What follows belongs to an exercise in optimizing a design on an open flow for small area and a short achievable clock period; a production flow would make more cautious choices.
Where RTL was checked, it was by simulation tests only, not by an equivalence proof against the original.
Not every run is shown, and edits may drop behaviour that the tests do not exercise.
Only the layout flow was run in run 2; the RTL was not checked for function there.
Power and IR drop assume default switching activity.

run_1/flops_by_reg.png
Drawn at 3 px/um.
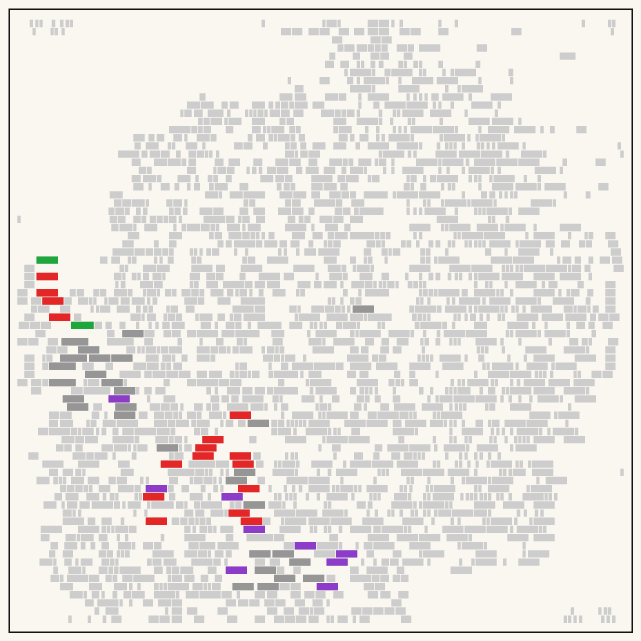
run_1/logic_types.png
Drawn at 2 px/um.
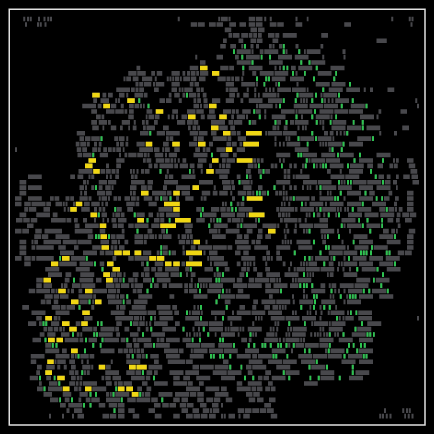
run_1/cell_density.png
Drawn at 2 px/um. The die is cut into 21 by 21 equal tiles; dark blue is low, red is high, 0 to 100% covered.
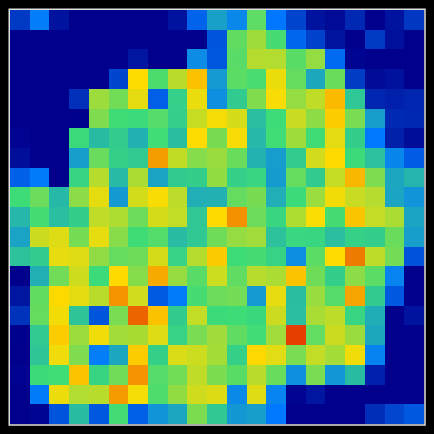
==> flow/config.mk <==
export PLATFORM = sky130hd
export DESIGN_NAME = ALU_TOP
export DESIGN_NICKNAME = ALU_TOP
export VERILOG_FILES = /design/flow/design.v
export SDC_FILE = /design/flow/constraint.sdc
export NUM_CORES = 4
export LEC_CHECK = 0
export CAP_MARGIN = 20
export CORE_MARGIN = 2
export CORE_UTILIZATION = 40
export SLEW_MARGIN = 20
==> flow/constraint.sdc <==
create_clock -name core_clock -period 130.0 [get_ports {CLK}]
set_input_delay 26.0000 -clock core_clock [delete_from_list [all_inputs] [get_ports {CLK}]]
set_output_delay 26.0000 -clock core_clock [all_outputs]
set_load 0.01 [all_outputs]
==> flow/design.v <==
module div_hi (
  input [15:0] a,
  input [15:0] b,
  output [8:0] q,
  output [8:0] rout
);
  wire n1 = ~b[0];
  wire n2 = a[15] & n1;
  wire n3 = a[15] ^ n1;
  wire n4 = n2 | n3;
  wire n5 = n3 ^ 1'b1;
  wire n6 = ~|b[15:1];
  wire ge7 = n4 & n6;
  assign q[8] = ge7;
  wire n8 = ge7 ? n5 : a[15];
  wire n9 = ~b[0];
  wire n10 = ~b[1];
  wire n11 = a[14] & n9;
  wire n12 = n8 & n10;
  wire n13 = a[14] ^ n9;
  wire n14 = n8 ^ n10;
  wire n15 = n11 | n13;
  wire n16 = n12 | (n14 & n15);
  wire n17 = n14 & n13;
  wire n18 = n13 ^ 1'b1;
  wire n19 = n14 ^ n15;
  wire n20 = ~|b[15:2];
  wire ge21 = n16 & n20;
  assign q[7] = ge21;
  wire n22 = ge21 ? n18 : a[14];
  wire n23 = ge21 ? n19 : n8;
  wire n24 = ~b[0];
  wire n25 = ~b[1];
  wire n26 = ~b[2];
  wire n27 = a[13] & n24;
  wire n28 = n22 & n25;
  wire n29 = n23 & n26;
  wire n30 = a[13] ^ n24;
  wire n31 = n22 ^ n25;
  wire n32 = n23 ^ n26;
  wire n33 = n27 | n30;
  wire n34 = n28 | (n31 & n33);
  wire n35 = n31 & n30;
  wire n36 = n29 | (n32 & n34);
  wire n37 = n32 & n35;
  wire n38 = n30 ^ 1'b1;
  wire n39 = n31 ^ n33;
  wire n40 = n32 ^ n34;
  wire n41 = ~|b[15:3];
  wire ge42 = n36 & n41;
  assign q[6] = ge42;
  wire n43 = ge42 ? n38 : a[13];
  wire n44 = ge42 ? n39 : n22;
  wire n45 = ge42 ? n40 : n23;
  wire n46 = ~b[0];
  wire n47 = ~b[1];
  wire n48 = ~b[2];
  wire n49 = ~b[3];
  wire n50 = a[12] & n46;
  wire n51 = n43 & n47;
  wire n52 = n44 & n48;
  wire n53 = n45 & n49;
  wire n54 = a[12] ^ n46;
  wire n55 = n43 ^ n47;
  wire n56 = n44 ^ n48;
  wire n57 = n45 ^ n49;
  wire n58 = n50 | n54;
  wire n59 = n51 | (n55 & n58);
  wire n60 = n55 & n54;
  wire n61 = n53 | (n57 & n52);
  wire n62 = n57 & n56;
  wire n63 = n52 | (n56 & n59);
  wire n64 = n56 & n60;
  wire n65 = n61 | (n62 & n59);
  wire n66 = n62 & n60;
  wire n67 = n54 ^ 1'b1;
  wire n68 = n55 ^ n58;
  wire n69 = n56 ^ n59;
  wire n70 = n57 ^ n63;
  wire n71 = ~|b[15:4];
  wire ge72 = n65 & n71;
  assign q[5] = ge72;
  wire n73 = ge72 ? n67 : a[12];
  wire n74 = ge72 ? n68 : n43;
  wire n75 = ge72 ? n69 : n44;
  wire n76 = ge72 ? n70 : n45;
  wire n77 = ~b[0];
  wire n78 = ~b[1];
  wire n79 = ~b[2];
  wire n80 = ~b[3];
  wire n81 = ~b[4];
  wire n82 = a[11] & n77;
  wire n83 = n73 & n78;
  wire n84 = n74 & n79;
  wire n85 = n75 & n80;
  wire n86 = n76 & n81;
  wire n87 = a[11] ^ n77;
  wire n88 = n73 ^ n78;
  wire n89 = n74 ^ n79;
  wire n90 = n75 ^ n80;
  wire n91 = n76 ^ n81;
  wire n92 = n82 | n87;
  wire n93 = n83 | (n88 & n92);
  wire n94 = n88 & n87;
  wire n95 = n85 | (n90 & n84);
  wire n96 = n90 & n89;
  wire n97 = n84 | (n89 & n93);
  wire n98 = n89 & n94;
  wire n99 = n95 | (n96 & n93);
  wire n100 = n96 & n94;
  wire n101 = n86 | (n91 & n99);
  wire n102 = n91 & n100;
  wire n103 = n87 ^ 1'b1;
  wire n104 = n88 ^ n92;
  wire n105 = n89 ^ n93;
  wire n106 = n90 ^ n97;
  wire n107 = n91 ^ n99;
  wire n108 = ~|b[15:5];
  wire ge109 = n101 & n108;
  assign q[4] = ge109;
  wire n110 = ge109 ? n103 : a[11];
  wire n111 = ge109 ? n104 : n73;
  wire n112 = ge109 ? n105 : n74;
  wire n113 = ge109 ? n106 : n75;
  wire n114 = ge109 ? n107 : n76;
  wire n115 = ~b[0];
  wire n116 = ~b[1];
  wire n117 = ~b[2];
  wire n118 = ~b[3];
  wire n119 = ~b[4];
  wire n120 = ~b[5];
  wire n121 = a[10] & n115;
  wire n122 = n110 & n116;
  wire n123 = n111 & n117;
  wire n124 = n112 & n118;
  wire n125 = n113 & n119;
  wire n126 = n114 & n120;
  wire n127 = a[10] ^ n115;
  wire n128 = n110 ^ n116;
  wire n129 = n111 ^ n117;
  wire n130 = n112 ^ n118;
  wire n131 = n113 ^ n119;
  wire n132 = n114 ^ n120;
  wire n133 = n121 | n127;
  wire n134 = n122 | (n128 & n133);
  wire n135 = n128 & n127;
  wire n136 = n124 | (n130 & n123);
  wire n137 = n130 & n129;
  wire n138 = n126 | (n132 & n125);
  wire n139 = n132 & n131;
  wire n140 = n123 | (n129 & n134);
  wire n141 = n129 & n135;
  wire n142 = n136 | (n137 & n134);
  wire n143 = n137 & n135;
  wire n144 = n125 | (n131 & n142);
  wire n145 = n131 & n143;
  wire n146 = n138 | (n139 & n142);
  wire n147 = n139 & n143;
  wire n148 = n127 ^ 1'b1;
  wire n149 = n128 ^ n133;
  wire n150 = n129 ^ n134;
  wire n151 = n130 ^ n140;
  wire n152 = n131 ^ n142;
  wire n153 = n132 ^ n144;
  wire n154 = ~|b[15:6];
  wire ge155 = n146 & n154;
  assign q[3] = ge155;
  wire n156 = ge155 ? n148 : a[10];
  wire n157 = ge155 ? n149 : n110;
  wire n158 = ge155 ? n150 : n111;
  wire n159 = ge155 ? n151 : n112;
  wire n160 = ge155 ? n152 : n113;
  wire n161 = ge155 ? n153 : n114;
  wire n162 = ~b[0];
  wire n163 = ~b[1];
  wire n164 = ~b[2];
  wire n165 = ~b[3];
  wire n166 = ~b[4];
  wire n167 = ~b[5];
  wire n168 = ~b[6];
  wire n169 = a[9] & n162;
  wire n170 = n156 & n163;
  wire n171 = n157 & n164;
  wire n172 = n158 & n165;
  wire n173 = n159 & n166;
  wire n174 = n160 & n167;
  wire n175 = n161 & n168;
  wire n176 = a[9] ^ n162;
  wire n177 = n156 ^ n163;
  wire n178 = n157 ^ n164;
  wire n179 = n158 ^ n165;
  wire n180 = n159 ^ n166;
  wire n181 = n160 ^ n167;
  wire n182 = n161 ^ n168;
  wire n183 = n169 | n176;
  wire n184 = n170 | (n177 & n183);
  wire n185 = n177 & n176;
  wire n186 = n172 | (n179 & n171);
  wire n187 = n179 & n178;
  wire n188 = n174 | (n181 & n173);
  wire n189 = n181 & n180;
  wire n190 = n171 | (n178 & n184);
  wire n191 = n178 & n185;
  wire n192 = n186 | (n187 & n184);
  wire n193 = n187 & n185;
  wire n194 = n175 | (n182 & n188);
  wire n195 = n182 & n189;
  wire n196 = n173 | (n180 & n192);
  wire n197 = n180 & n193;
  wire n198 = n188 | (n189 & n192);
  wire n199 = n189 & n193;
  wire n200 = n194 | (n195 & n192);
  wire n201 = n195 & n193;
  wire n202 = n176 ^ 1'b1;
  wire n203 = n177 ^ n183;
  wire n204 = n178 ^ n184;
  wire n205 = n179 ^ n190;
  wire n206 = n180 ^ n192;
  wire n207 = n181 ^ n196;
  wire n208 = n182 ^ n198;
  wire n209 = ~|b[15:7];
  wire ge210 = n200 & n209;
  assign q[2] = ge210;
  wire n211 = ge210 ? n202 : a[9];
  wire n212 = ge210 ? n203 : n156;
  wire n213 = ge210 ? n204 : n157;
  wire n214 = ge210 ? n205 : n158;
  wire n215 = ge210 ? n206 : n159;
  wire n216 = ge210 ? n207 : n160;
  wire n217 = ge210 ? n208 : n161;
  wire n218 = ~b[0];
  wire n219 = ~b[1];
  wire n220 = ~b[2];
  wire n221 = ~b[3];
  wire n222 = ~b[4];
  wire n223 = ~b[5];
  wire n224 = ~b[6];
  wire n225 = ~b[7];
  wire n226 = a[8] & n218;
  wire n227 = n211 & n219;
  wire n228 = n212 & n220;
  wire n229 = n213 & n221;
  wire n230 = n214 & n222;
  wire n231 = n215 & n223;
  wire n232 = n216 & n224;
  wire n233 = n217 & n225;
  wire n234 = a[8] ^ n218;
  wire n235 = n211 ^ n219;
  wire n236 = n212 ^ n220;
  wire n237 = n213 ^ n221;
  wire n238 = n214 ^ n222;
  wire n239 = n215 ^ n223;
  wire n240 = n216 ^ n224;
  wire n241 = n217 ^ n225;
  wire n242 = n226 | n234;
  wire n243 = n227 | (n235 & n242);
  wire n244 = n235 & n234;
  wire n245 = n229 | (n237 & n228);
  wire n246 = n237 & n236;
  wire n247 = n231 | (n239 & n230);
  wire n248 = n239 & n238;
  wire n249 = n233 | (n241 & n232);
  wire n250 = n241 & n240;
  wire n251 = n228 | (n236 & n243);
  wire n252 = n236 & n244;
  wire n253 = n245 | (n246 & n243);
  wire n254 = n246 & n244;
  wire n255 = n232 | (n240 & n247);
  wire n256 = n240 & n248;
  wire n257 = n249 | (n250 & n247);
  wire n258 = n250 & n248;
  wire n259 = n230 | (n238 & n253);
  wire n260 = n238 & n254;
  wire n261 = n247 | (n248 & n253);
  wire n262 = n248 & n254;
  wire n263 = n255 | (n256 & n253);
  wire n264 = n256 & n254;
  wire n265 = n257 | (n258 & n253);
  wire n266 = n258 & n254;
  wire n267 = n234 ^ 1'b1;
  wire n268 = n235 ^ n242;
  wire n269 = n236 ^ n243;
  wire n270 = n237 ^ n251;
  wire n271 = n238 ^ n253;
  wire n272 = n239 ^ n259;
  wire n273 = n240 ^ n261;
  wire n274 = n241 ^ n263;
  wire n275 = ~|b[15:8];
  wire ge276 = n265 & n275;
  assign q[1] = ge276;
  wire n277 = ge276 ? n267 : a[8];
  wire n278 = ge276 ? n268 : n211;
  wire n279 = ge276 ? n269 : n212;
  wire n280 = ge276 ? n270 : n213;
  wire n281 = ge276 ? n271 : n214;
  wire n282 = ge276 ? n272 : n215;
  wire n283 = ge276 ? n273 : n216;
  wire n284 = ge276 ? n274 : n217;
  wire n285 = ~b[0];
  wire n286 = ~b[1];
  wire n287 = ~b[2];
  wire n288 = ~b[3];
  wire n289 = ~b[4];
  wire n290 = ~b[5];
  wire n291 = ~b[6];
  wire n292 = ~b[7];
  wire n293 = ~b[8];
  wire n294 = a[7] & n285;
  wire n295 = n277 & n286;
  wire n296 = n278 & n287;
  wire n297 = n279 & n288;
  wire n298 = n280 & n289;
  wire n299 = n281 & n290;
  wire n300 = n282 & n291;
  wire n301 = n283 & n292;
  wire n302 = n284 & n293;
  wire n303 = a[7] ^ n285;
  wire n304 = n277 ^ n286;
  wire n305 = n278 ^ n287;
  wire n306 = n279 ^ n288;
  wire n307 = n280 ^ n289;
  wire n308 = n281 ^ n290;
  wire n309 = n282 ^ n291;
  wire n310 = n283 ^ n292;
  wire n311 = n284 ^ n293;
  wire n312 = n294 | n303;
  wire n313 = n295 | (n304 & n312);
  wire n314 = n304 & n303;
  wire n315 = n297 | (n306 & n296);
  wire n316 = n306 & n305;
  wire n317 = n299 | (n308 & n298);
  wire n318 = n308 & n307;
  wire n319 = n301 | (n310 & n300);
  wire n320 = n310 & n309;
  wire n321 = n296 | (n305 & n313);
  wire n322 = n305 & n314;
  wire n323 = n315 | (n316 & n313);
  wire n324 = n316 & n314;
  wire n325 = n300 | (n309 & n317);
  wire n326 = n309 & n318;
  wire n327 = n319 | (n320 & n317);
  wire n328 = n320 & n318;
  wire n329 = n298 | (n307 & n323);
  wire n330 = n307 & n324;
  wire n331 = n317 | (n318 & n323);
  wire n332 = n318 & n324;
  wire n333 = n325 | (n326 & n323);
  wire n334 = n326 & n324;
  wire n335 = n327 | (n328 & n323);
  wire n336 = n328 & n324;
  wire n337 = n302 | (n311 & n335);
  wire n338 = n311 & n336;
  wire n339 = n303 ^ 1'b1;
  wire n340 = n304 ^ n312;
  wire n341 = n305 ^ n313;
  wire n342 = n306 ^ n321;
  wire n343 = n307 ^ n323;
  wire n344 = n308 ^ n329;
  wire n345 = n309 ^ n331;
  wire n346 = n310 ^ n333;
  wire n347 = n311 ^ n335;
  wire n348 = ~|b[15:9];
  wire ge349 = n337 & n348;
  assign q[0] = ge349;
  wire n350 = ge349 ? n339 : a[7];
  wire n351 = ge349 ? n340 : n277;
  wire n352 = ge349 ? n341 : n278;
  wire n353 = ge349 ? n342 : n279;
  wire n354 = ge349 ? n343 : n280;
  wire n355 = ge349 ? n344 : n281;
  wire n356 = ge349 ? n345 : n282;
  wire n357 = ge349 ? n346 : n283;
  wire n358 = ge349 ? n347 : n284;
  assign rout[0] = n350;
  assign rout[1] = n351;
  assign rout[2] = n352;
  assign rout[3] = n353;
  assign rout[4] = n354;
  assign rout[5] = n355;
  assign rout[6] = n356;
  assign rout[7] = n357;
  assign rout[8] = n358;
endmodule
module div_lo (
  input [15:0] a,
  input [15:0] b,
  input [8:0] rin,
  output [6:0] q
);
  wire n359 = ~b[0];
  wire n360 = ~b[1];
  wire n361 = ~b[2];
  wire n362 = ~b[3];
  wire n363 = ~b[4];
  wire n364 = ~b[5];
  wire n365 = ~b[6];
  wire n366 = ~b[7];
  wire n367 = ~b[8];
  wire n368 = ~b[9];
  wire n369 = a[6] & n359;
  wire n370 = rin[0] & n360;
  wire n371 = rin[1] & n361;
  wire n372 = rin[2] & n362;
  wire n373 = rin[3] & n363;
  wire n374 = rin[4] & n364;
  wire n375 = rin[5] & n365;
  wire n376 = rin[6] & n366;
  wire n377 = rin[7] & n367;
  wire n378 = rin[8] & n368;
  wire n379 = a[6] ^ n359;
  wire n380 = rin[0] ^ n360;
  wire n381 = rin[1] ^ n361;
  wire n382 = rin[2] ^ n362;
  wire n383 = rin[3] ^ n363;
  wire n384 = rin[4] ^ n364;
  wire n385 = rin[5] ^ n365;
  wire n386 = rin[6] ^ n366;
  wire n387 = rin[7] ^ n367;
  wire n388 = rin[8] ^ n368;
  wire n389 = n369 | n379;
  wire n390 = n370 | (n380 & n389);
  wire n391 = n380 & n379;
  wire n392 = n372 | (n382 & n371);
  wire n393 = n382 & n381;
  wire n394 = n374 | (n384 & n373);
  wire n395 = n384 & n383;
  wire n396 = n376 | (n386 & n375);
  wire n397 = n386 & n385;
  wire n398 = n378 | (n388 & n377);
  wire n399 = n388 & n387;
  wire n400 = n371 | (n381 & n390);
  wire n401 = n381 & n391;
  wire n402 = n392 | (n393 & n390);
  wire n403 = n393 & n391;
  wire n404 = n375 | (n385 & n394);
  wire n405 = n385 & n395;
  wire n406 = n396 | (n397 & n394);
  wire n407 = n397 & n395;
  wire n408 = n373 | (n383 & n402);
  wire n409 = n383 & n403;
  wire n410 = n394 | (n395 & n402);
  wire n411 = n395 & n403;
  wire n412 = n404 | (n405 & n402);
  wire n413 = n405 & n403;
  wire n414 = n406 | (n407 & n402);
  wire n415 = n407 & n403;
  wire n416 = n377 | (n387 & n414);
  wire n417 = n387 & n415;
  wire n418 = n398 | (n399 & n414);
  wire n419 = n399 & n415;
  wire n420 = n379 ^ 1'b1;
  wire n421 = n380 ^ n389;
  wire n422 = n381 ^ n390;
  wire n423 = n382 ^ n400;
  wire n424 = n383 ^ n402;
  wire n425 = n384 ^ n408;
  wire n426 = n385 ^ n410;
  wire n427 = n386 ^ n412;
  wire n428 = n387 ^ n414;
  wire n429 = n388 ^ n416;
  wire n430 = ~|b[15:10];
  wire ge431 = n418 & n430;
  assign q[6] = ge431;
  wire n432 = ge431 ? n420 : a[6];
  wire n433 = ge431 ? n421 : rin[0];
  wire n434 = ge431 ? n422 : rin[1];
  wire n435 = ge431 ? n423 : rin[2];
  wire n436 = ge431 ? n424 : rin[3];
  wire n437 = ge431 ? n425 : rin[4];
  wire n438 = ge431 ? n426 : rin[5];
  wire n439 = ge431 ? n427 : rin[6];
  wire n440 = ge431 ? n428 : rin[7];
  wire n441 = ge431 ? n429 : rin[8];
  wire n442 = ~b[0];
  wire n443 = ~b[1];
  wire n444 = ~b[2];
  wire n445 = ~b[3];
  wire n446 = ~b[4];
  wire n447 = ~b[5];
  wire n448 = ~b[6];
  wire n449 = ~b[7];
  wire n450 = ~b[8];
  wire n451 = ~b[9];
  wire n452 = ~b[10];
  wire n453 = a[5] & n442;
  wire n454 = n432 & n443;
  wire n455 = n433 & n444;
  wire n456 = n434 & n445;
  wire n457 = n435 & n446;
  wire n458 = n436 & n447;
  wire n459 = n437 & n448;
  wire n460 = n438 & n449;
  wire n461 = n439 & n450;
  wire n462 = n440 & n451;
  wire n463 = n441 & n452;
  wire n464 = a[5] ^ n442;
  wire n465 = n432 ^ n443;
  wire n466 = n433 ^ n444;
  wire n467 = n434 ^ n445;
  wire n468 = n435 ^ n446;
  wire n469 = n436 ^ n447;
  wire n470 = n437 ^ n448;
  wire n471 = n438 ^ n449;
  wire n472 = n439 ^ n450;
  wire n473 = n440 ^ n451;
  wire n474 = n441 ^ n452;
  wire n475 = n453 | n464;
  wire n476 = n454 | (n465 & n475);
  wire n477 = n465 & n464;
  wire n478 = n456 | (n467 & n455);
  wire n479 = n467 & n466;
  wire n480 = n458 | (n469 & n457);
  wire n481 = n469 & n468;
  wire n482 = n460 | (n471 & n459);
  wire n483 = n471 & n470;
  wire n484 = n462 | (n473 & n461);
  wire n485 = n473 & n472;
  wire n486 = n455 | (n466 & n476);
  wire n487 = n466 & n477;
  wire n488 = n478 | (n479 & n476);
  wire n489 = n479 & n477;
  wire n490 = n459 | (n470 & n480);
  wire n491 = n470 & n481;
  wire n492 = n482 | (n483 & n480);
  wire n493 = n483 & n481;
  wire n494 = n463 | (n474 & n484);
  wire n495 = n474 & n485;
  wire n496 = n457 | (n468 & n488);
  wire n497 = n468 & n489;
  wire n498 = n480 | (n481 & n488);
  wire n499 = n481 & n489;
  wire n500 = n490 | (n491 & n488);
  wire n501 = n491 & n489;
  wire n502 = n492 | (n493 & n488);
  wire n503 = n493 & n489;
  wire n504 = n461 | (n472 & n502);
  wire n505 = n472 & n503;
  wire n506 = n484 | (n485 & n502);
  wire n507 = n485 & n503;
  wire n508 = n494 | (n495 & n502);
  wire n509 = n495 & n503;
  wire n510 = n464 ^ 1'b1;
  wire n511 = n465 ^ n475;
  wire n512 = n466 ^ n476;
  wire n513 = n467 ^ n486;
  wire n514 = n468 ^ n488;
  wire n515 = n469 ^ n496;
  wire n516 = n470 ^ n498;
  wire n517 = n471 ^ n500;
  wire n518 = n472 ^ n502;
  wire n519 = n473 ^ n504;
  wire n520 = n474 ^ n506;
  wire n521 = ~|b[15:11];
  wire ge522 = n508 & n521;
  assign q[5] = ge522;
  wire n523 = ge522 ? n510 : a[5];
  wire n524 = ge522 ? n511 : n432;
  wire n525 = ge522 ? n512 : n433;
  wire n526 = ge522 ? n513 : n434;
  wire n527 = ge522 ? n514 : n435;
  wire n528 = ge522 ? n515 : n436;
  wire n529 = ge522 ? n516 : n437;
  wire n530 = ge522 ? n517 : n438;
  wire n531 = ge522 ? n518 : n439;
  wire n532 = ge522 ? n519 : n440;
  wire n533 = ge522 ? n520 : n441;
  wire n534 = ~b[0];
  wire n535 = ~b[1];
  wire n536 = ~b[2];
  wire n537 = ~b[3];
  wire n538 = ~b[4];
  wire n539 = ~b[5];
  wire n540 = ~b[6];
  wire n541 = ~b[7];
  wire n542 = ~b[8];
  wire n543 = ~b[9];
  wire n544 = ~b[10];
  wire n545 = ~b[11];
  wire n546 = a[4] & n534;
  wire n547 = n523 & n535;
  wire n548 = n524 & n536;
  wire n549 = n525 & n537;
  wire n550 = n526 & n538;
  wire n551 = n527 & n539;
  wire n552 = n528 & n540;
  wire n553 = n529 & n541;
  wire n554 = n530 & n542;
  wire n555 = n531 & n543;
  wire n556 = n532 & n544;
  wire n557 = n533 & n545;
  wire n558 = a[4] ^ n534;
  wire n559 = n523 ^ n535;
  wire n560 = n524 ^ n536;
  wire n561 = n525 ^ n537;
  wire n562 = n526 ^ n538;
  wire n563 = n527 ^ n539;
  wire n564 = n528 ^ n540;
  wire n565 = n529 ^ n541;
  wire n566 = n530 ^ n542;
  wire n567 = n531 ^ n543;
  wire n568 = n532 ^ n544;
  wire n569 = n533 ^ n545;
  wire n570 = n546 | n558;
  wire n571 = n547 | (n559 & n570);
  wire n572 = n559 & n558;
  wire n573 = n549 | (n561 & n548);
  wire n574 = n561 & n560;
  wire n575 = n551 | (n563 & n550);
  wire n576 = n563 & n562;
  wire n577 = n553 | (n565 & n552);
  wire n578 = n565 & n564;
  wire n579 = n555 | (n567 & n554);
  wire n580 = n567 & n566;
  wire n581 = n557 | (n569 & n556);
  wire n582 = n569 & n568;
  wire n583 = n548 | (n560 & n571);
  wire n584 = n560 & n572;
  wire n585 = n573 | (n574 & n571);
  wire n586 = n574 & n572;
  wire n587 = n552 | (n564 & n575);
  wire n588 = n564 & n576;
  wire n589 = n577 | (n578 & n575);
  wire n590 = n578 & n576;
  wire n591 = n556 | (n568 & n579);
  wire n592 = n568 & n580;
  wire n593 = n581 | (n582 & n579);
  wire n594 = n582 & n580;
  wire n595 = n550 | (n562 & n585);
  wire n596 = n562 & n586;
  wire n597 = n575 | (n576 & n585);
  wire n598 = n576 & n586;
  wire n599 = n587 | (n588 & n585);
  wire n600 = n588 & n586;
  wire n601 = n589 | (n590 & n585);
  wire n602 = n590 & n586;
  wire n603 = n554 | (n566 & n601);
  wire n604 = n566 & n602;
  wire n605 = n579 | (n580 & n601);
  wire n606 = n580 & n602;
  wire n607 = n591 | (n592 & n601);
  wire n608 = n592 & n602;
  wire n609 = n593 | (n594 & n601);
  wire n610 = n594 & n602;
  wire n611 = n558 ^ 1'b1;
  wire n612 = n559 ^ n570;
  wire n613 = n560 ^ n571;
  wire n614 = n561 ^ n583;
  wire n615 = n562 ^ n585;
  wire n616 = n563 ^ n595;
  wire n617 = n564 ^ n597;
  wire n618 = n565 ^ n599;
  wire n619 = n566 ^ n601;
  wire n620 = n567 ^ n603;
  wire n621 = n568 ^ n605;
  wire n622 = n569 ^ n607;
  wire n623 = ~|b[15:12];
  wire ge624 = n609 & n623;
  assign q[4] = ge624;
  wire n625 = ge624 ? n611 : a[4];
  wire n626 = ge624 ? n612 : n523;
  wire n627 = ge624 ? n613 : n524;
  wire n628 = ge624 ? n614 : n525;
  wire n629 = ge624 ? n615 : n526;
  wire n630 = ge624 ? n616 : n527;
  wire n631 = ge624 ? n617 : n528;
  wire n632 = ge624 ? n618 : n529;
  wire n633 = ge624 ? n619 : n530;
  wire n634 = ge624 ? n620 : n531;
  wire n635 = ge624 ? n621 : n532;
  wire n636 = ge624 ? n622 : n533;
  wire n637 = ~b[0];
  wire n638 = ~b[1];
  wire n639 = ~b[2];
  wire n640 = ~b[3];
  wire n641 = ~b[4];
  wire n642 = ~b[5];
  wire n643 = ~b[6];
  wire n644 = ~b[7];
  wire n645 = ~b[8];
  wire n646 = ~b[9];
  wire n647 = ~b[10];
  wire n648 = ~b[11];
  wire n649 = ~b[12];
  wire n650 = a[3] & n637;
  wire n651 = n625 & n638;
  wire n652 = n626 & n639;
  wire n653 = n627 & n640;
  wire n654 = n628 & n641;
  wire n655 = n629 & n642;
  wire n656 = n630 & n643;
  wire n657 = n631 & n644;
  wire n658 = n632 & n645;
  wire n659 = n633 & n646;
  wire n660 = n634 & n647;
  wire n661 = n635 & n648;
  wire n662 = n636 & n649;
  wire n663 = a[3] ^ n637;
  wire n664 = n625 ^ n638;
  wire n665 = n626 ^ n639;
  wire n666 = n627 ^ n640;
  wire n667 = n628 ^ n641;
  wire n668 = n629 ^ n642;
  wire n669 = n630 ^ n643;
  wire n670 = n631 ^ n644;
  wire n671 = n632 ^ n645;
  wire n672 = n633 ^ n646;
  wire n673 = n634 ^ n647;
  wire n674 = n635 ^ n648;
  wire n675 = n636 ^ n649;
  wire n676 = n650 | n663;
  wire n677 = n651 | (n664 & n676);
  wire n678 = n664 & n663;
  wire n679 = n653 | (n666 & n652);
  wire n680 = n666 & n665;
  wire n681 = n655 | (n668 & n654);
  wire n682 = n668 & n667;
  wire n683 = n657 | (n670 & n656);
  wire n684 = n670 & n669;
  wire n685 = n659 | (n672 & n658);
  wire n686 = n672 & n671;
  wire n687 = n661 | (n674 & n660);
  wire n688 = n674 & n673;
  wire n689 = n652 | (n665 & n677);
  wire n690 = n665 & n678;
  wire n691 = n679 | (n680 & n677);
  wire n692 = n680 & n678;
  wire n693 = n656 | (n669 & n681);
  wire n694 = n669 & n682;
  wire n695 = n683 | (n684 & n681);
  wire n696 = n684 & n682;
  wire n697 = n660 | (n673 & n685);
  wire n698 = n673 & n686;
  wire n699 = n687 | (n688 & n685);
  wire n700 = n688 & n686;
  wire n701 = n654 | (n667 & n691);
  wire n702 = n667 & n692;
  wire n703 = n681 | (n682 & n691);
  wire n704 = n682 & n692;
  wire n705 = n693 | (n694 & n691);
  wire n706 = n694 & n692;
  wire n707 = n695 | (n696 & n691);
  wire n708 = n696 & n692;
  wire n709 = n662 | (n675 & n699);
  wire n710 = n675 & n700;
  wire n711 = n658 | (n671 & n707);
  wire n712 = n671 & n708;
  wire n713 = n685 | (n686 & n707);
  wire n714 = n686 & n708;
  wire n715 = n697 | (n698 & n707);
  wire n716 = n698 & n708;
  wire n717 = n699 | (n700 & n707);
  wire n718 = n700 & n708;
  wire n719 = n709 | (n710 & n707);
  wire n720 = n710 & n708;
  wire n721 = n663 ^ 1'b1;
  wire n722 = n664 ^ n676;
  wire n723 = n665 ^ n677;
  wire n724 = n666 ^ n689;
  wire n725 = n667 ^ n691;
  wire n726 = n668 ^ n701;
  wire n727 = n669 ^ n703;
  wire n728 = n670 ^ n705;
  wire n729 = n671 ^ n707;
  wire n730 = n672 ^ n711;
  wire n731 = n673 ^ n713;
  wire n732 = n674 ^ n715;
  wire n733 = n675 ^ n717;
  wire n734 = ~|b[15:13];
  wire ge735 = n719 & n734;
  assign q[3] = ge735;
  wire n736 = ge735 ? n721 : a[3];
  wire n737 = ge735 ? n722 : n625;
  wire n738 = ge735 ? n723 : n626;
  wire n739 = ge735 ? n724 : n627;
  wire n740 = ge735 ? n725 : n628;
  wire n741 = ge735 ? n726 : n629;
  wire n742 = ge735 ? n727 : n630;
  wire n743 = ge735 ? n728 : n631;
  wire n744 = ge735 ? n729 : n632;
  wire n745 = ge735 ? n730 : n633;
  wire n746 = ge735 ? n731 : n634;
  wire n747 = ge735 ? n732 : n635;
  wire n748 = ge735 ? n733 : n636;
  wire n749 = ~b[0];
  wire n750 = ~b[1];
  wire n751 = ~b[2];
  wire n752 = ~b[3];
  wire n753 = ~b[4];
  wire n754 = ~b[5];
  wire n755 = ~b[6];
  wire n756 = ~b[7];
  wire n757 = ~b[8];
  wire n758 = ~b[9];
  wire n759 = ~b[10];
  wire n760 = ~b[11];
  wire n761 = ~b[12];
  wire n762 = ~b[13];
  wire n763 = a[2] & n749;
  wire n764 = n736 & n750;
  wire n765 = n737 & n751;
  wire n766 = n738 & n752;
  wire n767 = n739 & n753;
  wire n768 = n740 & n754;
  wire n769 = n741 & n755;
  wire n770 = n742 & n756;
  wire n771 = n743 & n757;
  wire n772 = n744 & n758;
  wire n773 = n745 & n759;
  wire n774 = n746 & n760;
  wire n775 = n747 & n761;
  wire n776 = n748 & n762;
  wire n777 = a[2] ^ n749;
  wire n778 = n736 ^ n750;
  wire n779 = n737 ^ n751;
  wire n780 = n738 ^ n752;
  wire n781 = n739 ^ n753;
  wire n782 = n740 ^ n754;
  wire n783 = n741 ^ n755;
  wire n784 = n742 ^ n756;
  wire n785 = n743 ^ n757;
  wire n786 = n744 ^ n758;
  wire n787 = n745 ^ n759;
  wire n788 = n746 ^ n760;
  wire n789 = n747 ^ n761;
  wire n790 = n748 ^ n762;
  wire n791 = n763 | n777;
  wire n792 = n764 | (n778 & n791);
  wire n793 = n778 & n777;
  wire n794 = n766 | (n780 & n765);
  wire n795 = n780 & n779;
  wire n796 = n768 | (n782 & n767);
  wire n797 = n782 & n781;
  wire n798 = n770 | (n784 & n769);
  wire n799 = n784 & n783;
  wire n800 = n772 | (n786 & n771);
  wire n801 = n786 & n785;
  wire n802 = n774 | (n788 & n773);
  wire n803 = n788 & n787;
  wire n804 = n776 | (n790 & n775);
  wire n805 = n790 & n789;
  wire n806 = n765 | (n779 & n792);
  wire n807 = n779 & n793;
  wire n808 = n794 | (n795 & n792);
  wire n809 = n795 & n793;
  wire n810 = n769 | (n783 & n796);
  wire n811 = n783 & n797;
  wire n812 = n798 | (n799 & n796);
  wire n813 = n799 & n797;
  wire n814 = n773 | (n787 & n800);
  wire n815 = n787 & n801;
  wire n816 = n802 | (n803 & n800);
  wire n817 = n803 & n801;
  wire n818 = n767 | (n781 & n808);
  wire n819 = n781 & n809;
  wire n820 = n796 | (n797 & n808);
  wire n821 = n797 & n809;
  wire n822 = n810 | (n811 & n808);
  wire n823 = n811 & n809;
  wire n824 = n812 | (n813 & n808);
  wire n825 = n813 & n809;
  wire n826 = n775 | (n789 & n816);
  wire n827 = n789 & n817;
  wire n828 = n804 | (n805 & n816);
  wire n829 = n805 & n817;
  wire n830 = n771 | (n785 & n824);
  wire n831 = n785 & n825;
  wire n832 = n800 | (n801 & n824);
  wire n833 = n801 & n825;
  wire n834 = n814 | (n815 & n824);
  wire n835 = n815 & n825;
  wire n836 = n816 | (n817 & n824);
  wire n837 = n817 & n825;
  wire n838 = n826 | (n827 & n824);
  wire n839 = n827 & n825;
  wire n840 = n828 | (n829 & n824);
  wire n841 = n829 & n825;
  wire n842 = n777 ^ 1'b1;
  wire n843 = n778 ^ n791;
  wire n844 = n779 ^ n792;
  wire n845 = n780 ^ n806;
  wire n846 = n781 ^ n808;
  wire n847 = n782 ^ n818;
  wire n848 = n783 ^ n820;
  wire n849 = n784 ^ n822;
  wire n850 = n785 ^ n824;
  wire n851 = n786 ^ n830;
  wire n852 = n787 ^ n832;
  wire n853 = n788 ^ n834;
  wire n854 = n789 ^ n836;
  wire n855 = n790 ^ n838;
  wire n856 = ~|b[15:14];
  wire ge857 = n840 & n856;
  assign q[2] = ge857;
  wire n858 = ge857 ? n842 : a[2];
  wire n859 = ge857 ? n843 : n736;
  wire n860 = ge857 ? n844 : n737;
  wire n861 = ge857 ? n845 : n738;
  wire n862 = ge857 ? n846 : n739;
  wire n863 = ge857 ? n847 : n740;
  wire n864 = ge857 ? n848 : n741;
  wire n865 = ge857 ? n849 : n742;
  wire n866 = ge857 ? n850 : n743;
  wire n867 = ge857 ? n851 : n744;
  wire n868 = ge857 ? n852 : n745;
  wire n869 = ge857 ? n853 : n746;
  wire n870 = ge857 ? n854 : n747;
  wire n871 = ge857 ? n855 : n748;
  wire n872 = ~b[0];
  wire n873 = ~b[1];
  wire n874 = ~b[2];
  wire n875 = ~b[3];
  wire n876 = ~b[4];
  wire n877 = ~b[5];
  wire n878 = ~b[6];
  wire n879 = ~b[7];
  wire n880 = ~b[8];
  wire n881 = ~b[9];
  wire n882 = ~b[10];
  wire n883 = ~b[11];
  wire n884 = ~b[12];
  wire n885 = ~b[13];
  wire n886 = ~b[14];
  wire n887 = a[1] & n872;
  wire n888 = n858 & n873;
  wire n889 = n859 & n874;
  wire n890 = n860 & n875;
  wire n891 = n861 & n876;
  wire n892 = n862 & n877;
  wire n893 = n863 & n878;
  wire n894 = n864 & n879;
  wire n895 = n865 & n880;
  wire n896 = n866 & n881;
  wire n897 = n867 & n882;
  wire n898 = n868 & n883;
  wire n899 = n869 & n884;
  wire n900 = n870 & n885;
  wire n901 = n871 & n886;
  wire n902 = a[1] ^ n872;
  wire n903 = n858 ^ n873;
  wire n904 = n859 ^ n874;
  wire n905 = n860 ^ n875;
  wire n906 = n861 ^ n876;
  wire n907 = n862 ^ n877;
  wire n908 = n863 ^ n878;
  wire n909 = n864 ^ n879;
  wire n910 = n865 ^ n880;
  wire n911 = n866 ^ n881;
  wire n912 = n867 ^ n882;
  wire n913 = n868 ^ n883;
  wire n914 = n869 ^ n884;
  wire n915 = n870 ^ n885;
  wire n916 = n871 ^ n886;
  wire n917 = n887 | n902;
  wire n918 = n888 | (n903 & n917);
  wire n919 = n903 & n902;
  wire n920 = n890 | (n905 & n889);
  wire n921 = n905 & n904;
  wire n922 = n892 | (n907 & n891);
  wire n923 = n907 & n906;
  wire n924 = n894 | (n909 & n893);
  wire n925 = n909 & n908;
  wire n926 = n896 | (n911 & n895);
  wire n927 = n911 & n910;
  wire n928 = n898 | (n913 & n897);
  wire n929 = n913 & n912;
  wire n930 = n900 | (n915 & n899);
  wire n931 = n915 & n914;
  wire n932 = n889 | (n904 & n918);
  wire n933 = n904 & n919;
  wire n934 = n920 | (n921 & n918);
  wire n935 = n921 & n919;
  wire n936 = n893 | (n908 & n922);
  wire n937 = n908 & n923;
  wire n938 = n924 | (n925 & n922);
  wire n939 = n925 & n923;
  wire n940 = n897 | (n912 & n926);
  wire n941 = n912 & n927;
  wire n942 = n928 | (n929 & n926);
  wire n943 = n929 & n927;
  wire n944 = n901 | (n916 & n930);
  wire n945 = n916 & n931;
  wire n946 = n891 | (n906 & n934);
  wire n947 = n906 & n935;
  wire n948 = n922 | (n923 & n934);
  wire n949 = n923 & n935;
  wire n950 = n936 | (n937 & n934);
  wire n951 = n937 & n935;
  wire n952 = n938 | (n939 & n934);
  wire n953 = n939 & n935;
  wire n954 = n899 | (n914 & n942);
  wire n955 = n914 & n943;
  wire n956 = n930 | (n931 & n942);
  wire n957 = n931 & n943;
  wire n958 = n944 | (n945 & n942);
  wire n959 = n945 & n943;
  wire n960 = n895 | (n910 & n952);
  wire n961 = n910 & n953;
  wire n962 = n926 | (n927 & n952);
  wire n963 = n927 & n953;
  wire n964 = n940 | (n941 & n952);
  wire n965 = n941 & n953;
  wire n966 = n942 | (n943 & n952);
  wire n967 = n943 & n953;
  wire n968 = n954 | (n955 & n952);
  wire n969 = n955 & n953;
  wire n970 = n956 | (n957 & n952);
  wire n971 = n957 & n953;
  wire n972 = n958 | (n959 & n952);
  wire n973 = n959 & n953;
  wire n974 = n902 ^ 1'b1;
  wire n975 = n903 ^ n917;
  wire n976 = n904 ^ n918;
  wire n977 = n905 ^ n932;
  wire n978 = n906 ^ n934;
  wire n979 = n907 ^ n946;
  wire n980 = n908 ^ n948;
  wire n981 = n909 ^ n950;
  wire n982 = n910 ^ n952;
  wire n983 = n911 ^ n960;
  wire n984 = n912 ^ n962;
  wire n985 = n913 ^ n964;
  wire n986 = n914 ^ n966;
  wire n987 = n915 ^ n968;
  wire n988 = n916 ^ n970;
  wire n989 = ~|b[15:15];
  wire ge990 = n972 & n989;
  assign q[1] = ge990;
  wire n991 = ge990 ? n974 : a[1];
  wire n992 = ge990 ? n975 : n858;
  wire n993 = ge990 ? n976 : n859;
  wire n994 = ge990 ? n977 : n860;
  wire n995 = ge990 ? n978 : n861;
  wire n996 = ge990 ? n979 : n862;
  wire n997 = ge990 ? n980 : n863;
  wire n998 = ge990 ? n981 : n864;
  wire n999 = ge990 ? n982 : n865;
  wire n1000 = ge990 ? n983 : n866;
  wire n1001 = ge990 ? n984 : n867;
  wire n1002 = ge990 ? n985 : n868;
  wire n1003 = ge990 ? n986 : n869;
  wire n1004 = ge990 ? n987 : n870;
  wire n1005 = ge990 ? n988 : n871;
  wire n1006 = ~b[0];
  wire n1007 = ~b[1];
  wire n1008 = ~b[2];
  wire n1009 = ~b[3];
  wire n1010 = ~b[4];
  wire n1011 = ~b[5];
  wire n1012 = ~b[6];
  wire n1013 = ~b[7];
  wire n1014 = ~b[8];
  wire n1015 = ~b[9];
  wire n1016 = ~b[10];
  wire n1017 = ~b[11];
  wire n1018 = ~b[12];
  wire n1019 = ~b[13];
  wire n1020 = ~b[14];
  wire n1021 = ~b[15];
  wire n1022 = a[0] & n1006;
  wire n1023 = n991 & n1007;
  wire n1024 = n992 & n1008;
  wire n1025 = n993 & n1009;
  wire n1026 = n994 & n1010;
  wire n1027 = n995 & n1011;
  wire n1028 = n996 & n1012;
  wire n1029 = n997 & n1013;
  wire n1030 = n998 & n1014;
  wire n1031 = n999 & n1015;
  wire n1032 = n1000 & n1016;
  wire n1033 = n1001 & n1017;
  wire n1034 = n1002 & n1018;
  wire n1035 = n1003 & n1019;
  wire n1036 = n1004 & n1020;
  wire n1037 = n1005 & n1021;
  wire n1038 = a[0] ^ n1006;
  wire n1039 = n991 ^ n1007;
  wire n1040 = n992 ^ n1008;
  wire n1041 = n993 ^ n1009;
  wire n1042 = n994 ^ n1010;
  wire n1043 = n995 ^ n1011;
  wire n1044 = n996 ^ n1012;
  wire n1045 = n997 ^ n1013;
  wire n1046 = n998 ^ n1014;
  wire n1047 = n999 ^ n1015;
  wire n1048 = n1000 ^ n1016;
  wire n1049 = n1001 ^ n1017;
  wire n1050 = n1002 ^ n1018;
  wire n1051 = n1003 ^ n1019;
  wire n1052 = n1004 ^ n1020;
  wire n1053 = n1005 ^ n1021;
  wire n1054 = n1022 | n1038;
  wire n1055 = n1023 | (n1039 & n1054);
  wire n1056 = n1039 & n1038;
  wire n1057 = n1025 | (n1041 & n1024);
  wire n1058 = n1041 & n1040;
  wire n1059 = n1027 | (n1043 & n1026);
  wire n1060 = n1043 & n1042;
  wire n1061 = n1029 | (n1045 & n1028);
  wire n1062 = n1045 & n1044;
  wire n1063 = n1031 | (n1047 & n1030);
  wire n1064 = n1047 & n1046;
  wire n1065 = n1033 | (n1049 & n1032);
  wire n1066 = n1049 & n1048;
  wire n1067 = n1035 | (n1051 & n1034);
  wire n1068 = n1051 & n1050;
  wire n1069 = n1037 | (n1053 & n1036);
  wire n1070 = n1053 & n1052;
  wire n1071 = n1024 | (n1040 & n1055);
  wire n1072 = n1040 & n1056;
  wire n1073 = n1057 | (n1058 & n1055);
  wire n1074 = n1058 & n1056;
  wire n1075 = n1028 | (n1044 & n1059);
  wire n1076 = n1044 & n1060;
  wire n1077 = n1061 | (n1062 & n1059);
  wire n1078 = n1062 & n1060;
  wire n1079 = n1032 | (n1048 & n1063);
  wire n1080 = n1048 & n1064;
  wire n1081 = n1065 | (n1066 & n1063);
  wire n1082 = n1066 & n1064;
  wire n1083 = n1036 | (n1052 & n1067);
  wire n1084 = n1052 & n1068;
  wire n1085 = n1069 | (n1070 & n1067);
  wire n1086 = n1070 & n1068;
  wire n1087 = n1026 | (n1042 & n1073);
  wire n1088 = n1042 & n1074;
  wire n1089 = n1059 | (n1060 & n1073);
  wire n1090 = n1060 & n1074;
  wire n1091 = n1075 | (n1076 & n1073);
  wire n1092 = n1076 & n1074;
  wire n1093 = n1077 | (n1078 & n1073);
  wire n1094 = n1078 & n1074;
  wire n1095 = n1034 | (n1050 & n1081);
  wire n1096 = n1050 & n1082;
  wire n1097 = n1067 | (n1068 & n1081);
  wire n1098 = n1068 & n1082;
  wire n1099 = n1083 | (n1084 & n1081);
  wire n1100 = n1084 & n1082;
  wire n1101 = n1085 | (n1086 & n1081);
  wire n1102 = n1086 & n1082;
  wire n1103 = n1030 | (n1046 & n1093);
  wire n1104 = n1046 & n1094;
  wire n1105 = n1063 | (n1064 & n1093);
  wire n1106 = n1064 & n1094;
  wire n1107 = n1079 | (n1080 & n1093);
  wire n1108 = n1080 & n1094;
  wire n1109 = n1081 | (n1082 & n1093);
  wire n1110 = n1082 & n1094;
  wire n1111 = n1095 | (n1096 & n1093);
  wire n1112 = n1096 & n1094;
  wire n1113 = n1097 | (n1098 & n1093);
  wire n1114 = n1098 & n1094;
  wire n1115 = n1099 | (n1100 & n1093);
  wire n1116 = n1100 & n1094;
  wire n1117 = n1101 | (n1102 & n1093);
  wire n1118 = n1102 & n1094;
  wire n1119 = n1038 ^ 1'b1;
  wire n1120 = n1039 ^ n1054;
  wire n1121 = n1040 ^ n1055;
  wire n1122 = n1041 ^ n1071;
  wire n1123 = n1042 ^ n1073;
  wire n1124 = n1043 ^ n1087;
  wire n1125 = n1044 ^ n1089;
  wire n1126 = n1045 ^ n1091;
  wire n1127 = n1046 ^ n1093;
  wire n1128 = n1047 ^ n1103;
  wire n1129 = n1048 ^ n1105;
  wire n1130 = n1049 ^ n1107;
  wire n1131 = n1050 ^ n1109;
  wire n1132 = n1051 ^ n1111;
  wire n1133 = n1052 ^ n1113;
  wire n1134 = n1053 ^ n1115;
  wire ge1135 = n1117;
  assign q[0] = ge1135;
endmodule
module mul16 (
  input [15:0] a,
  input [15:0] b,
  output [31:0] p
);
  wire pp1136 = a[0] & b[0];
  wire pp1137 = a[0] & b[1];
  wire pp1138 = a[0] & b[2];
  wire pp1139 = a[0] & b[3];
  wire pp1140 = a[0] & b[4];
  wire pp1141 = a[0] & b[5];
  wire pp1142 = a[0] & b[6];
  wire pp1143 = a[0] & b[7];
  wire pp1144 = a[0] & b[8];
  wire pp1145 = a[0] & b[9];
  wire pp1146 = a[0] & b[10];
  wire pp1147 = a[0] & b[11];
  wire pp1148 = a[0] & b[12];
  wire pp1149 = a[0] & b[13];
  wire pp1150 = a[0] & b[14];
  wire pp1151 = a[0] & b[15];
  wire pp1152 = a[1] & b[0];
  wire pp1153 = a[1] & b[1];
  wire pp1154 = a[1] & b[2];
  wire pp1155 = a[1] & b[3];
  wire pp1156 = a[1] & b[4];
  wire pp1157 = a[1] & b[5];
  wire pp1158 = a[1] & b[6];
  wire pp1159 = a[1] & b[7];
  wire pp1160 = a[1] & b[8];
  wire pp1161 = a[1] & b[9];
  wire pp1162 = a[1] & b[10];
  wire pp1163 = a[1] & b[11];
  wire pp1164 = a[1] & b[12];
  wire pp1165 = a[1] & b[13];
  wire pp1166 = a[1] & b[14];
  wire pp1167 = a[1] & b[15];
  wire pp1168 = a[2] & b[0];
  wire pp1169 = a[2] & b[1];
  wire pp1170 = a[2] & b[2];
  wire pp1171 = a[2] & b[3];
  wire pp1172 = a[2] & b[4];
  wire pp1173 = a[2] & b[5];
  wire pp1174 = a[2] & b[6];
  wire pp1175 = a[2] & b[7];
  wire pp1176 = a[2] & b[8];
  wire pp1177 = a[2] & b[9];
  wire pp1178 = a[2] & b[10];
  wire pp1179 = a[2] & b[11];
  wire pp1180 = a[2] & b[12];
  wire pp1181 = a[2] & b[13];
  wire pp1182 = a[2] & b[14];
  wire pp1183 = a[2] & b[15];
  wire pp1184 = a[3] & b[0];
  wire pp1185 = a[3] & b[1];
  wire pp1186 = a[3] & b[2];
  wire pp1187 = a[3] & b[3];
  wire pp1188 = a[3] & b[4];
  wire pp1189 = a[3] & b[5];
  wire pp1190 = a[3] & b[6];
  wire pp1191 = a[3] & b[7];
  wire pp1192 = a[3] & b[8];
  wire pp1193 = a[3] & b[9];
  wire pp1194 = a[3] & b[10];
  wire pp1195 = a[3] & b[11];
  wire pp1196 = a[3] & b[12];
  wire pp1197 = a[3] & b[13];
  wire pp1198 = a[3] & b[14];
  wire pp1199 = a[3] & b[15];
  wire pp1200 = a[4] & b[0];
  wire pp1201 = a[4] & b[1];
  wire pp1202 = a[4] & b[2];
  wire pp1203 = a[4] & b[3];
  wire pp1204 = a[4] & b[4];
  wire pp1205 = a[4] & b[5];
  wire pp1206 = a[4] & b[6];
  wire pp1207 = a[4] & b[7];
  wire pp1208 = a[4] & b[8];
  wire pp1209 = a[4] & b[9];
  wire pp1210 = a[4] & b[10];
  wire pp1211 = a[4] & b[11];
  wire pp1212 = a[4] & b[12];
  wire pp1213 = a[4] & b[13];
  wire pp1214 = a[4] & b[14];
  wire pp1215 = a[4] & b[15];
  wire pp1216 = a[5] & b[0];
  wire pp1217 = a[5] & b[1];
  wire pp1218 = a[5] & b[2];
  wire pp1219 = a[5] & b[3];
  wire pp1220 = a[5] & b[4];
  wire pp1221 = a[5] & b[5];
  wire pp1222 = a[5] & b[6];
  wire pp1223 = a[5] & b[7];
  wire pp1224 = a[5] & b[8];
  wire pp1225 = a[5] & b[9];
  wire pp1226 = a[5] & b[10];
  wire pp1227 = a[5] & b[11];
  wire pp1228 = a[5] & b[12];
  wire pp1229 = a[5] & b[13];
  wire pp1230 = a[5] & b[14];
  wire pp1231 = a[5] & b[15];
  wire pp1232 = a[6] & b[0];
  wire pp1233 = a[6] & b[1];
  wire pp1234 = a[6] & b[2];
  wire pp1235 = a[6] & b[3];
  wire pp1236 = a[6] & b[4];
  wire pp1237 = a[6] & b[5];
  wire pp1238 = a[6] & b[6];
  wire pp1239 = a[6] & b[7];
  wire pp1240 = a[6] & b[8];
  wire pp1241 = a[6] & b[9];
  wire pp1242 = a[6] & b[10];
  wire pp1243 = a[6] & b[11];
  wire pp1244 = a[6] & b[12];
  wire pp1245 = a[6] & b[13];
  wire pp1246 = a[6] & b[14];
  wire pp1247 = a[6] & b[15];
  wire pp1248 = a[7] & b[0];
  wire pp1249 = a[7] & b[1];
  wire pp1250 = a[7] & b[2];
  wire pp1251 = a[7] & b[3];
  wire pp1252 = a[7] & b[4];
  wire pp1253 = a[7] & b[5];
  wire pp1254 = a[7] & b[6];
  wire pp1255 = a[7] & b[7];
  wire pp1256 = a[7] & b[8];
  wire pp1257 = a[7] & b[9];
  wire pp1258 = a[7] & b[10];
  wire pp1259 = a[7] & b[11];
  wire pp1260 = a[7] & b[12];
  wire pp1261 = a[7] & b[13];
  wire pp1262 = a[7] & b[14];
  wire pp1263 = a[7] & b[15];
  wire pp1264 = a[8] & b[0];
  wire pp1265 = a[8] & b[1];
  wire pp1266 = a[8] & b[2];
  wire pp1267 = a[8] & b[3];
  wire pp1268 = a[8] & b[4];
  wire pp1269 = a[8] & b[5];
  wire pp1270 = a[8] & b[6];
  wire pp1271 = a[8] & b[7];
  wire pp1272 = a[8] & b[8];
  wire pp1273 = a[8] & b[9];
  wire pp1274 = a[8] & b[10];
  wire pp1275 = a[8] & b[11];
  wire pp1276 = a[8] & b[12];
  wire pp1277 = a[8] & b[13];
  wire pp1278 = a[8] & b[14];
  wire pp1279 = a[8] & b[15];
  wire pp1280 = a[9] & b[0];
  wire pp1281 = a[9] & b[1];
  wire pp1282 = a[9] & b[2];
  wire pp1283 = a[9] & b[3];
  wire pp1284 = a[9] & b[4];
  wire pp1285 = a[9] & b[5];
  wire pp1286 = a[9] & b[6];
  wire pp1287 = a[9] & b[7];
  wire pp1288 = a[9] & b[8];
  wire pp1289 = a[9] & b[9];
  wire pp1290 = a[9] & b[10];
  wire pp1291 = a[9] & b[11];
  wire pp1292 = a[9] & b[12];
  wire pp1293 = a[9] & b[13];
  wire pp1294 = a[9] & b[14];
  wire pp1295 = a[9] & b[15];
  wire pp1296 = a[10] & b[0];
  wire pp1297 = a[10] & b[1];
  wire pp1298 = a[10] & b[2];
  wire pp1299 = a[10] & b[3];
  wire pp1300 = a[10] & b[4];
  wire pp1301 = a[10] & b[5];
  wire pp1302 = a[10] & b[6];
  wire pp1303 = a[10] & b[7];
  wire pp1304 = a[10] & b[8];
  wire pp1305 = a[10] & b[9];
  wire pp1306 = a[10] & b[10];
  wire pp1307 = a[10] & b[11];
  wire pp1308 = a[10] & b[12];
  wire pp1309 = a[10] & b[13];
  wire pp1310 = a[10] & b[14];
  wire pp1311 = a[10] & b[15];
  wire pp1312 = a[11] & b[0];
  wire pp1313 = a[11] & b[1];
  wire pp1314 = a[11] & b[2];
  wire pp1315 = a[11] & b[3];
  wire pp1316 = a[11] & b[4];
  wire pp1317 = a[11] & b[5];
  wire pp1318 = a[11] & b[6];
  wire pp1319 = a[11] & b[7];
  wire pp1320 = a[11] & b[8];
  wire pp1321 = a[11] & b[9];
  wire pp1322 = a[11] & b[10];
  wire pp1323 = a[11] & b[11];
  wire pp1324 = a[11] & b[12];
  wire pp1325 = a[11] & b[13];
  wire pp1326 = a[11] & b[14];
  wire pp1327 = a[11] & b[15];
  wire pp1328 = a[12] & b[0];
  wire pp1329 = a[12] & b[1];
  wire pp1330 = a[12] & b[2];
  wire pp1331 = a[12] & b[3];
  wire pp1332 = a[12] & b[4];
  wire pp1333 = a[12] & b[5];
  wire pp1334 = a[12] & b[6];
  wire pp1335 = a[12] & b[7];
  wire pp1336 = a[12] & b[8];
  wire pp1337 = a[12] & b[9];
  wire pp1338 = a[12] & b[10];
  wire pp1339 = a[12] & b[11];
  wire pp1340 = a[12] & b[12];
  wire pp1341 = a[12] & b[13];
  wire pp1342 = a[12] & b[14];
  wire pp1343 = a[12] & b[15];
  wire pp1344 = a[13] & b[0];
  wire pp1345 = a[13] & b[1];
  wire pp1346 = a[13] & b[2];
  wire pp1347 = a[13] & b[3];
  wire pp1348 = a[13] & b[4];
  wire pp1349 = a[13] & b[5];
  wire pp1350 = a[13] & b[6];
  wire pp1351 = a[13] & b[7];
  wire pp1352 = a[13] & b[8];
  wire pp1353 = a[13] & b[9];
  wire pp1354 = a[13] & b[10];
  wire pp1355 = a[13] & b[11];
  wire pp1356 = a[13] & b[12];
  wire pp1357 = a[13] & b[13];
  wire pp1358 = a[13] & b[14];
  wire pp1359 = a[13] & b[15];
  wire pp1360 = a[14] & b[0];
  wire pp1361 = a[14] & b[1];
  wire pp1362 = a[14] & b[2];
  wire pp1363 = a[14] & b[3];
  wire pp1364 = a[14] & b[4];
  wire pp1365 = a[14] & b[5];
  wire pp1366 = a[14] & b[6];
  wire pp1367 = a[14] & b[7];
  wire pp1368 = a[14] & b[8];
  wire pp1369 = a[14] & b[9];
  wire pp1370 = a[14] & b[10];
  wire pp1371 = a[14] & b[11];
  wire pp1372 = a[14] & b[12];
  wire pp1373 = a[14] & b[13];
  wire pp1374 = a[14] & b[14];
  wire pp1375 = a[14] & b[15];
  wire pp1376 = a[15] & b[0];
  wire pp1377 = a[15] & b[1];
  wire pp1378 = a[15] & b[2];
  wire pp1379 = a[15] & b[3];
  wire pp1380 = a[15] & b[4];
  wire pp1381 = a[15] & b[5];
  wire pp1382 = a[15] & b[6];
  wire pp1383 = a[15] & b[7];
  wire pp1384 = a[15] & b[8];
  wire pp1385 = a[15] & b[9];
  wire pp1386 = a[15] & b[10];
  wire pp1387 = a[15] & b[11];
  wire pp1388 = a[15] & b[12];
  wire pp1389 = a[15] & b[13];
  wire pp1390 = a[15] & b[14];
  wire pp1391 = a[15] & b[15];
  wire n1392 = pp1149 ^ pp1164;
  wire n1393 = pp1149 & pp1164;
  wire n1394 = pp1150 ^ pp1165 ^ pp1180;
  wire n1395 = (pp1150 & pp1165) | (pp1150 & pp1180) | (pp1165 & pp1180);
  wire n1396 = pp1195 ^ pp1210;
  wire n1397 = pp1195 & pp1210;
  wire n1398 = pp1151 ^ pp1166 ^ pp1181;
  wire n1399 = (pp1151 & pp1166) | (pp1151 & pp1181) | (pp1166 & pp1181);
  wire n1400 = pp1196 ^ pp1211 ^ pp1226;
  wire n1401 = (pp1196 & pp1211) | (pp1196 & pp1226) | (pp1211 & pp1226);
  wire n1402 = pp1241 ^ pp1256;
  wire n1403 = pp1241 & pp1256;
  wire n1404 = pp1167 ^ pp1182 ^ pp1197;
  wire n1405 = (pp1167 & pp1182) | (pp1167 & pp1197) | (pp1182 & pp1197);
  wire n1406 = pp1212 ^ pp1227 ^ pp1242;
  wire n1407 = (pp1212 & pp1227) | (pp1212 & pp1242) | (pp1227 & pp1242);
  wire n1408 = pp1257 ^ pp1272;
  wire n1409 = pp1257 & pp1272;
  wire n1410 = pp1183 ^ pp1198 ^ pp1213;
  wire n1411 = (pp1183 & pp1198) | (pp1183 & pp1213) | (pp1198 & pp1213);
  wire n1412 = pp1228 ^ pp1243 ^ pp1258;
  wire n1413 = (pp1228 & pp1243) | (pp1228 & pp1258) | (pp1243 & pp1258);
  wire n1414 = pp1199 ^ pp1214 ^ pp1229;
  wire n1415 = (pp1199 & pp1214) | (pp1199 & pp1229) | (pp1214 & pp1229);
  wire n1416 = pp1145 ^ pp1160;
  wire n1417 = pp1145 & pp1160;
  wire n1418 = pp1146 ^ pp1161 ^ pp1176;
  wire n1419 = (pp1146 & pp1161) | (pp1146 & pp1176) | (pp1161 & pp1176);
  wire n1420 = pp1191 ^ pp1206;
  wire n1421 = pp1191 & pp1206;
  wire n1422 = pp1147 ^ pp1162 ^ pp1177;
  wire n1423 = (pp1147 & pp1162) | (pp1147 & pp1177) | (pp1162 & pp1177);
  wire n1424 = pp1192 ^ pp1207 ^ pp1222;
  wire n1425 = (pp1192 & pp1207) | (pp1192 & pp1222) | (pp1207 & pp1222);
  wire n1426 = pp1237 ^ pp1252;
  wire n1427 = pp1237 & pp1252;
  wire n1428 = pp1148 ^ pp1163 ^ pp1178;
  wire n1429 = (pp1148 & pp1163) | (pp1148 & pp1178) | (pp1163 & pp1178);
  wire n1430 = pp1193 ^ pp1208 ^ pp1223;
  wire n1431 = (pp1193 & pp1208) | (pp1193 & pp1223) | (pp1208 & pp1223);
  wire n1432 = pp1238 ^ pp1253 ^ pp1268;
  wire n1433 = (pp1238 & pp1253) | (pp1238 & pp1268) | (pp1253 & pp1268);
  wire n1434 = pp1283 ^ pp1298;
  wire n1435 = pp1283 & pp1298;
  wire n1436 = n1392 ^ pp1179 ^ pp1194;
  wire n1437 = (n1392 & pp1179) | (n1392 & pp1194) | (pp1179 & pp1194);
  wire n1438 = pp1209 ^ pp1224 ^ pp1239;
  wire n1439 = (pp1209 & pp1224) | (pp1209 & pp1239) | (pp1224 & pp1239);
  wire n1440 = pp1254 ^ pp1269 ^ pp1284;
  wire n1441 = (pp1254 & pp1269) | (pp1254 & pp1284) | (pp1269 & pp1284);
  wire n1442 = pp1299 ^ pp1314 ^ pp1329;
  wire n1443 = (pp1299 & pp1314) | (pp1299 & pp1329) | (pp1314 & pp1329);
  wire n1444 = n1393 ^ n1394 ^ n1396;
  wire n1445 = (n1393 & n1394) | (n1393 & n1396) | (n1394 & n1396);
  wire n1446 = pp1225 ^ pp1240 ^ pp1255;
  wire n1447 = (pp1225 & pp1240) | (pp1225 & pp1255) | (pp1240 & pp1255);
  wire n1448 = pp1270 ^ pp1285 ^ pp1300;
  wire n1449 = (pp1270 & pp1285) | (pp1270 & pp1300) | (pp1285 & pp1300);
  wire n1450 = pp1315 ^ pp1330 ^ pp1345;
  wire n1451 = (pp1315 & pp1330) | (pp1315 & pp1345) | (pp1330 & pp1345);
  wire n1452 = n1395 ^ n1397 ^ n1398;
  wire n1453 = (n1395 & n1397) | (n1395 & n1398) | (n1397 & n1398);
  wire n1454 = n1400 ^ n1402 ^ pp1271;
  wire n1455 = (n1400 & n1402) | (n1400 & pp1271) | (n1402 & pp1271);
  wire n1456 = pp1286 ^ pp1301 ^ pp1316;
  wire n1457 = (pp1286 & pp1301) | (pp1286 & pp1316) | (pp1301 & pp1316);
  wire n1458 = pp1331 ^ pp1346 ^ pp1361;
  wire n1459 = (pp1331 & pp1346) | (pp1331 & pp1361) | (pp1346 & pp1361);
  wire n1460 = n1399 ^ n1401 ^ n1403;
  wire n1461 = (n1399 & n1401) | (n1399 & n1403) | (n1401 & n1403);
  wire n1462 = n1404 ^ n1406 ^ n1408;
  wire n1463 = (n1404 & n1406) | (n1404 & n1408) | (n1406 & n1408);
  wire n1464 = pp1287 ^ pp1302 ^ pp1317;
  wire n1465 = (pp1287 & pp1302) | (pp1287 & pp1317) | (pp1302 & pp1317);
  wire n1466 = pp1332 ^ pp1347 ^ pp1362;
  wire n1467 = (pp1332 & pp1347) | (pp1332 & pp1362) | (pp1347 & pp1362);
  wire n1468 = n1405 ^ n1407 ^ n1409;
  wire n1469 = (n1405 & n1407) | (n1405 & n1409) | (n1407 & n1409);
  wire n1470 = n1410 ^ n1412 ^ pp1273;
  wire n1471 = (n1410 & n1412) | (n1410 & pp1273) | (n1412 & pp1273);
  wire n1472 = pp1288 ^ pp1303 ^ pp1318;
  wire n1473 = (pp1288 & pp1303) | (pp1288 & pp1318) | (pp1303 & pp1318);
  wire n1474 = pp1333 ^ pp1348 ^ pp1363;
  wire n1475 = (pp1333 & pp1348) | (pp1333 & pp1363) | (pp1348 & pp1363);
  wire n1476 = n1411 ^ n1413 ^ n1414;
  wire n1477 = (n1411 & n1413) | (n1411 & n1414) | (n1413 & n1414);
  wire n1478 = pp1244 ^ pp1259 ^ pp1274;
  wire n1479 = (pp1244 & pp1259) | (pp1244 & pp1274) | (pp1259 & pp1274);
  wire n1480 = pp1289 ^ pp1304 ^ pp1319;
  wire n1481 = (pp1289 & pp1304) | (pp1289 & pp1319) | (pp1304 & pp1319);
  wire n1482 = pp1334 ^ pp1349 ^ pp1364;
  wire n1483 = (pp1334 & pp1349) | (pp1334 & pp1364) | (pp1349 & pp1364);
  wire n1484 = n1415 ^ pp1215 ^ pp1230;
  wire n1485 = (n1415 & pp1215) | (n1415 & pp1230) | (pp1215 & pp1230);
  wire n1486 = pp1245 ^ pp1260 ^ pp1275;
  wire n1487 = (pp1245 & pp1260) | (pp1245 & pp1275) | (pp1260 & pp1275);
  wire n1488 = pp1290 ^ pp1305 ^ pp1320;
  wire n1489 = (pp1290 & pp1305) | (pp1290 & pp1320) | (pp1305 & pp1320);
  wire n1490 = pp1335 ^ pp1350 ^ pp1365;
  wire n1491 = (pp1335 & pp1350) | (pp1335 & pp1365) | (pp1350 & pp1365);
  wire n1492 = pp1231 ^ pp1246 ^ pp1261;
  wire n1493 = (pp1231 & pp1246) | (pp1231 & pp1261) | (pp1246 & pp1261);
  wire n1494 = pp1276 ^ pp1291 ^ pp1306;
  wire n1495 = (pp1276 & pp1291) | (pp1276 & pp1306) | (pp1291 & pp1306);
  wire n1496 = pp1321 ^ pp1336 ^ pp1351;
  wire n1497 = (pp1321 & pp1336) | (pp1321 & pp1351) | (pp1336 & pp1351);
  wire n1498 = pp1247 ^ pp1262 ^ pp1277;
  wire n1499 = (pp1247 & pp1262) | (pp1247 & pp1277) | (pp1262 & pp1277);
  wire n1500 = pp1292 ^ pp1307 ^ pp1322;
  wire n1501 = (pp1292 & pp1307) | (pp1292 & pp1322) | (pp1307 & pp1322);
  wire n1502 = pp1263 ^ pp1278 ^ pp1293;
  wire n1503 = (pp1263 & pp1278) | (pp1263 & pp1293) | (pp1278 & pp1293);
  wire n1504 = pp1142 ^ pp1157;
  wire n1505 = pp1142 & pp1157;
  wire n1506 = pp1143 ^ pp1158 ^ pp1173;
  wire n1507 = (pp1143 & pp1158) | (pp1143 & pp1173) | (pp1158 & pp1173);
  wire n1508 = pp1188 ^ pp1203;
  wire n1509 = pp1188 & pp1203;
  wire n1510 = pp1144 ^ pp1159 ^ pp1174;
  wire n1511 = (pp1144 & pp1159) | (pp1144 & pp1174) | (pp1159 & pp1174);
  wire n1512 = pp1189 ^ pp1204 ^ pp1219;
  wire n1513 = (pp1189 & pp1204) | (pp1189 & pp1219) | (pp1204 & pp1219);
  wire n1514 = pp1234 ^ pp1249;
  wire n1515 = pp1234 & pp1249;
  wire n1516 = n1416 ^ pp1175 ^ pp1190;
  wire n1517 = (n1416 & pp1175) | (n1416 & pp1190) | (pp1175 & pp1190);
  wire n1518 = pp1205 ^ pp1220 ^ pp1235;
  wire n1519 = (pp1205 & pp1220) | (pp1205 & pp1235) | (pp1220 & pp1235);
  wire n1520 = pp1250 ^ pp1265 ^ pp1280;
  wire n1521 = (pp1250 & pp1265) | (pp1250 & pp1280) | (pp1265 & pp1280);
  wire n1522 = n1417 ^ n1418 ^ n1420;
  wire n1523 = (n1417 & n1418) | (n1417 & n1420) | (n1418 & n1420);
  wire n1524 = pp1221 ^ pp1236 ^ pp1251;
  wire n1525 = (pp1221 & pp1236) | (pp1221 & pp1251) | (pp1236 & pp1251);
  wire n1526 = pp1266 ^ pp1281 ^ pp1296;
  wire n1527 = (pp1266 & pp1281) | (pp1266 & pp1296) | (pp1281 & pp1296);
  wire n1528 = n1419 ^ n1421 ^ n1422;
  wire n1529 = (n1419 & n1421) | (n1419 & n1422) | (n1421 & n1422);
  wire n1530 = n1424 ^ n1426 ^ pp1267;
  wire n1531 = (n1424 & n1426) | (n1424 & pp1267) | (n1426 & pp1267);
  wire n1532 = pp1282 ^ pp1297 ^ pp1312;
  wire n1533 = (pp1282 & pp1297) | (pp1282 & pp1312) | (pp1297 & pp1312);
  wire n1534 = n1423 ^ n1425 ^ n1427;
  wire n1535 = (n1423 & n1425) | (n1423 & n1427) | (n1425 & n1427);
  wire n1536 = n1428 ^ n1430 ^ n1432;
  wire n1537 = (n1428 & n1430) | (n1428 & n1432) | (n1430 & n1432);
  wire n1538 = n1434 ^ pp1313 ^ pp1328;
  wire n1539 = (n1434 & pp1313) | (n1434 & pp1328) | (pp1313 & pp1328);
  wire n1540 = n1429 ^ n1431 ^ n1433;
  wire n1541 = (n1429 & n1431) | (n1429 & n1433) | (n1431 & n1433);
  wire n1542 = n1435 ^ n1436 ^ n1438;
  wire n1543 = (n1435 & n1436) | (n1435 & n1438) | (n1436 & n1438);
  wire n1544 = n1440 ^ n1442 ^ pp1344;
  wire n1545 = (n1440 & n1442) | (n1440 & pp1344) | (n1442 & pp1344);
  wire n1546 = n1437 ^ n1439 ^ n1441;
  wire n1547 = (n1437 & n1439) | (n1437 & n1441) | (n1439 & n1441);
  wire n1548 = n1443 ^ n1444 ^ n1446;
  wire n1549 = (n1443 & n1444) | (n1443 & n1446) | (n1444 & n1446);
  wire n1550 = n1448 ^ n1450 ^ pp1360;
  wire n1551 = (n1448 & n1450) | (n1448 & pp1360) | (n1450 & pp1360);
  wire n1552 = n1445 ^ n1447 ^ n1449;
  wire n1553 = (n1445 & n1447) | (n1445 & n1449) | (n1447 & n1449);
  wire n1554 = n1451 ^ n1452 ^ n1454;
  wire n1555 = (n1451 & n1452) | (n1451 & n1454) | (n1452 & n1454);
  wire n1556 = n1456 ^ n1458 ^ pp1376;
  wire n1557 = (n1456 & n1458) | (n1456 & pp1376) | (n1458 & pp1376);
  wire n1558 = n1453 ^ n1455 ^ n1457;
  wire n1559 = (n1453 & n1455) | (n1453 & n1457) | (n1455 & n1457);
  wire n1560 = n1459 ^ n1460 ^ n1462;
  wire n1561 = (n1459 & n1460) | (n1459 & n1462) | (n1460 & n1462);
  wire n1562 = n1464 ^ n1466 ^ pp1377;
  wire n1563 = (n1464 & n1466) | (n1464 & pp1377) | (n1466 & pp1377);
  wire n1564 = n1461 ^ n1463 ^ n1465;
  wire n1565 = (n1461 & n1463) | (n1461 & n1465) | (n1463 & n1465);
  wire n1566 = n1467 ^ n1468 ^ n1470;
  wire n1567 = (n1467 & n1468) | (n1467 & n1470) | (n1468 & n1470);
  wire n1568 = n1472 ^ n1474 ^ pp1378;
  wire n1569 = (n1472 & n1474) | (n1472 & pp1378) | (n1474 & pp1378);
  wire n1570 = n1469 ^ n1471 ^ n1473;
  wire n1571 = (n1469 & n1471) | (n1469 & n1473) | (n1471 & n1473);
  wire n1572 = n1475 ^ n1476 ^ n1478;
  wire n1573 = (n1475 & n1476) | (n1475 & n1478) | (n1476 & n1478);
  wire n1574 = n1480 ^ n1482 ^ pp1379;
  wire n1575 = (n1480 & n1482) | (n1480 & pp1379) | (n1482 & pp1379);
  wire n1576 = n1477 ^ n1479 ^ n1481;
  wire n1577 = (n1477 & n1479) | (n1477 & n1481) | (n1479 & n1481);
  wire n1578 = n1483 ^ n1484 ^ n1486;
  wire n1579 = (n1483 & n1484) | (n1483 & n1486) | (n1484 & n1486);
  wire n1580 = n1488 ^ n1490 ^ pp1380;
  wire n1581 = (n1488 & n1490) | (n1488 & pp1380) | (n1490 & pp1380);
  wire n1582 = n1485 ^ n1487 ^ n1489;
  wire n1583 = (n1485 & n1487) | (n1485 & n1489) | (n1487 & n1489);
  wire n1584 = n1491 ^ n1492 ^ n1494;
  wire n1585 = (n1491 & n1492) | (n1491 & n1494) | (n1492 & n1494);
  wire n1586 = n1496 ^ pp1366 ^ pp1381;
  wire n1587 = (n1496 & pp1366) | (n1496 & pp1381) | (pp1366 & pp1381);
  wire n1588 = n1493 ^ n1495 ^ n1497;
  wire n1589 = (n1493 & n1495) | (n1493 & n1497) | (n1495 & n1497);
  wire n1590 = n1498 ^ n1500 ^ pp1337;
  wire n1591 = (n1498 & n1500) | (n1498 & pp1337) | (n1500 & pp1337);
  wire n1592 = pp1352 ^ pp1367 ^ pp1382;
  wire n1593 = (pp1352 & pp1367) | (pp1352 & pp1382) | (pp1367 & pp1382);
  wire n1594 = n1499 ^ n1501 ^ n1502;
  wire n1595 = (n1499 & n1501) | (n1499 & n1502) | (n1501 & n1502);
  wire n1596 = pp1308 ^ pp1323 ^ pp1338;
  wire n1597 = (pp1308 & pp1323) | (pp1308 & pp1338) | (pp1323 & pp1338);
  wire n1598 = pp1353 ^ pp1368 ^ pp1383;
  wire n1599 = (pp1353 & pp1368) | (pp1353 & pp1383) | (pp1368 & pp1383);
  wire n1600 = n1503 ^ pp1279 ^ pp1294;
  wire n1601 = (n1503 & pp1279) | (n1503 & pp1294) | (pp1279 & pp1294);
  wire n1602 = pp1309 ^ pp1324 ^ pp1339;
  wire n1603 = (pp1309 & pp1324) | (pp1309 & pp1339) | (pp1324 & pp1339);
  wire n1604 = pp1354 ^ pp1369 ^ pp1384;
  wire n1605 = (pp1354 & pp1369) | (pp1354 & pp1384) | (pp1369 & pp1384);
  wire n1606 = pp1295 ^ pp1310 ^ pp1325;
  wire n1607 = (pp1295 & pp1310) | (pp1295 & pp1325) | (pp1310 & pp1325);
  wire n1608 = pp1340 ^ pp1355 ^ pp1370;
  wire n1609 = (pp1340 & pp1355) | (pp1340 & pp1370) | (pp1355 & pp1370);
  wire n1610 = pp1311 ^ pp1326 ^ pp1341;
  wire n1611 = (pp1311 & pp1326) | (pp1311 & pp1341) | (pp1326 & pp1341);
  wire n1612 = pp1140 ^ pp1155;
  wire n1613 = pp1140 & pp1155;
  wire n1614 = pp1141 ^ pp1156 ^ pp1171;
  wire n1615 = (pp1141 & pp1156) | (pp1141 & pp1171) | (pp1156 & pp1171);
  wire n1616 = pp1186 ^ pp1201;
  wire n1617 = pp1186 & pp1201;
  wire n1618 = n1504 ^ pp1172 ^ pp1187;
  wire n1619 = (n1504 & pp1172) | (n1504 & pp1187) | (pp1172 & pp1187);
  wire n1620 = pp1202 ^ pp1217 ^ pp1232;
  wire n1621 = (pp1202 & pp1217) | (pp1202 & pp1232) | (pp1217 & pp1232);
  wire n1622 = n1505 ^ n1506 ^ n1508;
  wire n1623 = (n1505 & n1506) | (n1505 & n1508) | (n1506 & n1508);
  wire n1624 = pp1218 ^ pp1233 ^ pp1248;
  wire n1625 = (pp1218 & pp1233) | (pp1218 & pp1248) | (pp1233 & pp1248);
  wire n1626 = n1507 ^ n1509 ^ n1510;
  wire n1627 = (n1507 & n1509) | (n1507 & n1510) | (n1509 & n1510);
  wire n1628 = n1512 ^ n1514 ^ pp1264;
  wire n1629 = (n1512 & n1514) | (n1512 & pp1264) | (n1514 & pp1264);
  wire n1630 = n1511 ^ n1513 ^ n1515;
  wire n1631 = (n1511 & n1513) | (n1511 & n1515) | (n1513 & n1515);
  wire n1632 = n1516 ^ n1518 ^ n1520;
  wire n1633 = (n1516 & n1518) | (n1516 & n1520) | (n1518 & n1520);
  wire n1634 = n1517 ^ n1519 ^ n1521;
  wire n1635 = (n1517 & n1519) | (n1517 & n1521) | (n1519 & n1521);
  wire n1636 = n1522 ^ n1524 ^ n1526;
  wire n1637 = (n1522 & n1524) | (n1522 & n1526) | (n1524 & n1526);
  wire n1638 = n1523 ^ n1525 ^ n1527;
  wire n1639 = (n1523 & n1525) | (n1523 & n1527) | (n1525 & n1527);
  wire n1640 = n1528 ^ n1530 ^ n1532;
  wire n1641 = (n1528 & n1530) | (n1528 & n1532) | (n1530 & n1532);
  wire n1642 = n1529 ^ n1531 ^ n1533;
  wire n1643 = (n1529 & n1531) | (n1529 & n1533) | (n1531 & n1533);
  wire n1644 = n1534 ^ n1536 ^ n1538;
  wire n1645 = (n1534 & n1536) | (n1534 & n1538) | (n1536 & n1538);
  wire n1646 = n1535 ^ n1537 ^ n1539;
  wire n1647 = (n1535 & n1537) | (n1535 & n1539) | (n1537 & n1539);
  wire n1648 = n1540 ^ n1542 ^ n1544;
  wire n1649 = (n1540 & n1542) | (n1540 & n1544) | (n1542 & n1544);
  wire n1650 = n1541 ^ n1543 ^ n1545;
  wire n1651 = (n1541 & n1543) | (n1541 & n1545) | (n1543 & n1545);
  wire n1652 = n1546 ^ n1548 ^ n1550;
  wire n1653 = (n1546 & n1548) | (n1546 & n1550) | (n1548 & n1550);
  wire n1654 = n1547 ^ n1549 ^ n1551;
  wire n1655 = (n1547 & n1549) | (n1547 & n1551) | (n1549 & n1551);
  wire n1656 = n1552 ^ n1554 ^ n1556;
  wire n1657 = (n1552 & n1554) | (n1552 & n1556) | (n1554 & n1556);
  wire n1658 = n1553 ^ n1555 ^ n1557;
  wire n1659 = (n1553 & n1555) | (n1553 & n1557) | (n1555 & n1557);
  wire n1660 = n1558 ^ n1560 ^ n1562;
  wire n1661 = (n1558 & n1560) | (n1558 & n1562) | (n1560 & n1562);
  wire n1662 = n1559 ^ n1561 ^ n1563;
  wire n1663 = (n1559 & n1561) | (n1559 & n1563) | (n1561 & n1563);
  wire n1664 = n1564 ^ n1566 ^ n1568;
  wire n1665 = (n1564 & n1566) | (n1564 & n1568) | (n1566 & n1568);
  wire n1666 = n1565 ^ n1567 ^ n1569;
  wire n1667 = (n1565 & n1567) | (n1565 & n1569) | (n1567 & n1569);
  wire n1668 = n1570 ^ n1572 ^ n1574;
  wire n1669 = (n1570 & n1572) | (n1570 & n1574) | (n1572 & n1574);
  wire n1670 = n1571 ^ n1573 ^ n1575;
  wire n1671 = (n1571 & n1573) | (n1571 & n1575) | (n1573 & n1575);
  wire n1672 = n1576 ^ n1578 ^ n1580;
  wire n1673 = (n1576 & n1578) | (n1576 & n1580) | (n1578 & n1580);
  wire n1674 = n1577 ^ n1579 ^ n1581;
  wire n1675 = (n1577 & n1579) | (n1577 & n1581) | (n1579 & n1581);
  wire n1676 = n1582 ^ n1584 ^ n1586;
  wire n1677 = (n1582 & n1584) | (n1582 & n1586) | (n1584 & n1586);
  wire n1678 = n1583 ^ n1585 ^ n1587;
  wire n1679 = (n1583 & n1585) | (n1583 & n1587) | (n1585 & n1587);
  wire n1680 = n1588 ^ n1590 ^ n1592;
  wire n1681 = (n1588 & n1590) | (n1588 & n1592) | (n1590 & n1592);
  wire n1682 = n1589 ^ n1591 ^ n1593;
  wire n1683 = (n1589 & n1591) | (n1589 & n1593) | (n1591 & n1593);
  wire n1684 = n1594 ^ n1596 ^ n1598;
  wire n1685 = (n1594 & n1596) | (n1594 & n1598) | (n1596 & n1598);
  wire n1686 = n1595 ^ n1597 ^ n1599;
  wire n1687 = (n1595 & n1597) | (n1595 & n1599) | (n1597 & n1599);
  wire n1688 = n1600 ^ n1602 ^ n1604;
  wire n1689 = (n1600 & n1602) | (n1600 & n1604) | (n1602 & n1604);
  wire n1690 = n1601 ^ n1603 ^ n1605;
  wire n1691 = (n1601 & n1603) | (n1601 & n1605) | (n1603 & n1605);
  wire n1692 = n1606 ^ n1608 ^ pp1385;
  wire n1693 = (n1606 & n1608) | (n1606 & pp1385) | (n1608 & pp1385);
  wire n1694 = n1607 ^ n1609 ^ n1610;
  wire n1695 = (n1607 & n1609) | (n1607 & n1610) | (n1609 & n1610);
  wire n1696 = pp1356 ^ pp1371 ^ pp1386;
  wire n1697 = (pp1356 & pp1371) | (pp1356 & pp1386) | (pp1371 & pp1386);
  wire n1698 = n1611 ^ pp1327 ^ pp1342;
  wire n1699 = (n1611 & pp1327) | (n1611 & pp1342) | (pp1327 & pp1342);
  wire n1700 = pp1357 ^ pp1372 ^ pp1387;
  wire n1701 = (pp1357 & pp1372) | (pp1357 & pp1387) | (pp1372 & pp1387);
  wire n1702 = pp1343 ^ pp1358 ^ pp1373;
  wire n1703 = (pp1343 & pp1358) | (pp1343 & pp1373) | (pp1358 & pp1373);
  wire n1704 = pp1139 ^ pp1154;
  wire n1705 = pp1139 & pp1154;
  wire n1706 = n1612 ^ pp1170 ^ pp1185;
  wire n1707 = (n1612 & pp1170) | (n1612 & pp1185) | (pp1170 & pp1185);
  wire n1708 = n1613 ^ n1614 ^ n1616;
  wire n1709 = (n1613 & n1614) | (n1613 & n1616) | (n1614 & n1616);
  wire n1710 = n1615 ^ n1617 ^ n1618;
  wire n1711 = (n1615 & n1617) | (n1615 & n1618) | (n1617 & n1618);
  wire n1712 = n1619 ^ n1621 ^ n1622;
  wire n1713 = (n1619 & n1621) | (n1619 & n1622) | (n1621 & n1622);
  wire n1714 = n1623 ^ n1625 ^ n1626;
  wire n1715 = (n1623 & n1625) | (n1623 & n1626) | (n1625 & n1626);
  wire n1716 = n1627 ^ n1629 ^ n1630;
  wire n1717 = (n1627 & n1629) | (n1627 & n1630) | (n1629 & n1630);
  wire n1718 = n1631 ^ n1633 ^ n1634;
  wire n1719 = (n1631 & n1633) | (n1631 & n1634) | (n1633 & n1634);
  wire n1720 = n1635 ^ n1637 ^ n1638;
  wire n1721 = (n1635 & n1637) | (n1635 & n1638) | (n1637 & n1638);
  wire n1722 = n1639 ^ n1641 ^ n1642;
  wire n1723 = (n1639 & n1641) | (n1639 & n1642) | (n1641 & n1642);
  wire n1724 = n1643 ^ n1645 ^ n1646;
  wire n1725 = (n1643 & n1645) | (n1643 & n1646) | (n1645 & n1646);
  wire n1726 = n1647 ^ n1649 ^ n1650;
  wire n1727 = (n1647 & n1649) | (n1647 & n1650) | (n1649 & n1650);
  wire n1728 = n1651 ^ n1653 ^ n1654;
  wire n1729 = (n1651 & n1653) | (n1651 & n1654) | (n1653 & n1654);
  wire n1730 = n1655 ^ n1657 ^ n1658;
  wire n1731 = (n1655 & n1657) | (n1655 & n1658) | (n1657 & n1658);
  wire n1732 = n1659 ^ n1661 ^ n1662;
  wire n1733 = (n1659 & n1661) | (n1659 & n1662) | (n1661 & n1662);
  wire n1734 = n1663 ^ n1665 ^ n1666;
  wire n1735 = (n1663 & n1665) | (n1663 & n1666) | (n1665 & n1666);
  wire n1736 = n1667 ^ n1669 ^ n1670;
  wire n1737 = (n1667 & n1669) | (n1667 & n1670) | (n1669 & n1670);
  wire n1738 = n1671 ^ n1673 ^ n1674;
  wire n1739 = (n1671 & n1673) | (n1671 & n1674) | (n1673 & n1674);
  wire n1740 = n1675 ^ n1677 ^ n1678;
  wire n1741 = (n1675 & n1677) | (n1675 & n1678) | (n1677 & n1678);
  wire n1742 = n1679 ^ n1681 ^ n1682;
  wire n1743 = (n1679 & n1681) | (n1679 & n1682) | (n1681 & n1682);
  wire n1744 = n1683 ^ n1685 ^ n1686;
  wire n1745 = (n1683 & n1685) | (n1683 & n1686) | (n1685 & n1686);
  wire n1746 = n1687 ^ n1689 ^ n1690;
  wire n1747 = (n1687 & n1689) | (n1687 & n1690) | (n1689 & n1690);
  wire n1748 = n1691 ^ n1693 ^ n1694;
  wire n1749 = (n1691 & n1693) | (n1691 & n1694) | (n1693 & n1694);
  wire n1750 = n1695 ^ n1697 ^ n1698;
  wire n1751 = (n1695 & n1697) | (n1695 & n1698) | (n1697 & n1698);
  wire n1752 = n1699 ^ n1701 ^ n1702;
  wire n1753 = (n1699 & n1701) | (n1699 & n1702) | (n1701 & n1702);
  wire n1754 = n1703 ^ pp1359 ^ pp1374;
  wire n1755 = (n1703 & pp1359) | (n1703 & pp1374) | (pp1359 & pp1374);
  wire n1756 = pp1138 ^ pp1153;
  wire n1757 = pp1138 & pp1153;
  wire n1758 = n1704 ^ pp1169 ^ pp1184;
  wire n1759 = (n1704 & pp1169) | (n1704 & pp1184) | (pp1169 & pp1184);
  wire n1760 = n1705 ^ n1706 ^ pp1200;
  wire n1761 = (n1705 & n1706) | (n1705 & pp1200) | (n1706 & pp1200);
  wire n1762 = n1707 ^ n1708 ^ pp1216;
  wire n1763 = (n1707 & n1708) | (n1707 & pp1216) | (n1708 & pp1216);
  wire n1764 = n1709 ^ n1710 ^ n1620;
  wire n1765 = (n1709 & n1710) | (n1709 & n1620) | (n1710 & n1620);
  wire n1766 = n1711 ^ n1712 ^ n1624;
  wire n1767 = (n1711 & n1712) | (n1711 & n1624) | (n1712 & n1624);
  wire n1768 = n1713 ^ n1714 ^ n1628;
  wire n1769 = (n1713 & n1714) | (n1713 & n1628) | (n1714 & n1628);
  wire n1770 = n1715 ^ n1716 ^ n1632;
  wire n1771 = (n1715 & n1716) | (n1715 & n1632) | (n1716 & n1632);
  wire n1772 = n1717 ^ n1718 ^ n1636;
  wire n1773 = (n1717 & n1718) | (n1717 & n1636) | (n1718 & n1636);
  wire n1774 = n1719 ^ n1720 ^ n1640;
  wire n1775 = (n1719 & n1720) | (n1719 & n1640) | (n1720 & n1640);
  wire n1776 = n1721 ^ n1722 ^ n1644;
  wire n1777 = (n1721 & n1722) | (n1721 & n1644) | (n1722 & n1644);
  wire n1778 = n1723 ^ n1724 ^ n1648;
  wire n1779 = (n1723 & n1724) | (n1723 & n1648) | (n1724 & n1648);
  wire n1780 = n1725 ^ n1726 ^ n1652;
  wire n1781 = (n1725 & n1726) | (n1725 & n1652) | (n1726 & n1652);
  wire n1782 = n1727 ^ n1728 ^ n1656;
  wire n1783 = (n1727 & n1728) | (n1727 & n1656) | (n1728 & n1656);
  wire n1784 = n1729 ^ n1730 ^ n1660;
  wire n1785 = (n1729 & n1730) | (n1729 & n1660) | (n1730 & n1660);
  wire n1786 = n1731 ^ n1732 ^ n1664;
  wire n1787 = (n1731 & n1732) | (n1731 & n1664) | (n1732 & n1664);
  wire n1788 = n1733 ^ n1734 ^ n1668;
  wire n1789 = (n1733 & n1734) | (n1733 & n1668) | (n1734 & n1668);
  wire n1790 = n1735 ^ n1736 ^ n1672;
  wire n1791 = (n1735 & n1736) | (n1735 & n1672) | (n1736 & n1672);
  wire n1792 = n1737 ^ n1738 ^ n1676;
  wire n1793 = (n1737 & n1738) | (n1737 & n1676) | (n1738 & n1676);
  wire n1794 = n1739 ^ n1740 ^ n1680;
  wire n1795 = (n1739 & n1740) | (n1739 & n1680) | (n1740 & n1680);
  wire n1796 = n1741 ^ n1742 ^ n1684;
  wire n1797 = (n1741 & n1742) | (n1741 & n1684) | (n1742 & n1684);
  wire n1798 = n1743 ^ n1744 ^ n1688;
  wire n1799 = (n1743 & n1744) | (n1743 & n1688) | (n1744 & n1688);
  wire n1800 = n1745 ^ n1746 ^ n1692;
  wire n1801 = (n1745 & n1746) | (n1745 & n1692) | (n1746 & n1692);
  wire n1802 = n1747 ^ n1748 ^ n1696;
  wire n1803 = (n1747 & n1748) | (n1747 & n1696) | (n1748 & n1696);
  wire n1804 = n1749 ^ n1750 ^ n1700;
  wire n1805 = (n1749 & n1750) | (n1749 & n1700) | (n1750 & n1700);
  wire n1806 = n1751 ^ n1752 ^ pp1388;
  wire n1807 = (n1751 & n1752) | (n1751 & pp1388) | (n1752 & pp1388);
  wire n1808 = n1753 ^ n1754 ^ pp1389;
  wire n1809 = (n1753 & n1754) | (n1753 & pp1389) | (n1754 & pp1389);
  wire n1810 = n1755 ^ pp1375 ^ pp1390;
  wire n1811 = (n1755 & pp1375) | (n1755 & pp1390) | (pp1375 & pp1390);
  assign p[0] = pp1136;
  wire n1812 = pp1137 ^ pp1152 ^ 1'b0;
  wire n1813 = (pp1137 & pp1152) | (pp1137 & 1'b0) | (pp1152 & 1'b0);
  wire n1814 = n1756 ^ pp1168 ^ n1813;
  wire n1815 = (n1756 & pp1168) | (n1756 & n1813) | (pp1168 & n1813);
  wire n1816 = n1757 ^ n1758 ^ n1815;
  wire n1817 = (n1757 & n1758) | (n1757 & n1815) | (n1758 & n1815);
  wire n1818 = n1759 ^ n1760 ^ n1817;
  wire n1819 = (n1759 & n1760) | (n1759 & n1817) | (n1760 & n1817);
  wire n1820 = n1761 ^ n1762 ^ n1819;
  wire n1821 = (n1761 & n1762) | (n1761 & n1819) | (n1762 & n1819);
  wire n1822 = n1763 ^ n1764 ^ n1821;
  wire n1823 = (n1763 & n1764) | (n1763 & n1821) | (n1764 & n1821);
  wire n1824 = n1765 ^ n1766 ^ n1823;
  wire n1825 = (n1765 & n1766) | (n1765 & n1823) | (n1766 & n1823);
  wire n1826 = n1767 ^ n1768 ^ n1825;
  wire n1827 = (n1767 & n1768) | (n1767 & n1825) | (n1768 & n1825);
  wire n1828 = n1769 ^ n1770 ^ n1827;
  wire n1829 = (n1769 & n1770) | (n1769 & n1827) | (n1770 & n1827);
  wire n1830 = n1771 ^ n1772 ^ n1829;
  wire n1831 = (n1771 & n1772) | (n1771 & n1829) | (n1772 & n1829);
  wire n1832 = n1773 ^ n1774 ^ n1831;
  wire n1833 = (n1773 & n1774) | (n1773 & n1831) | (n1774 & n1831);
  wire n1834 = n1775 ^ n1776 ^ n1833;
  wire n1835 = (n1775 & n1776) | (n1775 & n1833) | (n1776 & n1833);
  wire n1836 = n1777 ^ n1778 ^ n1835;
  wire n1837 = (n1777 & n1778) | (n1777 & n1835) | (n1778 & n1835);
  wire n1838 = n1779 ^ n1780 ^ n1837;
  wire n1839 = (n1779 & n1780) | (n1779 & n1837) | (n1780 & n1837);
  wire n1840 = n1781 ^ n1782 ^ n1839;
  wire n1841 = (n1781 & n1782) | (n1781 & n1839) | (n1782 & n1839);
  wire n1842 = n1783 ^ n1784 ^ n1841;
  wire n1843 = (n1783 & n1784) | (n1783 & n1841) | (n1784 & n1841);
  wire n1844 = n1785 ^ n1786 ^ n1843;
  wire n1845 = (n1785 & n1786) | (n1785 & n1843) | (n1786 & n1843);
  wire n1846 = n1787 ^ n1788 ^ n1845;
  wire n1847 = (n1787 & n1788) | (n1787 & n1845) | (n1788 & n1845);
  wire n1848 = n1789 ^ n1790 ^ n1847;
  wire n1849 = (n1789 & n1790) | (n1789 & n1847) | (n1790 & n1847);
  wire n1850 = n1791 ^ n1792 ^ n1849;
  wire n1851 = (n1791 & n1792) | (n1791 & n1849) | (n1792 & n1849);
  wire n1852 = n1793 ^ n1794 ^ n1851;
  wire n1853 = (n1793 & n1794) | (n1793 & n1851) | (n1794 & n1851);
  wire n1854 = n1795 ^ n1796 ^ n1853;
  wire n1855 = (n1795 & n1796) | (n1795 & n1853) | (n1796 & n1853);
  wire n1856 = n1797 ^ n1798 ^ n1855;
  wire n1857 = (n1797 & n1798) | (n1797 & n1855) | (n1798 & n1855);
  wire n1858 = n1799 ^ n1800 ^ n1857;
  wire n1859 = (n1799 & n1800) | (n1799 & n1857) | (n1800 & n1857);
  wire n1860 = n1801 ^ n1802 ^ n1859;
  wire n1861 = (n1801 & n1802) | (n1801 & n1859) | (n1802 & n1859);
  wire n1862 = n1803 ^ n1804 ^ n1861;
  wire n1863 = (n1803 & n1804) | (n1803 & n1861) | (n1804 & n1861);
  wire n1864 = n1805 ^ n1806 ^ n1863;
  wire n1865 = (n1805 & n1806) | (n1805 & n1863) | (n1806 & n1863);
  wire n1866 = n1807 ^ n1808 ^ n1865;
  wire n1867 = (n1807 & n1808) | (n1807 & n1865) | (n1808 & n1865);
  wire n1868 = n1809 ^ n1810 ^ n1867;
  wire n1869 = (n1809 & n1810) | (n1809 & n1867) | (n1810 & n1867);
  wire n1870 = n1811 ^ pp1391 ^ n1869;
  wire n1871 = (n1811 & pp1391) | (n1811 & n1869) | (pp1391 & n1869);
  wire n1872 = 1'b0 ^ 1'b0 ^ n1871;
  wire n1873 = (1'b0 & 1'b0) | (1'b0 & n1871) | (1'b0 & n1871);
  assign p[1] = n1812;
  assign p[2] = n1814;
  assign p[3] = n1816;
  assign p[4] = n1818;
  assign p[5] = n1820;
  assign p[6] = n1822;
  assign p[7] = n1824;
  assign p[8] = n1826;
  assign p[9] = n1828;
  assign p[10] = n1830;
  assign p[11] = n1832;
  assign p[12] = n1834;
  assign p[13] = n1836;
  assign p[14] = n1838;
  assign p[15] = n1840;
  assign p[16] = n1842;
  assign p[17] = n1844;
  assign p[18] = n1846;
  assign p[19] = n1848;
  assign p[20] = n1850;
  assign p[21] = n1852;
  assign p[22] = n1854;
  assign p[23] = n1856;
  assign p[24] = n1858;
  assign p[25] = n1860;
  assign p[26] = n1862;
  assign p[27] = n1864;
  assign p[28] = n1866;
  assign p[29] = n1868;
  assign p[30] = n1870;
  assign p[31] = n1872;
endmodule
module addsub16 (
  input [15:0] a,
  input [15:0] b,
  input sub,
  output [15:0] s,
  output c
);
  wire n1874 = b[0] ^ sub;
  wire n1875 = b[1] ^ sub;
  wire n1876 = b[2] ^ sub;
  wire n1877 = b[3] ^ sub;
  wire n1878 = b[4] ^ sub;
  wire n1879 = b[5] ^ sub;
  wire n1880 = b[6] ^ sub;
  wire n1881 = b[7] ^ sub;
  wire n1882 = b[8] ^ sub;
  wire n1883 = b[9] ^ sub;
  wire n1884 = b[10] ^ sub;
  wire n1885 = b[11] ^ sub;
  wire n1886 = b[12] ^ sub;
  wire n1887 = b[13] ^ sub;
  wire n1888 = b[14] ^ sub;
  wire n1889 = b[15] ^ sub;
  wire n1890 = a[0] ^ n1874 ^ sub;
  wire n1891 = (a[0] & n1874) | (a[0] & sub) | (n1874 & sub);
  wire n1892 = a[1] ^ n1875 ^ n1891;
  wire n1893 = (a[1] & n1875) | (a[1] & n1891) | (n1875 & n1891);
  wire n1894 = a[2] ^ n1876 ^ n1893;
  wire n1895 = (a[2] & n1876) | (a[2] & n1893) | (n1876 & n1893);
  wire n1896 = a[3] ^ n1877 ^ n1895;
  wire n1897 = (a[3] & n1877) | (a[3] & n1895) | (n1877 & n1895);
  wire n1898 = a[4] ^ n1878 ^ n1897;
  wire n1899 = (a[4] & n1878) | (a[4] & n1897) | (n1878 & n1897);
  wire n1900 = a[5] ^ n1879 ^ n1899;
  wire n1901 = (a[5] & n1879) | (a[5] & n1899) | (n1879 & n1899);
  wire n1902 = a[6] ^ n1880 ^ n1901;
  wire n1903 = (a[6] & n1880) | (a[6] & n1901) | (n1880 & n1901);
  wire n1904 = a[7] ^ n1881 ^ n1903;
  wire n1905 = (a[7] & n1881) | (a[7] & n1903) | (n1881 & n1903);
  wire n1906 = a[8] ^ n1882 ^ n1905;
  wire n1907 = (a[8] & n1882) | (a[8] & n1905) | (n1882 & n1905);
  wire n1908 = a[9] ^ n1883 ^ n1907;
  wire n1909 = (a[9] & n1883) | (a[9] & n1907) | (n1883 & n1907);
  wire n1910 = a[10] ^ n1884 ^ n1909;
  wire n1911 = (a[10] & n1884) | (a[10] & n1909) | (n1884 & n1909);
  wire n1912 = a[11] ^ n1885 ^ n1911;
  wire n1913 = (a[11] & n1885) | (a[11] & n1911) | (n1885 & n1911);
  wire n1914 = a[12] ^ n1886 ^ n1913;
  wire n1915 = (a[12] & n1886) | (a[12] & n1913) | (n1886 & n1913);
  wire n1916 = a[13] ^ n1887 ^ n1915;
  wire n1917 = (a[13] & n1887) | (a[13] & n1915) | (n1887 & n1915);
  wire n1918 = a[14] ^ n1888 ^ n1917;
  wire n1919 = (a[14] & n1888) | (a[14] & n1917) | (n1888 & n1917);
  wire n1920 = a[15] ^ n1889 ^ n1919;
  wire n1921 = (a[15] & n1889) | (a[15] & n1919) | (n1889 & n1919);
  assign s[0] = n1890;
  assign s[1] = n1892;
  assign s[2] = n1894;
  assign s[3] = n1896;
  assign s[4] = n1898;
  assign s[5] = n1900;
  assign s[6] = n1902;
  assign s[7] = n1904;
  assign s[8] = n1906;
  assign s[9] = n1908;
  assign s[10] = n1910;
  assign s[11] = n1912;
  assign s[12] = n1914;
  assign s[13] = n1916;
  assign s[14] = n1918;
  assign s[15] = n1920;
  assign c = n1921;
endmodule
module ALU_TOP #(parameter width_top = 16) (A, B, ALU_FUN,
    CLK,RST,
    ARITH_OUT,
    LOGIC_OUT,
    CMP_OUT,
    SHIFT_OUT,
    CARRY_OUT,
    ARITH_FLAG_OUT,
    LOGIC_FLAG_OUT,
    CMP_FLAG_OUT,
    SHIFT_FLAG_OUT
    );
    input [width_top-1:0] A;
    input [width_top-1:0] B;
    input [3:0] ALU_FUN;
    input CLK;
    input RST;
    output [2*width_top-1:0] ARITH_OUT;
    output [2*width_top-1:0] LOGIC_OUT;
    output [2*width_top-1:0] CMP_OUT;
    output [2*width_top-1:0] SHIFT_OUT;
    output CARRY_OUT;
    output ARITH_FLAG_OUT;
    output LOGIC_FLAG_OUT;
    output CMP_FLAG_OUT;
    output SHIFT_FLAG_OUT;
    reg        arith_flag, logic_flag, cmp_flag, shift_flag;
    reg [1:0]  op_r;
    reg [15:0] a_r, b_r;
    reg [8:0]  dq_r;      
    reg [8:0]  dr_r;      
    wire [8:0] dq_hi, dr_hi;
    div_hi u_div_hi (.a(A), .b(B), .q(dq_hi), .rout(dr_hi));
    always @(posedge CLK or negedge RST)
    begin
        if (!RST) begin
            arith_flag <= 1'b0;
            logic_flag <= 1'b0;
            cmp_flag   <= 1'b0;
            shift_flag <= 1'b0;
        end else begin
            arith_flag <= (ALU_FUN[3:2] == 2'b00);
            logic_flag <= (ALU_FUN[3:2] == 2'b01);
            cmp_flag   <= (ALU_FUN[3:2] == 2'b10);
            shift_flag <= (ALU_FUN[3:2] == 2'b11);
        end
    end
    always @(posedge CLK)
    begin
        op_r <= ALU_FUN[1:0];
        a_r  <= A;
        b_r  <= B;
        dq_r <= dq_hi;
        dr_r <= dr_hi;
    end
    wire        sub = op_r[0] | cmp_flag;
    wire [15:0] s;
    wire        c;
    addsub16 u_addsub (.a(a_r), .b(b_r), .sub(sub), .s(s), .c(c));
    wire [31:0] prod;
    mul16 u_mul (.a(a_r), .b(b_r), .p(prod));
    wire [6:0] dq_lo;
    div_lo u_div_lo (.a(a_r), .b(b_r), .rin(dr_r), .q(dq_lo));
    wire        bnz = |b_r;
    wire [15:0] quot = bnz ? {dq_r, dq_lo} : 16'd0;
    reg [31:0] arith_val;
    always @(*)
    begin
        case (op_r)
        2'b00: arith_val = {15'd0, c, s};
        2'b01: arith_val = {{16{~c}}, s};
        2'b10: arith_val = prod;
        default: arith_val = {16'd0, quot};
        endcase
    end
    assign ARITH_OUT = arith_flag ? arith_val : 32'd0;
    assign CARRY_OUT = ARITH_OUT[16];
    assign ARITH_FLAG_OUT = arith_flag;
    wire [15:0] lg = op_r[0] ? (a_r | b_r) : (a_r & b_r);
    assign LOGIC_OUT = logic_flag ? {{16{op_r[1]}}, lg ^ {16{op_r[1]}}} : 32'd0;
    assign LOGIC_FLAG_OUT = logic_flag;
    wire eq = ~|s;
    wire lt = ~c;
    wire gt = c & ~eq;
    wire cmp0 = (op_r == 2'b01) ? eq : (op_r == 2'b11) ? lt : 1'b0;
    wire cmp1 = (op_r == 2'b10) ? gt : (op_r == 2'b11) ? lt : 1'b0;
    assign CMP_OUT = cmp_flag ? {30'd0, cmp1, cmp0} : 32'd0;
    assign CMP_FLAG_OUT = cmp_flag;
    wire [15:0] sx = op_r[1] ? b_r : a_r;
    wire [16:0] sh = op_r[0] ? {sx, 1'b0} : {2'b00, sx[15:1]};
    assign SHIFT_OUT = shift_flag ? {15'd0, sh} : 32'd0;
    assign SHIFT_FLAG_OUT = shift_flag;
endmodule
==> flow/run.sh <==
#!/bin/bash
# synth_recipe.tcl (not shown) runs the flow's synth.tcl, then flattens the netlist and writes it again
# the make line also repeats each setting of config.mk as NAME=value (left out here)
make -C /OpenROAD-flow-scripts/flow DESIGN_CONFIG=/design/flow/config.mk WORK_HOME=/design/flow/orfs CLKGATE_MAP_FILE= SYNTH_SCRIPT=/design/flow/synth_recipe.tcl finish
==> impl_metrics.tcl, run 1 <==
set metrics [dict create \
    nNetsFinal 2459 \
    synthTopCellsByArea "fa_1 34%, ha_1 11%, inv_1 7.4%" \
    gp_congestion 0.949 \
    yosysTopAreaCell "fa_1" \
    p_seq_uw 19.7 \
    clockBufferDepth 2 \
    synth-edff-count 0 \
    fillers 4025 \
    power_density_nw_per_um2 10.8 \
    drtIter0Drc 999 \
    hold_viol 0 \
    wl_um 52900 \
    path_common_cell "a21oi_1" \
    cts_tree "done" \
    num_io_pins 171 \
    tns_ps 0 \
    final_cell_mix "325 x inv_1, 284 x fa_1, 240 x nor2_1, 143 x ha_1, 125 x clkdlybuf4s50_1" \
    portBuffers 125 \
    min_period_ps 42760 \
    critical_path_buf_inv_count 5 \
    p_leak_uw 0.00840 \
    htreeDepth 2 \
    cp.arrival_ps 16760 \
    cts_hold_buf 0 \
    period_share_pct 32.9 \
    end_kind "output port" \
    numClockSinks 56 \
    cp-start-kind "flip-flop" \
    drive_above_1_share_pct 5.86 \
    antenna_found_initial 0 \
    slew_headroom_pct 31.2 \
    setup_viol 0 \
    die_h_um 207 \
    pg_clk_uw 14.5 \
    whs_ps 25870 \
    max_freq_mhz 23.4 \
    via_per_inst 5.46 \
    dr_total_vias 13800 \
    synth.avg_cell_area_um2 8.62 \
    rows 74 \
    p_sw_share_pct 50.8 \
    drc 0 \
    antenna_cells 0 \
    wl_per_cell_um 20.9 \
    vdd_drop_max_mv 0.00865 \
    final_antenna_net_count 0 \
    slowest_stage "a2111oi_2" \
    cts_made_buffers 5 \
    synth_top_area_share_pct 34.4 \
    area_growth_pct 11.0 \
    grt_pass1_wl_um 82400 \
    clk_pin_slew_ps 90 \
    yosysWarnings 1 \
    synth-main-ff-cell "dfxtp_1" \
    ys_seq_elements 56 \
    root_buffer "clkbuf_16" \
    critPathMaxStageDelay_ps 760 \
    top_power_group "combinational logic" \
    pwr-share-seq_pct 10.0 \
    drt-pass1-iter-count 5 \
    fp.dieArea_um2 42900 \
    cp_top_family "compound AO/OA/AOI/OAI gates" \
    grt_max_degree 49 \
    synthArstFlopShare_pct 7.14 \
    p_sw_uw 100 \
    syn-cell-area_um2 16500 \
    clockPowerShare_pct 7.3 \
    worst_slew_pin_slew_ps 1020 \
    die_w_um 207 \
    status "complete, no violations" \
    grt_remaining_overflow 0 \
    pwr-share-comb_pct 82.7 \
    cp_max_fo 16 \
    p_int_uw 97.4 \
    p_comb_uw 164 \
    max_cap_violations 0 \
    start_util_pct 40.5 \
    yosysSeqAreaShare_pct 6.91 \
    synthCells 1915 \
    cts_resized 0 \
]
About flops_by_reg.png:
signal	color	sequential cells
dq_r	purple	9
op_r	green	2
b_r	red	16

About logic_types.png:
family	color	cells
multiplexers	yellow	80
inverters	green	336
most common cell after layout, fill and taps aside: inv_1
multi-input combinational area share: 73.8%
final std cells w/o fill: 2527

About cell_density.png:
nearly empty tiles	17%
emptiest ninth of the die	upper left
tiles over 75% full	6.3%

## run 1: synthesized netlist by cell type, types with 22 or more instances
cell type	n
mux2_2	32
nor2_1	242
dfxtp_1	52
ha_1	143
fa_1	284
nand2_1	114
mux2i_1	37
o21a_1	22
buf_1	22
a21oi_1	57
buf_4	61
a211oi_1	25
xor2_1	24
and2_1	47
o21ai_0	73
clkbuf_1	53
inv_1	326
xnor2_1	52
a21o_1	26
## run 1: path summary, 6_finish.rpt
| path | from | endpoint | slack, ps | depth (start not counted) |
|---|---|---|---|---|
| setup / recovery | a_r[6]$_DFF_P_ | ARITH_OUT[0] | 87240 | 62 |
| hold / removal | RST | logic_flag$_DFF_PN0_ | 25870 | 1 |
| max in group asynchronous | RST | shift_flag$_DFF_PN0_ | 103940 | 1 |
| min in group core_clock | ALU_FUN[1] | op_r[1]$_DFF_P_ | 26120 | 1 |
## run 1: cell type report
type                       instances  area, um^2  share of cell area [%]
clock buffer                       5         125                   0.683
clock inverter                     3        27.5                   0.150
inverter                         336        1260                    6.88
multi-input combinational       1428       13500                    73.8
sequential                        56        1140                    6.23
tap                              532         666                    3.63
timing repair buffer             167        1570                    8.59
## run 1: layer usage
layer / track usage [%] / part of all wire, % / up-vias
li1: - / - / 6178
met1: 32.0 / 40 / 6876
met2: 41.1 / 46 / 613
met3: 4.02 / 8.3 / 132
met4: 10.4 / 4.8 / 0
met5: 0 / 0 / -
## run 1: metrics by stage
stage	power (uW)	area (um^2)	setup WS [ps]	instances	util [%]
floorplan	135	16700	89420	1959	-
global placement	183	18100	88050	2518	44.6
detailed placement	184	18200	87410	2518	44.6
CTS	201	18300	87020	2526	44.9
global route	228	18300	85850	2527	45.0
finish	198	18300	87240	2527	45.0
## run 1: cell families (layout without fill, tap and decap cells)
kind of cell | after synthesis | after routing | synth area share, %
simple gates | 515 | 515 | 14.2
buf+inv | 475 | 511 | 12.2
fa+ha+maj | 428 | 428 | 45.3
compound gates | 284 | 284 | 11.4
mux | 80 | 80 | 5.88
xor+xnor | 76 | 76 | 4.03
flops | 56 | 56 | 6.91
other cells | 1 | 45 | 0.0227
## run 1: flip-flops by register name, indices dropped and copies added, names as in the netlist
register / flops
a_r: 16
b_r: 16
dq_r: 9
dr_r: 9
op_r: 2
arith_flag: 1
cmp_flag: 1
logic_flag: 1
shift_flag: 1
run_1/ir_drop.png
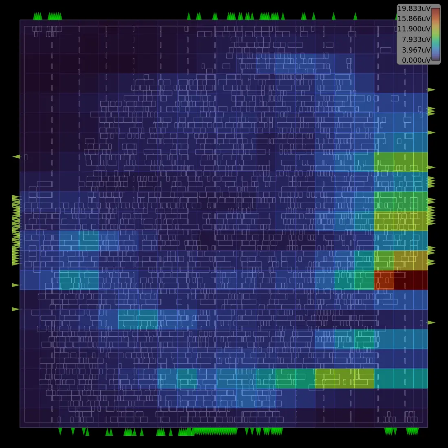

==> run 2: too many edits to list; what changed since run 1 <==
flow/design.v: 2116 -> 2085 lines; modules unchanged: 0
  ALU_TOP: edited, 93 -> 2085 lines
  removed: div_hi, div_lo, mul16, addsub16
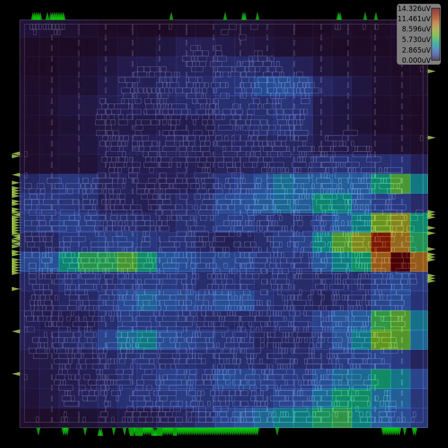
run_2/ir_drop.png
Power Internal: 105 uW
NetSw: 114 uW
PwrDens: 11.9 nW/um^2
Power, Total: 220 uW

==> run 2 against run 1 <==
Effect of this change: routed wire length up 0.83%; critical path type unchanged; combinational power increased by 13%; design area up 0.96%.
==> impl_metrics.tcl, run 2 <==
set metrics [dict create \
    top_regs "a_r (16), b_r (16)" \
    cp-start-kind "flip-flop" \
    synth_top_area_share_pct 33.9 \
    period_share_pct 33.5 \
    grt_max_degree 53 \
    p_sw_share_pct 52.1 \
    p_leak_uw 0.00826 \
    min_period_ps 43570 \
    clockBufferDepth 2 \
    yosysWarnings 1 \
    hold_viol 0 \
    antenna_found_initial 1 \
    grt.met1_usage_pct 33.8 \
    synth_xor_area_share_pct 4.02 \
    final_cell_mix "295 x inv_1, 284 x fa_1, 252 x nor2_1, 143 x ha_1, 126 x nand2_1" \
    pwr-share-comb_pct 84.9 \
    htreeDepth 2 \
    drt-pass1-iter-count 6 \
    rows 75 \
    cts_resized 0 \
    postPlaceCellArea_um2 18300 \
    critical_path_buf_inv_count 3 \
    status "complete, no violations" \
    synth_top_family_by_area "adder cells" \
    max_freq_mhz 23.0 \
    setup_viol 0 \
    synthTopCellsByArea "fa_1 34%, ha_1 11%, inv_1 6.6%" \
    cp.arrival_ps 17570 \
    cp_max_fo 19 \
    yosysTopAreaCell "fa_1" \
    synth_compound_area_share_pct 12.5 \
    stdcell_area_um2 18500 \
    pwr-share-seq_pct 9.1 \
    grt_use_met3_pct 3.59 \
    post-place-ws_ps 86920 \
    max_cap_violations 0 \
    vdd_drop_max_mv 0.0189 \
    final_antenna_net_count 0 \
    gr-usage-met2_pct 40.4 \
    drc 0 \
    synth.area.mux_share_pct 6.00 \
    critPathMaxStageDelay_ps 860 \
    cts_tree "done" \
    cts_made_buffers 5 \
]
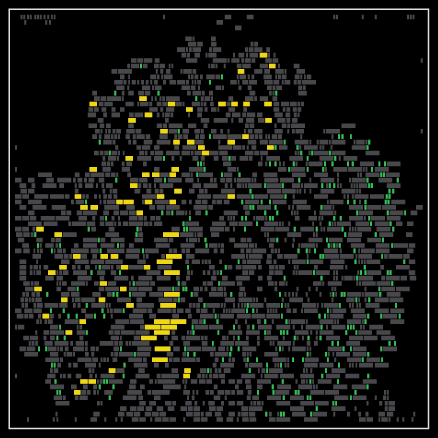
run_2/logic_types.png
Drawn at 2 px/um.
family	color	cells
multiplexers	yellow	78
inverters	green	304

-- run 2: final timing paths --
check                          startpoint                    to  slack (ps)  depth (start not counted)
min in group core_clock              A[3]        a_r[3]$_DFF_P_       26150                          1
max in group asynchronous             RST  arith_flag$_DFF_PN0_      103940                          1
worst max-delay path       b_r[1]$_DFF_P_          ARITH_OUT[0]       86430                         56
worst min-delay path                  RST    cmp_flag$_DFF_PN0_       25900                          1
-- run 2: power by group through the flow --
stage | clock network, uW | registers (uW) | logic, uW
2_1_floorplan | 0 | 19.2 | 123
3_3_place_gp | 0 | 20.3 | 186
3_5_place_dp | 0 | 20.3 | 188
4_1_cts | 13.4 | 19.9 | 190
5_1_grt | 14.2 | 20.0 | 212
6_report | 13.2 | 20.0 | 186
-- run 2: per-stage QoR --
stage	hold WS (ps)	total power, uW	std cells
CTS	25900	223	2548
floorplan	25700	142	1986
global route	25900	247	2549
detailed placement	26220	208	2540
finish	25900	220	2549
global placement	26210	206	2540
-- run 2: metal layers --
layer,vias to the layer above,wire [um]
li1,6309,-
met1,7020,22400
met2,572,24700
met3,94,4660
met4,2,1520
met5,-,7
-- run 2: area by class of cell --
| cell class | count | area, um^2 | share of cell area [%] |
|---|---|---|---|
| Sequential cell | 56 | 1140 | 6.17 |
| Timing Repair Buffer | 159 | 1510 | 8.18 |
| Clock inverter | 3 | 22.5 | 0.122 |
| Multi-Input combinational cell | 1483 | 13900 | 75.0 |
| Tap cell | 539 | 674 | 3.64 |
| Clock buffer | 5 | 125 | 0.676 |
| Inverter | 304 | 1140 | 6.17 |
-- run 2: kinds of logic (layout without fill, tap and decap cells) --
family	Yosys count	in the layout
multiplexers	78	78
flip-flops	56	56
XOR/XNOR	77	77
AND/OR/NAND/NOR	541	541
other	1	45
adder cells (fa/ha/maj)	428	428
buffers and inverters	447	471
AO/OA/AOI/OAI	314	314

static timing again, ports no longer ideal:
How much do the figures lean on ideal ports? The routed layouts below were timed once more, with nothing changed but the port constraints.
Step 1 sets driving cells, clkbuf_16 on the clock port and buf_2 on the other inputs (assumed; they add their load-dependent delay and slew).
Step 2 adds t to the input delays and takes it off the output delays; t is the mean of the earliest and latest rising clock arrival at the registers after step 1. Input paths then give back, and output paths get back, about the clock's delay inside the block.
Three values: no drivers, after step 1, after step 2; two values: the first two.
run	t (ns)	setup WS [ns]	worst hold slack (ns)
run 1	0.344	87.244 / 87.206 / 87.549	25.873 / 25.869 / 26.212
run 2	0.328	86.434 / 86.394 / 86.722	25.897 / 25.883 / 26.211
After both steps setup and hold are still met in every run listed.
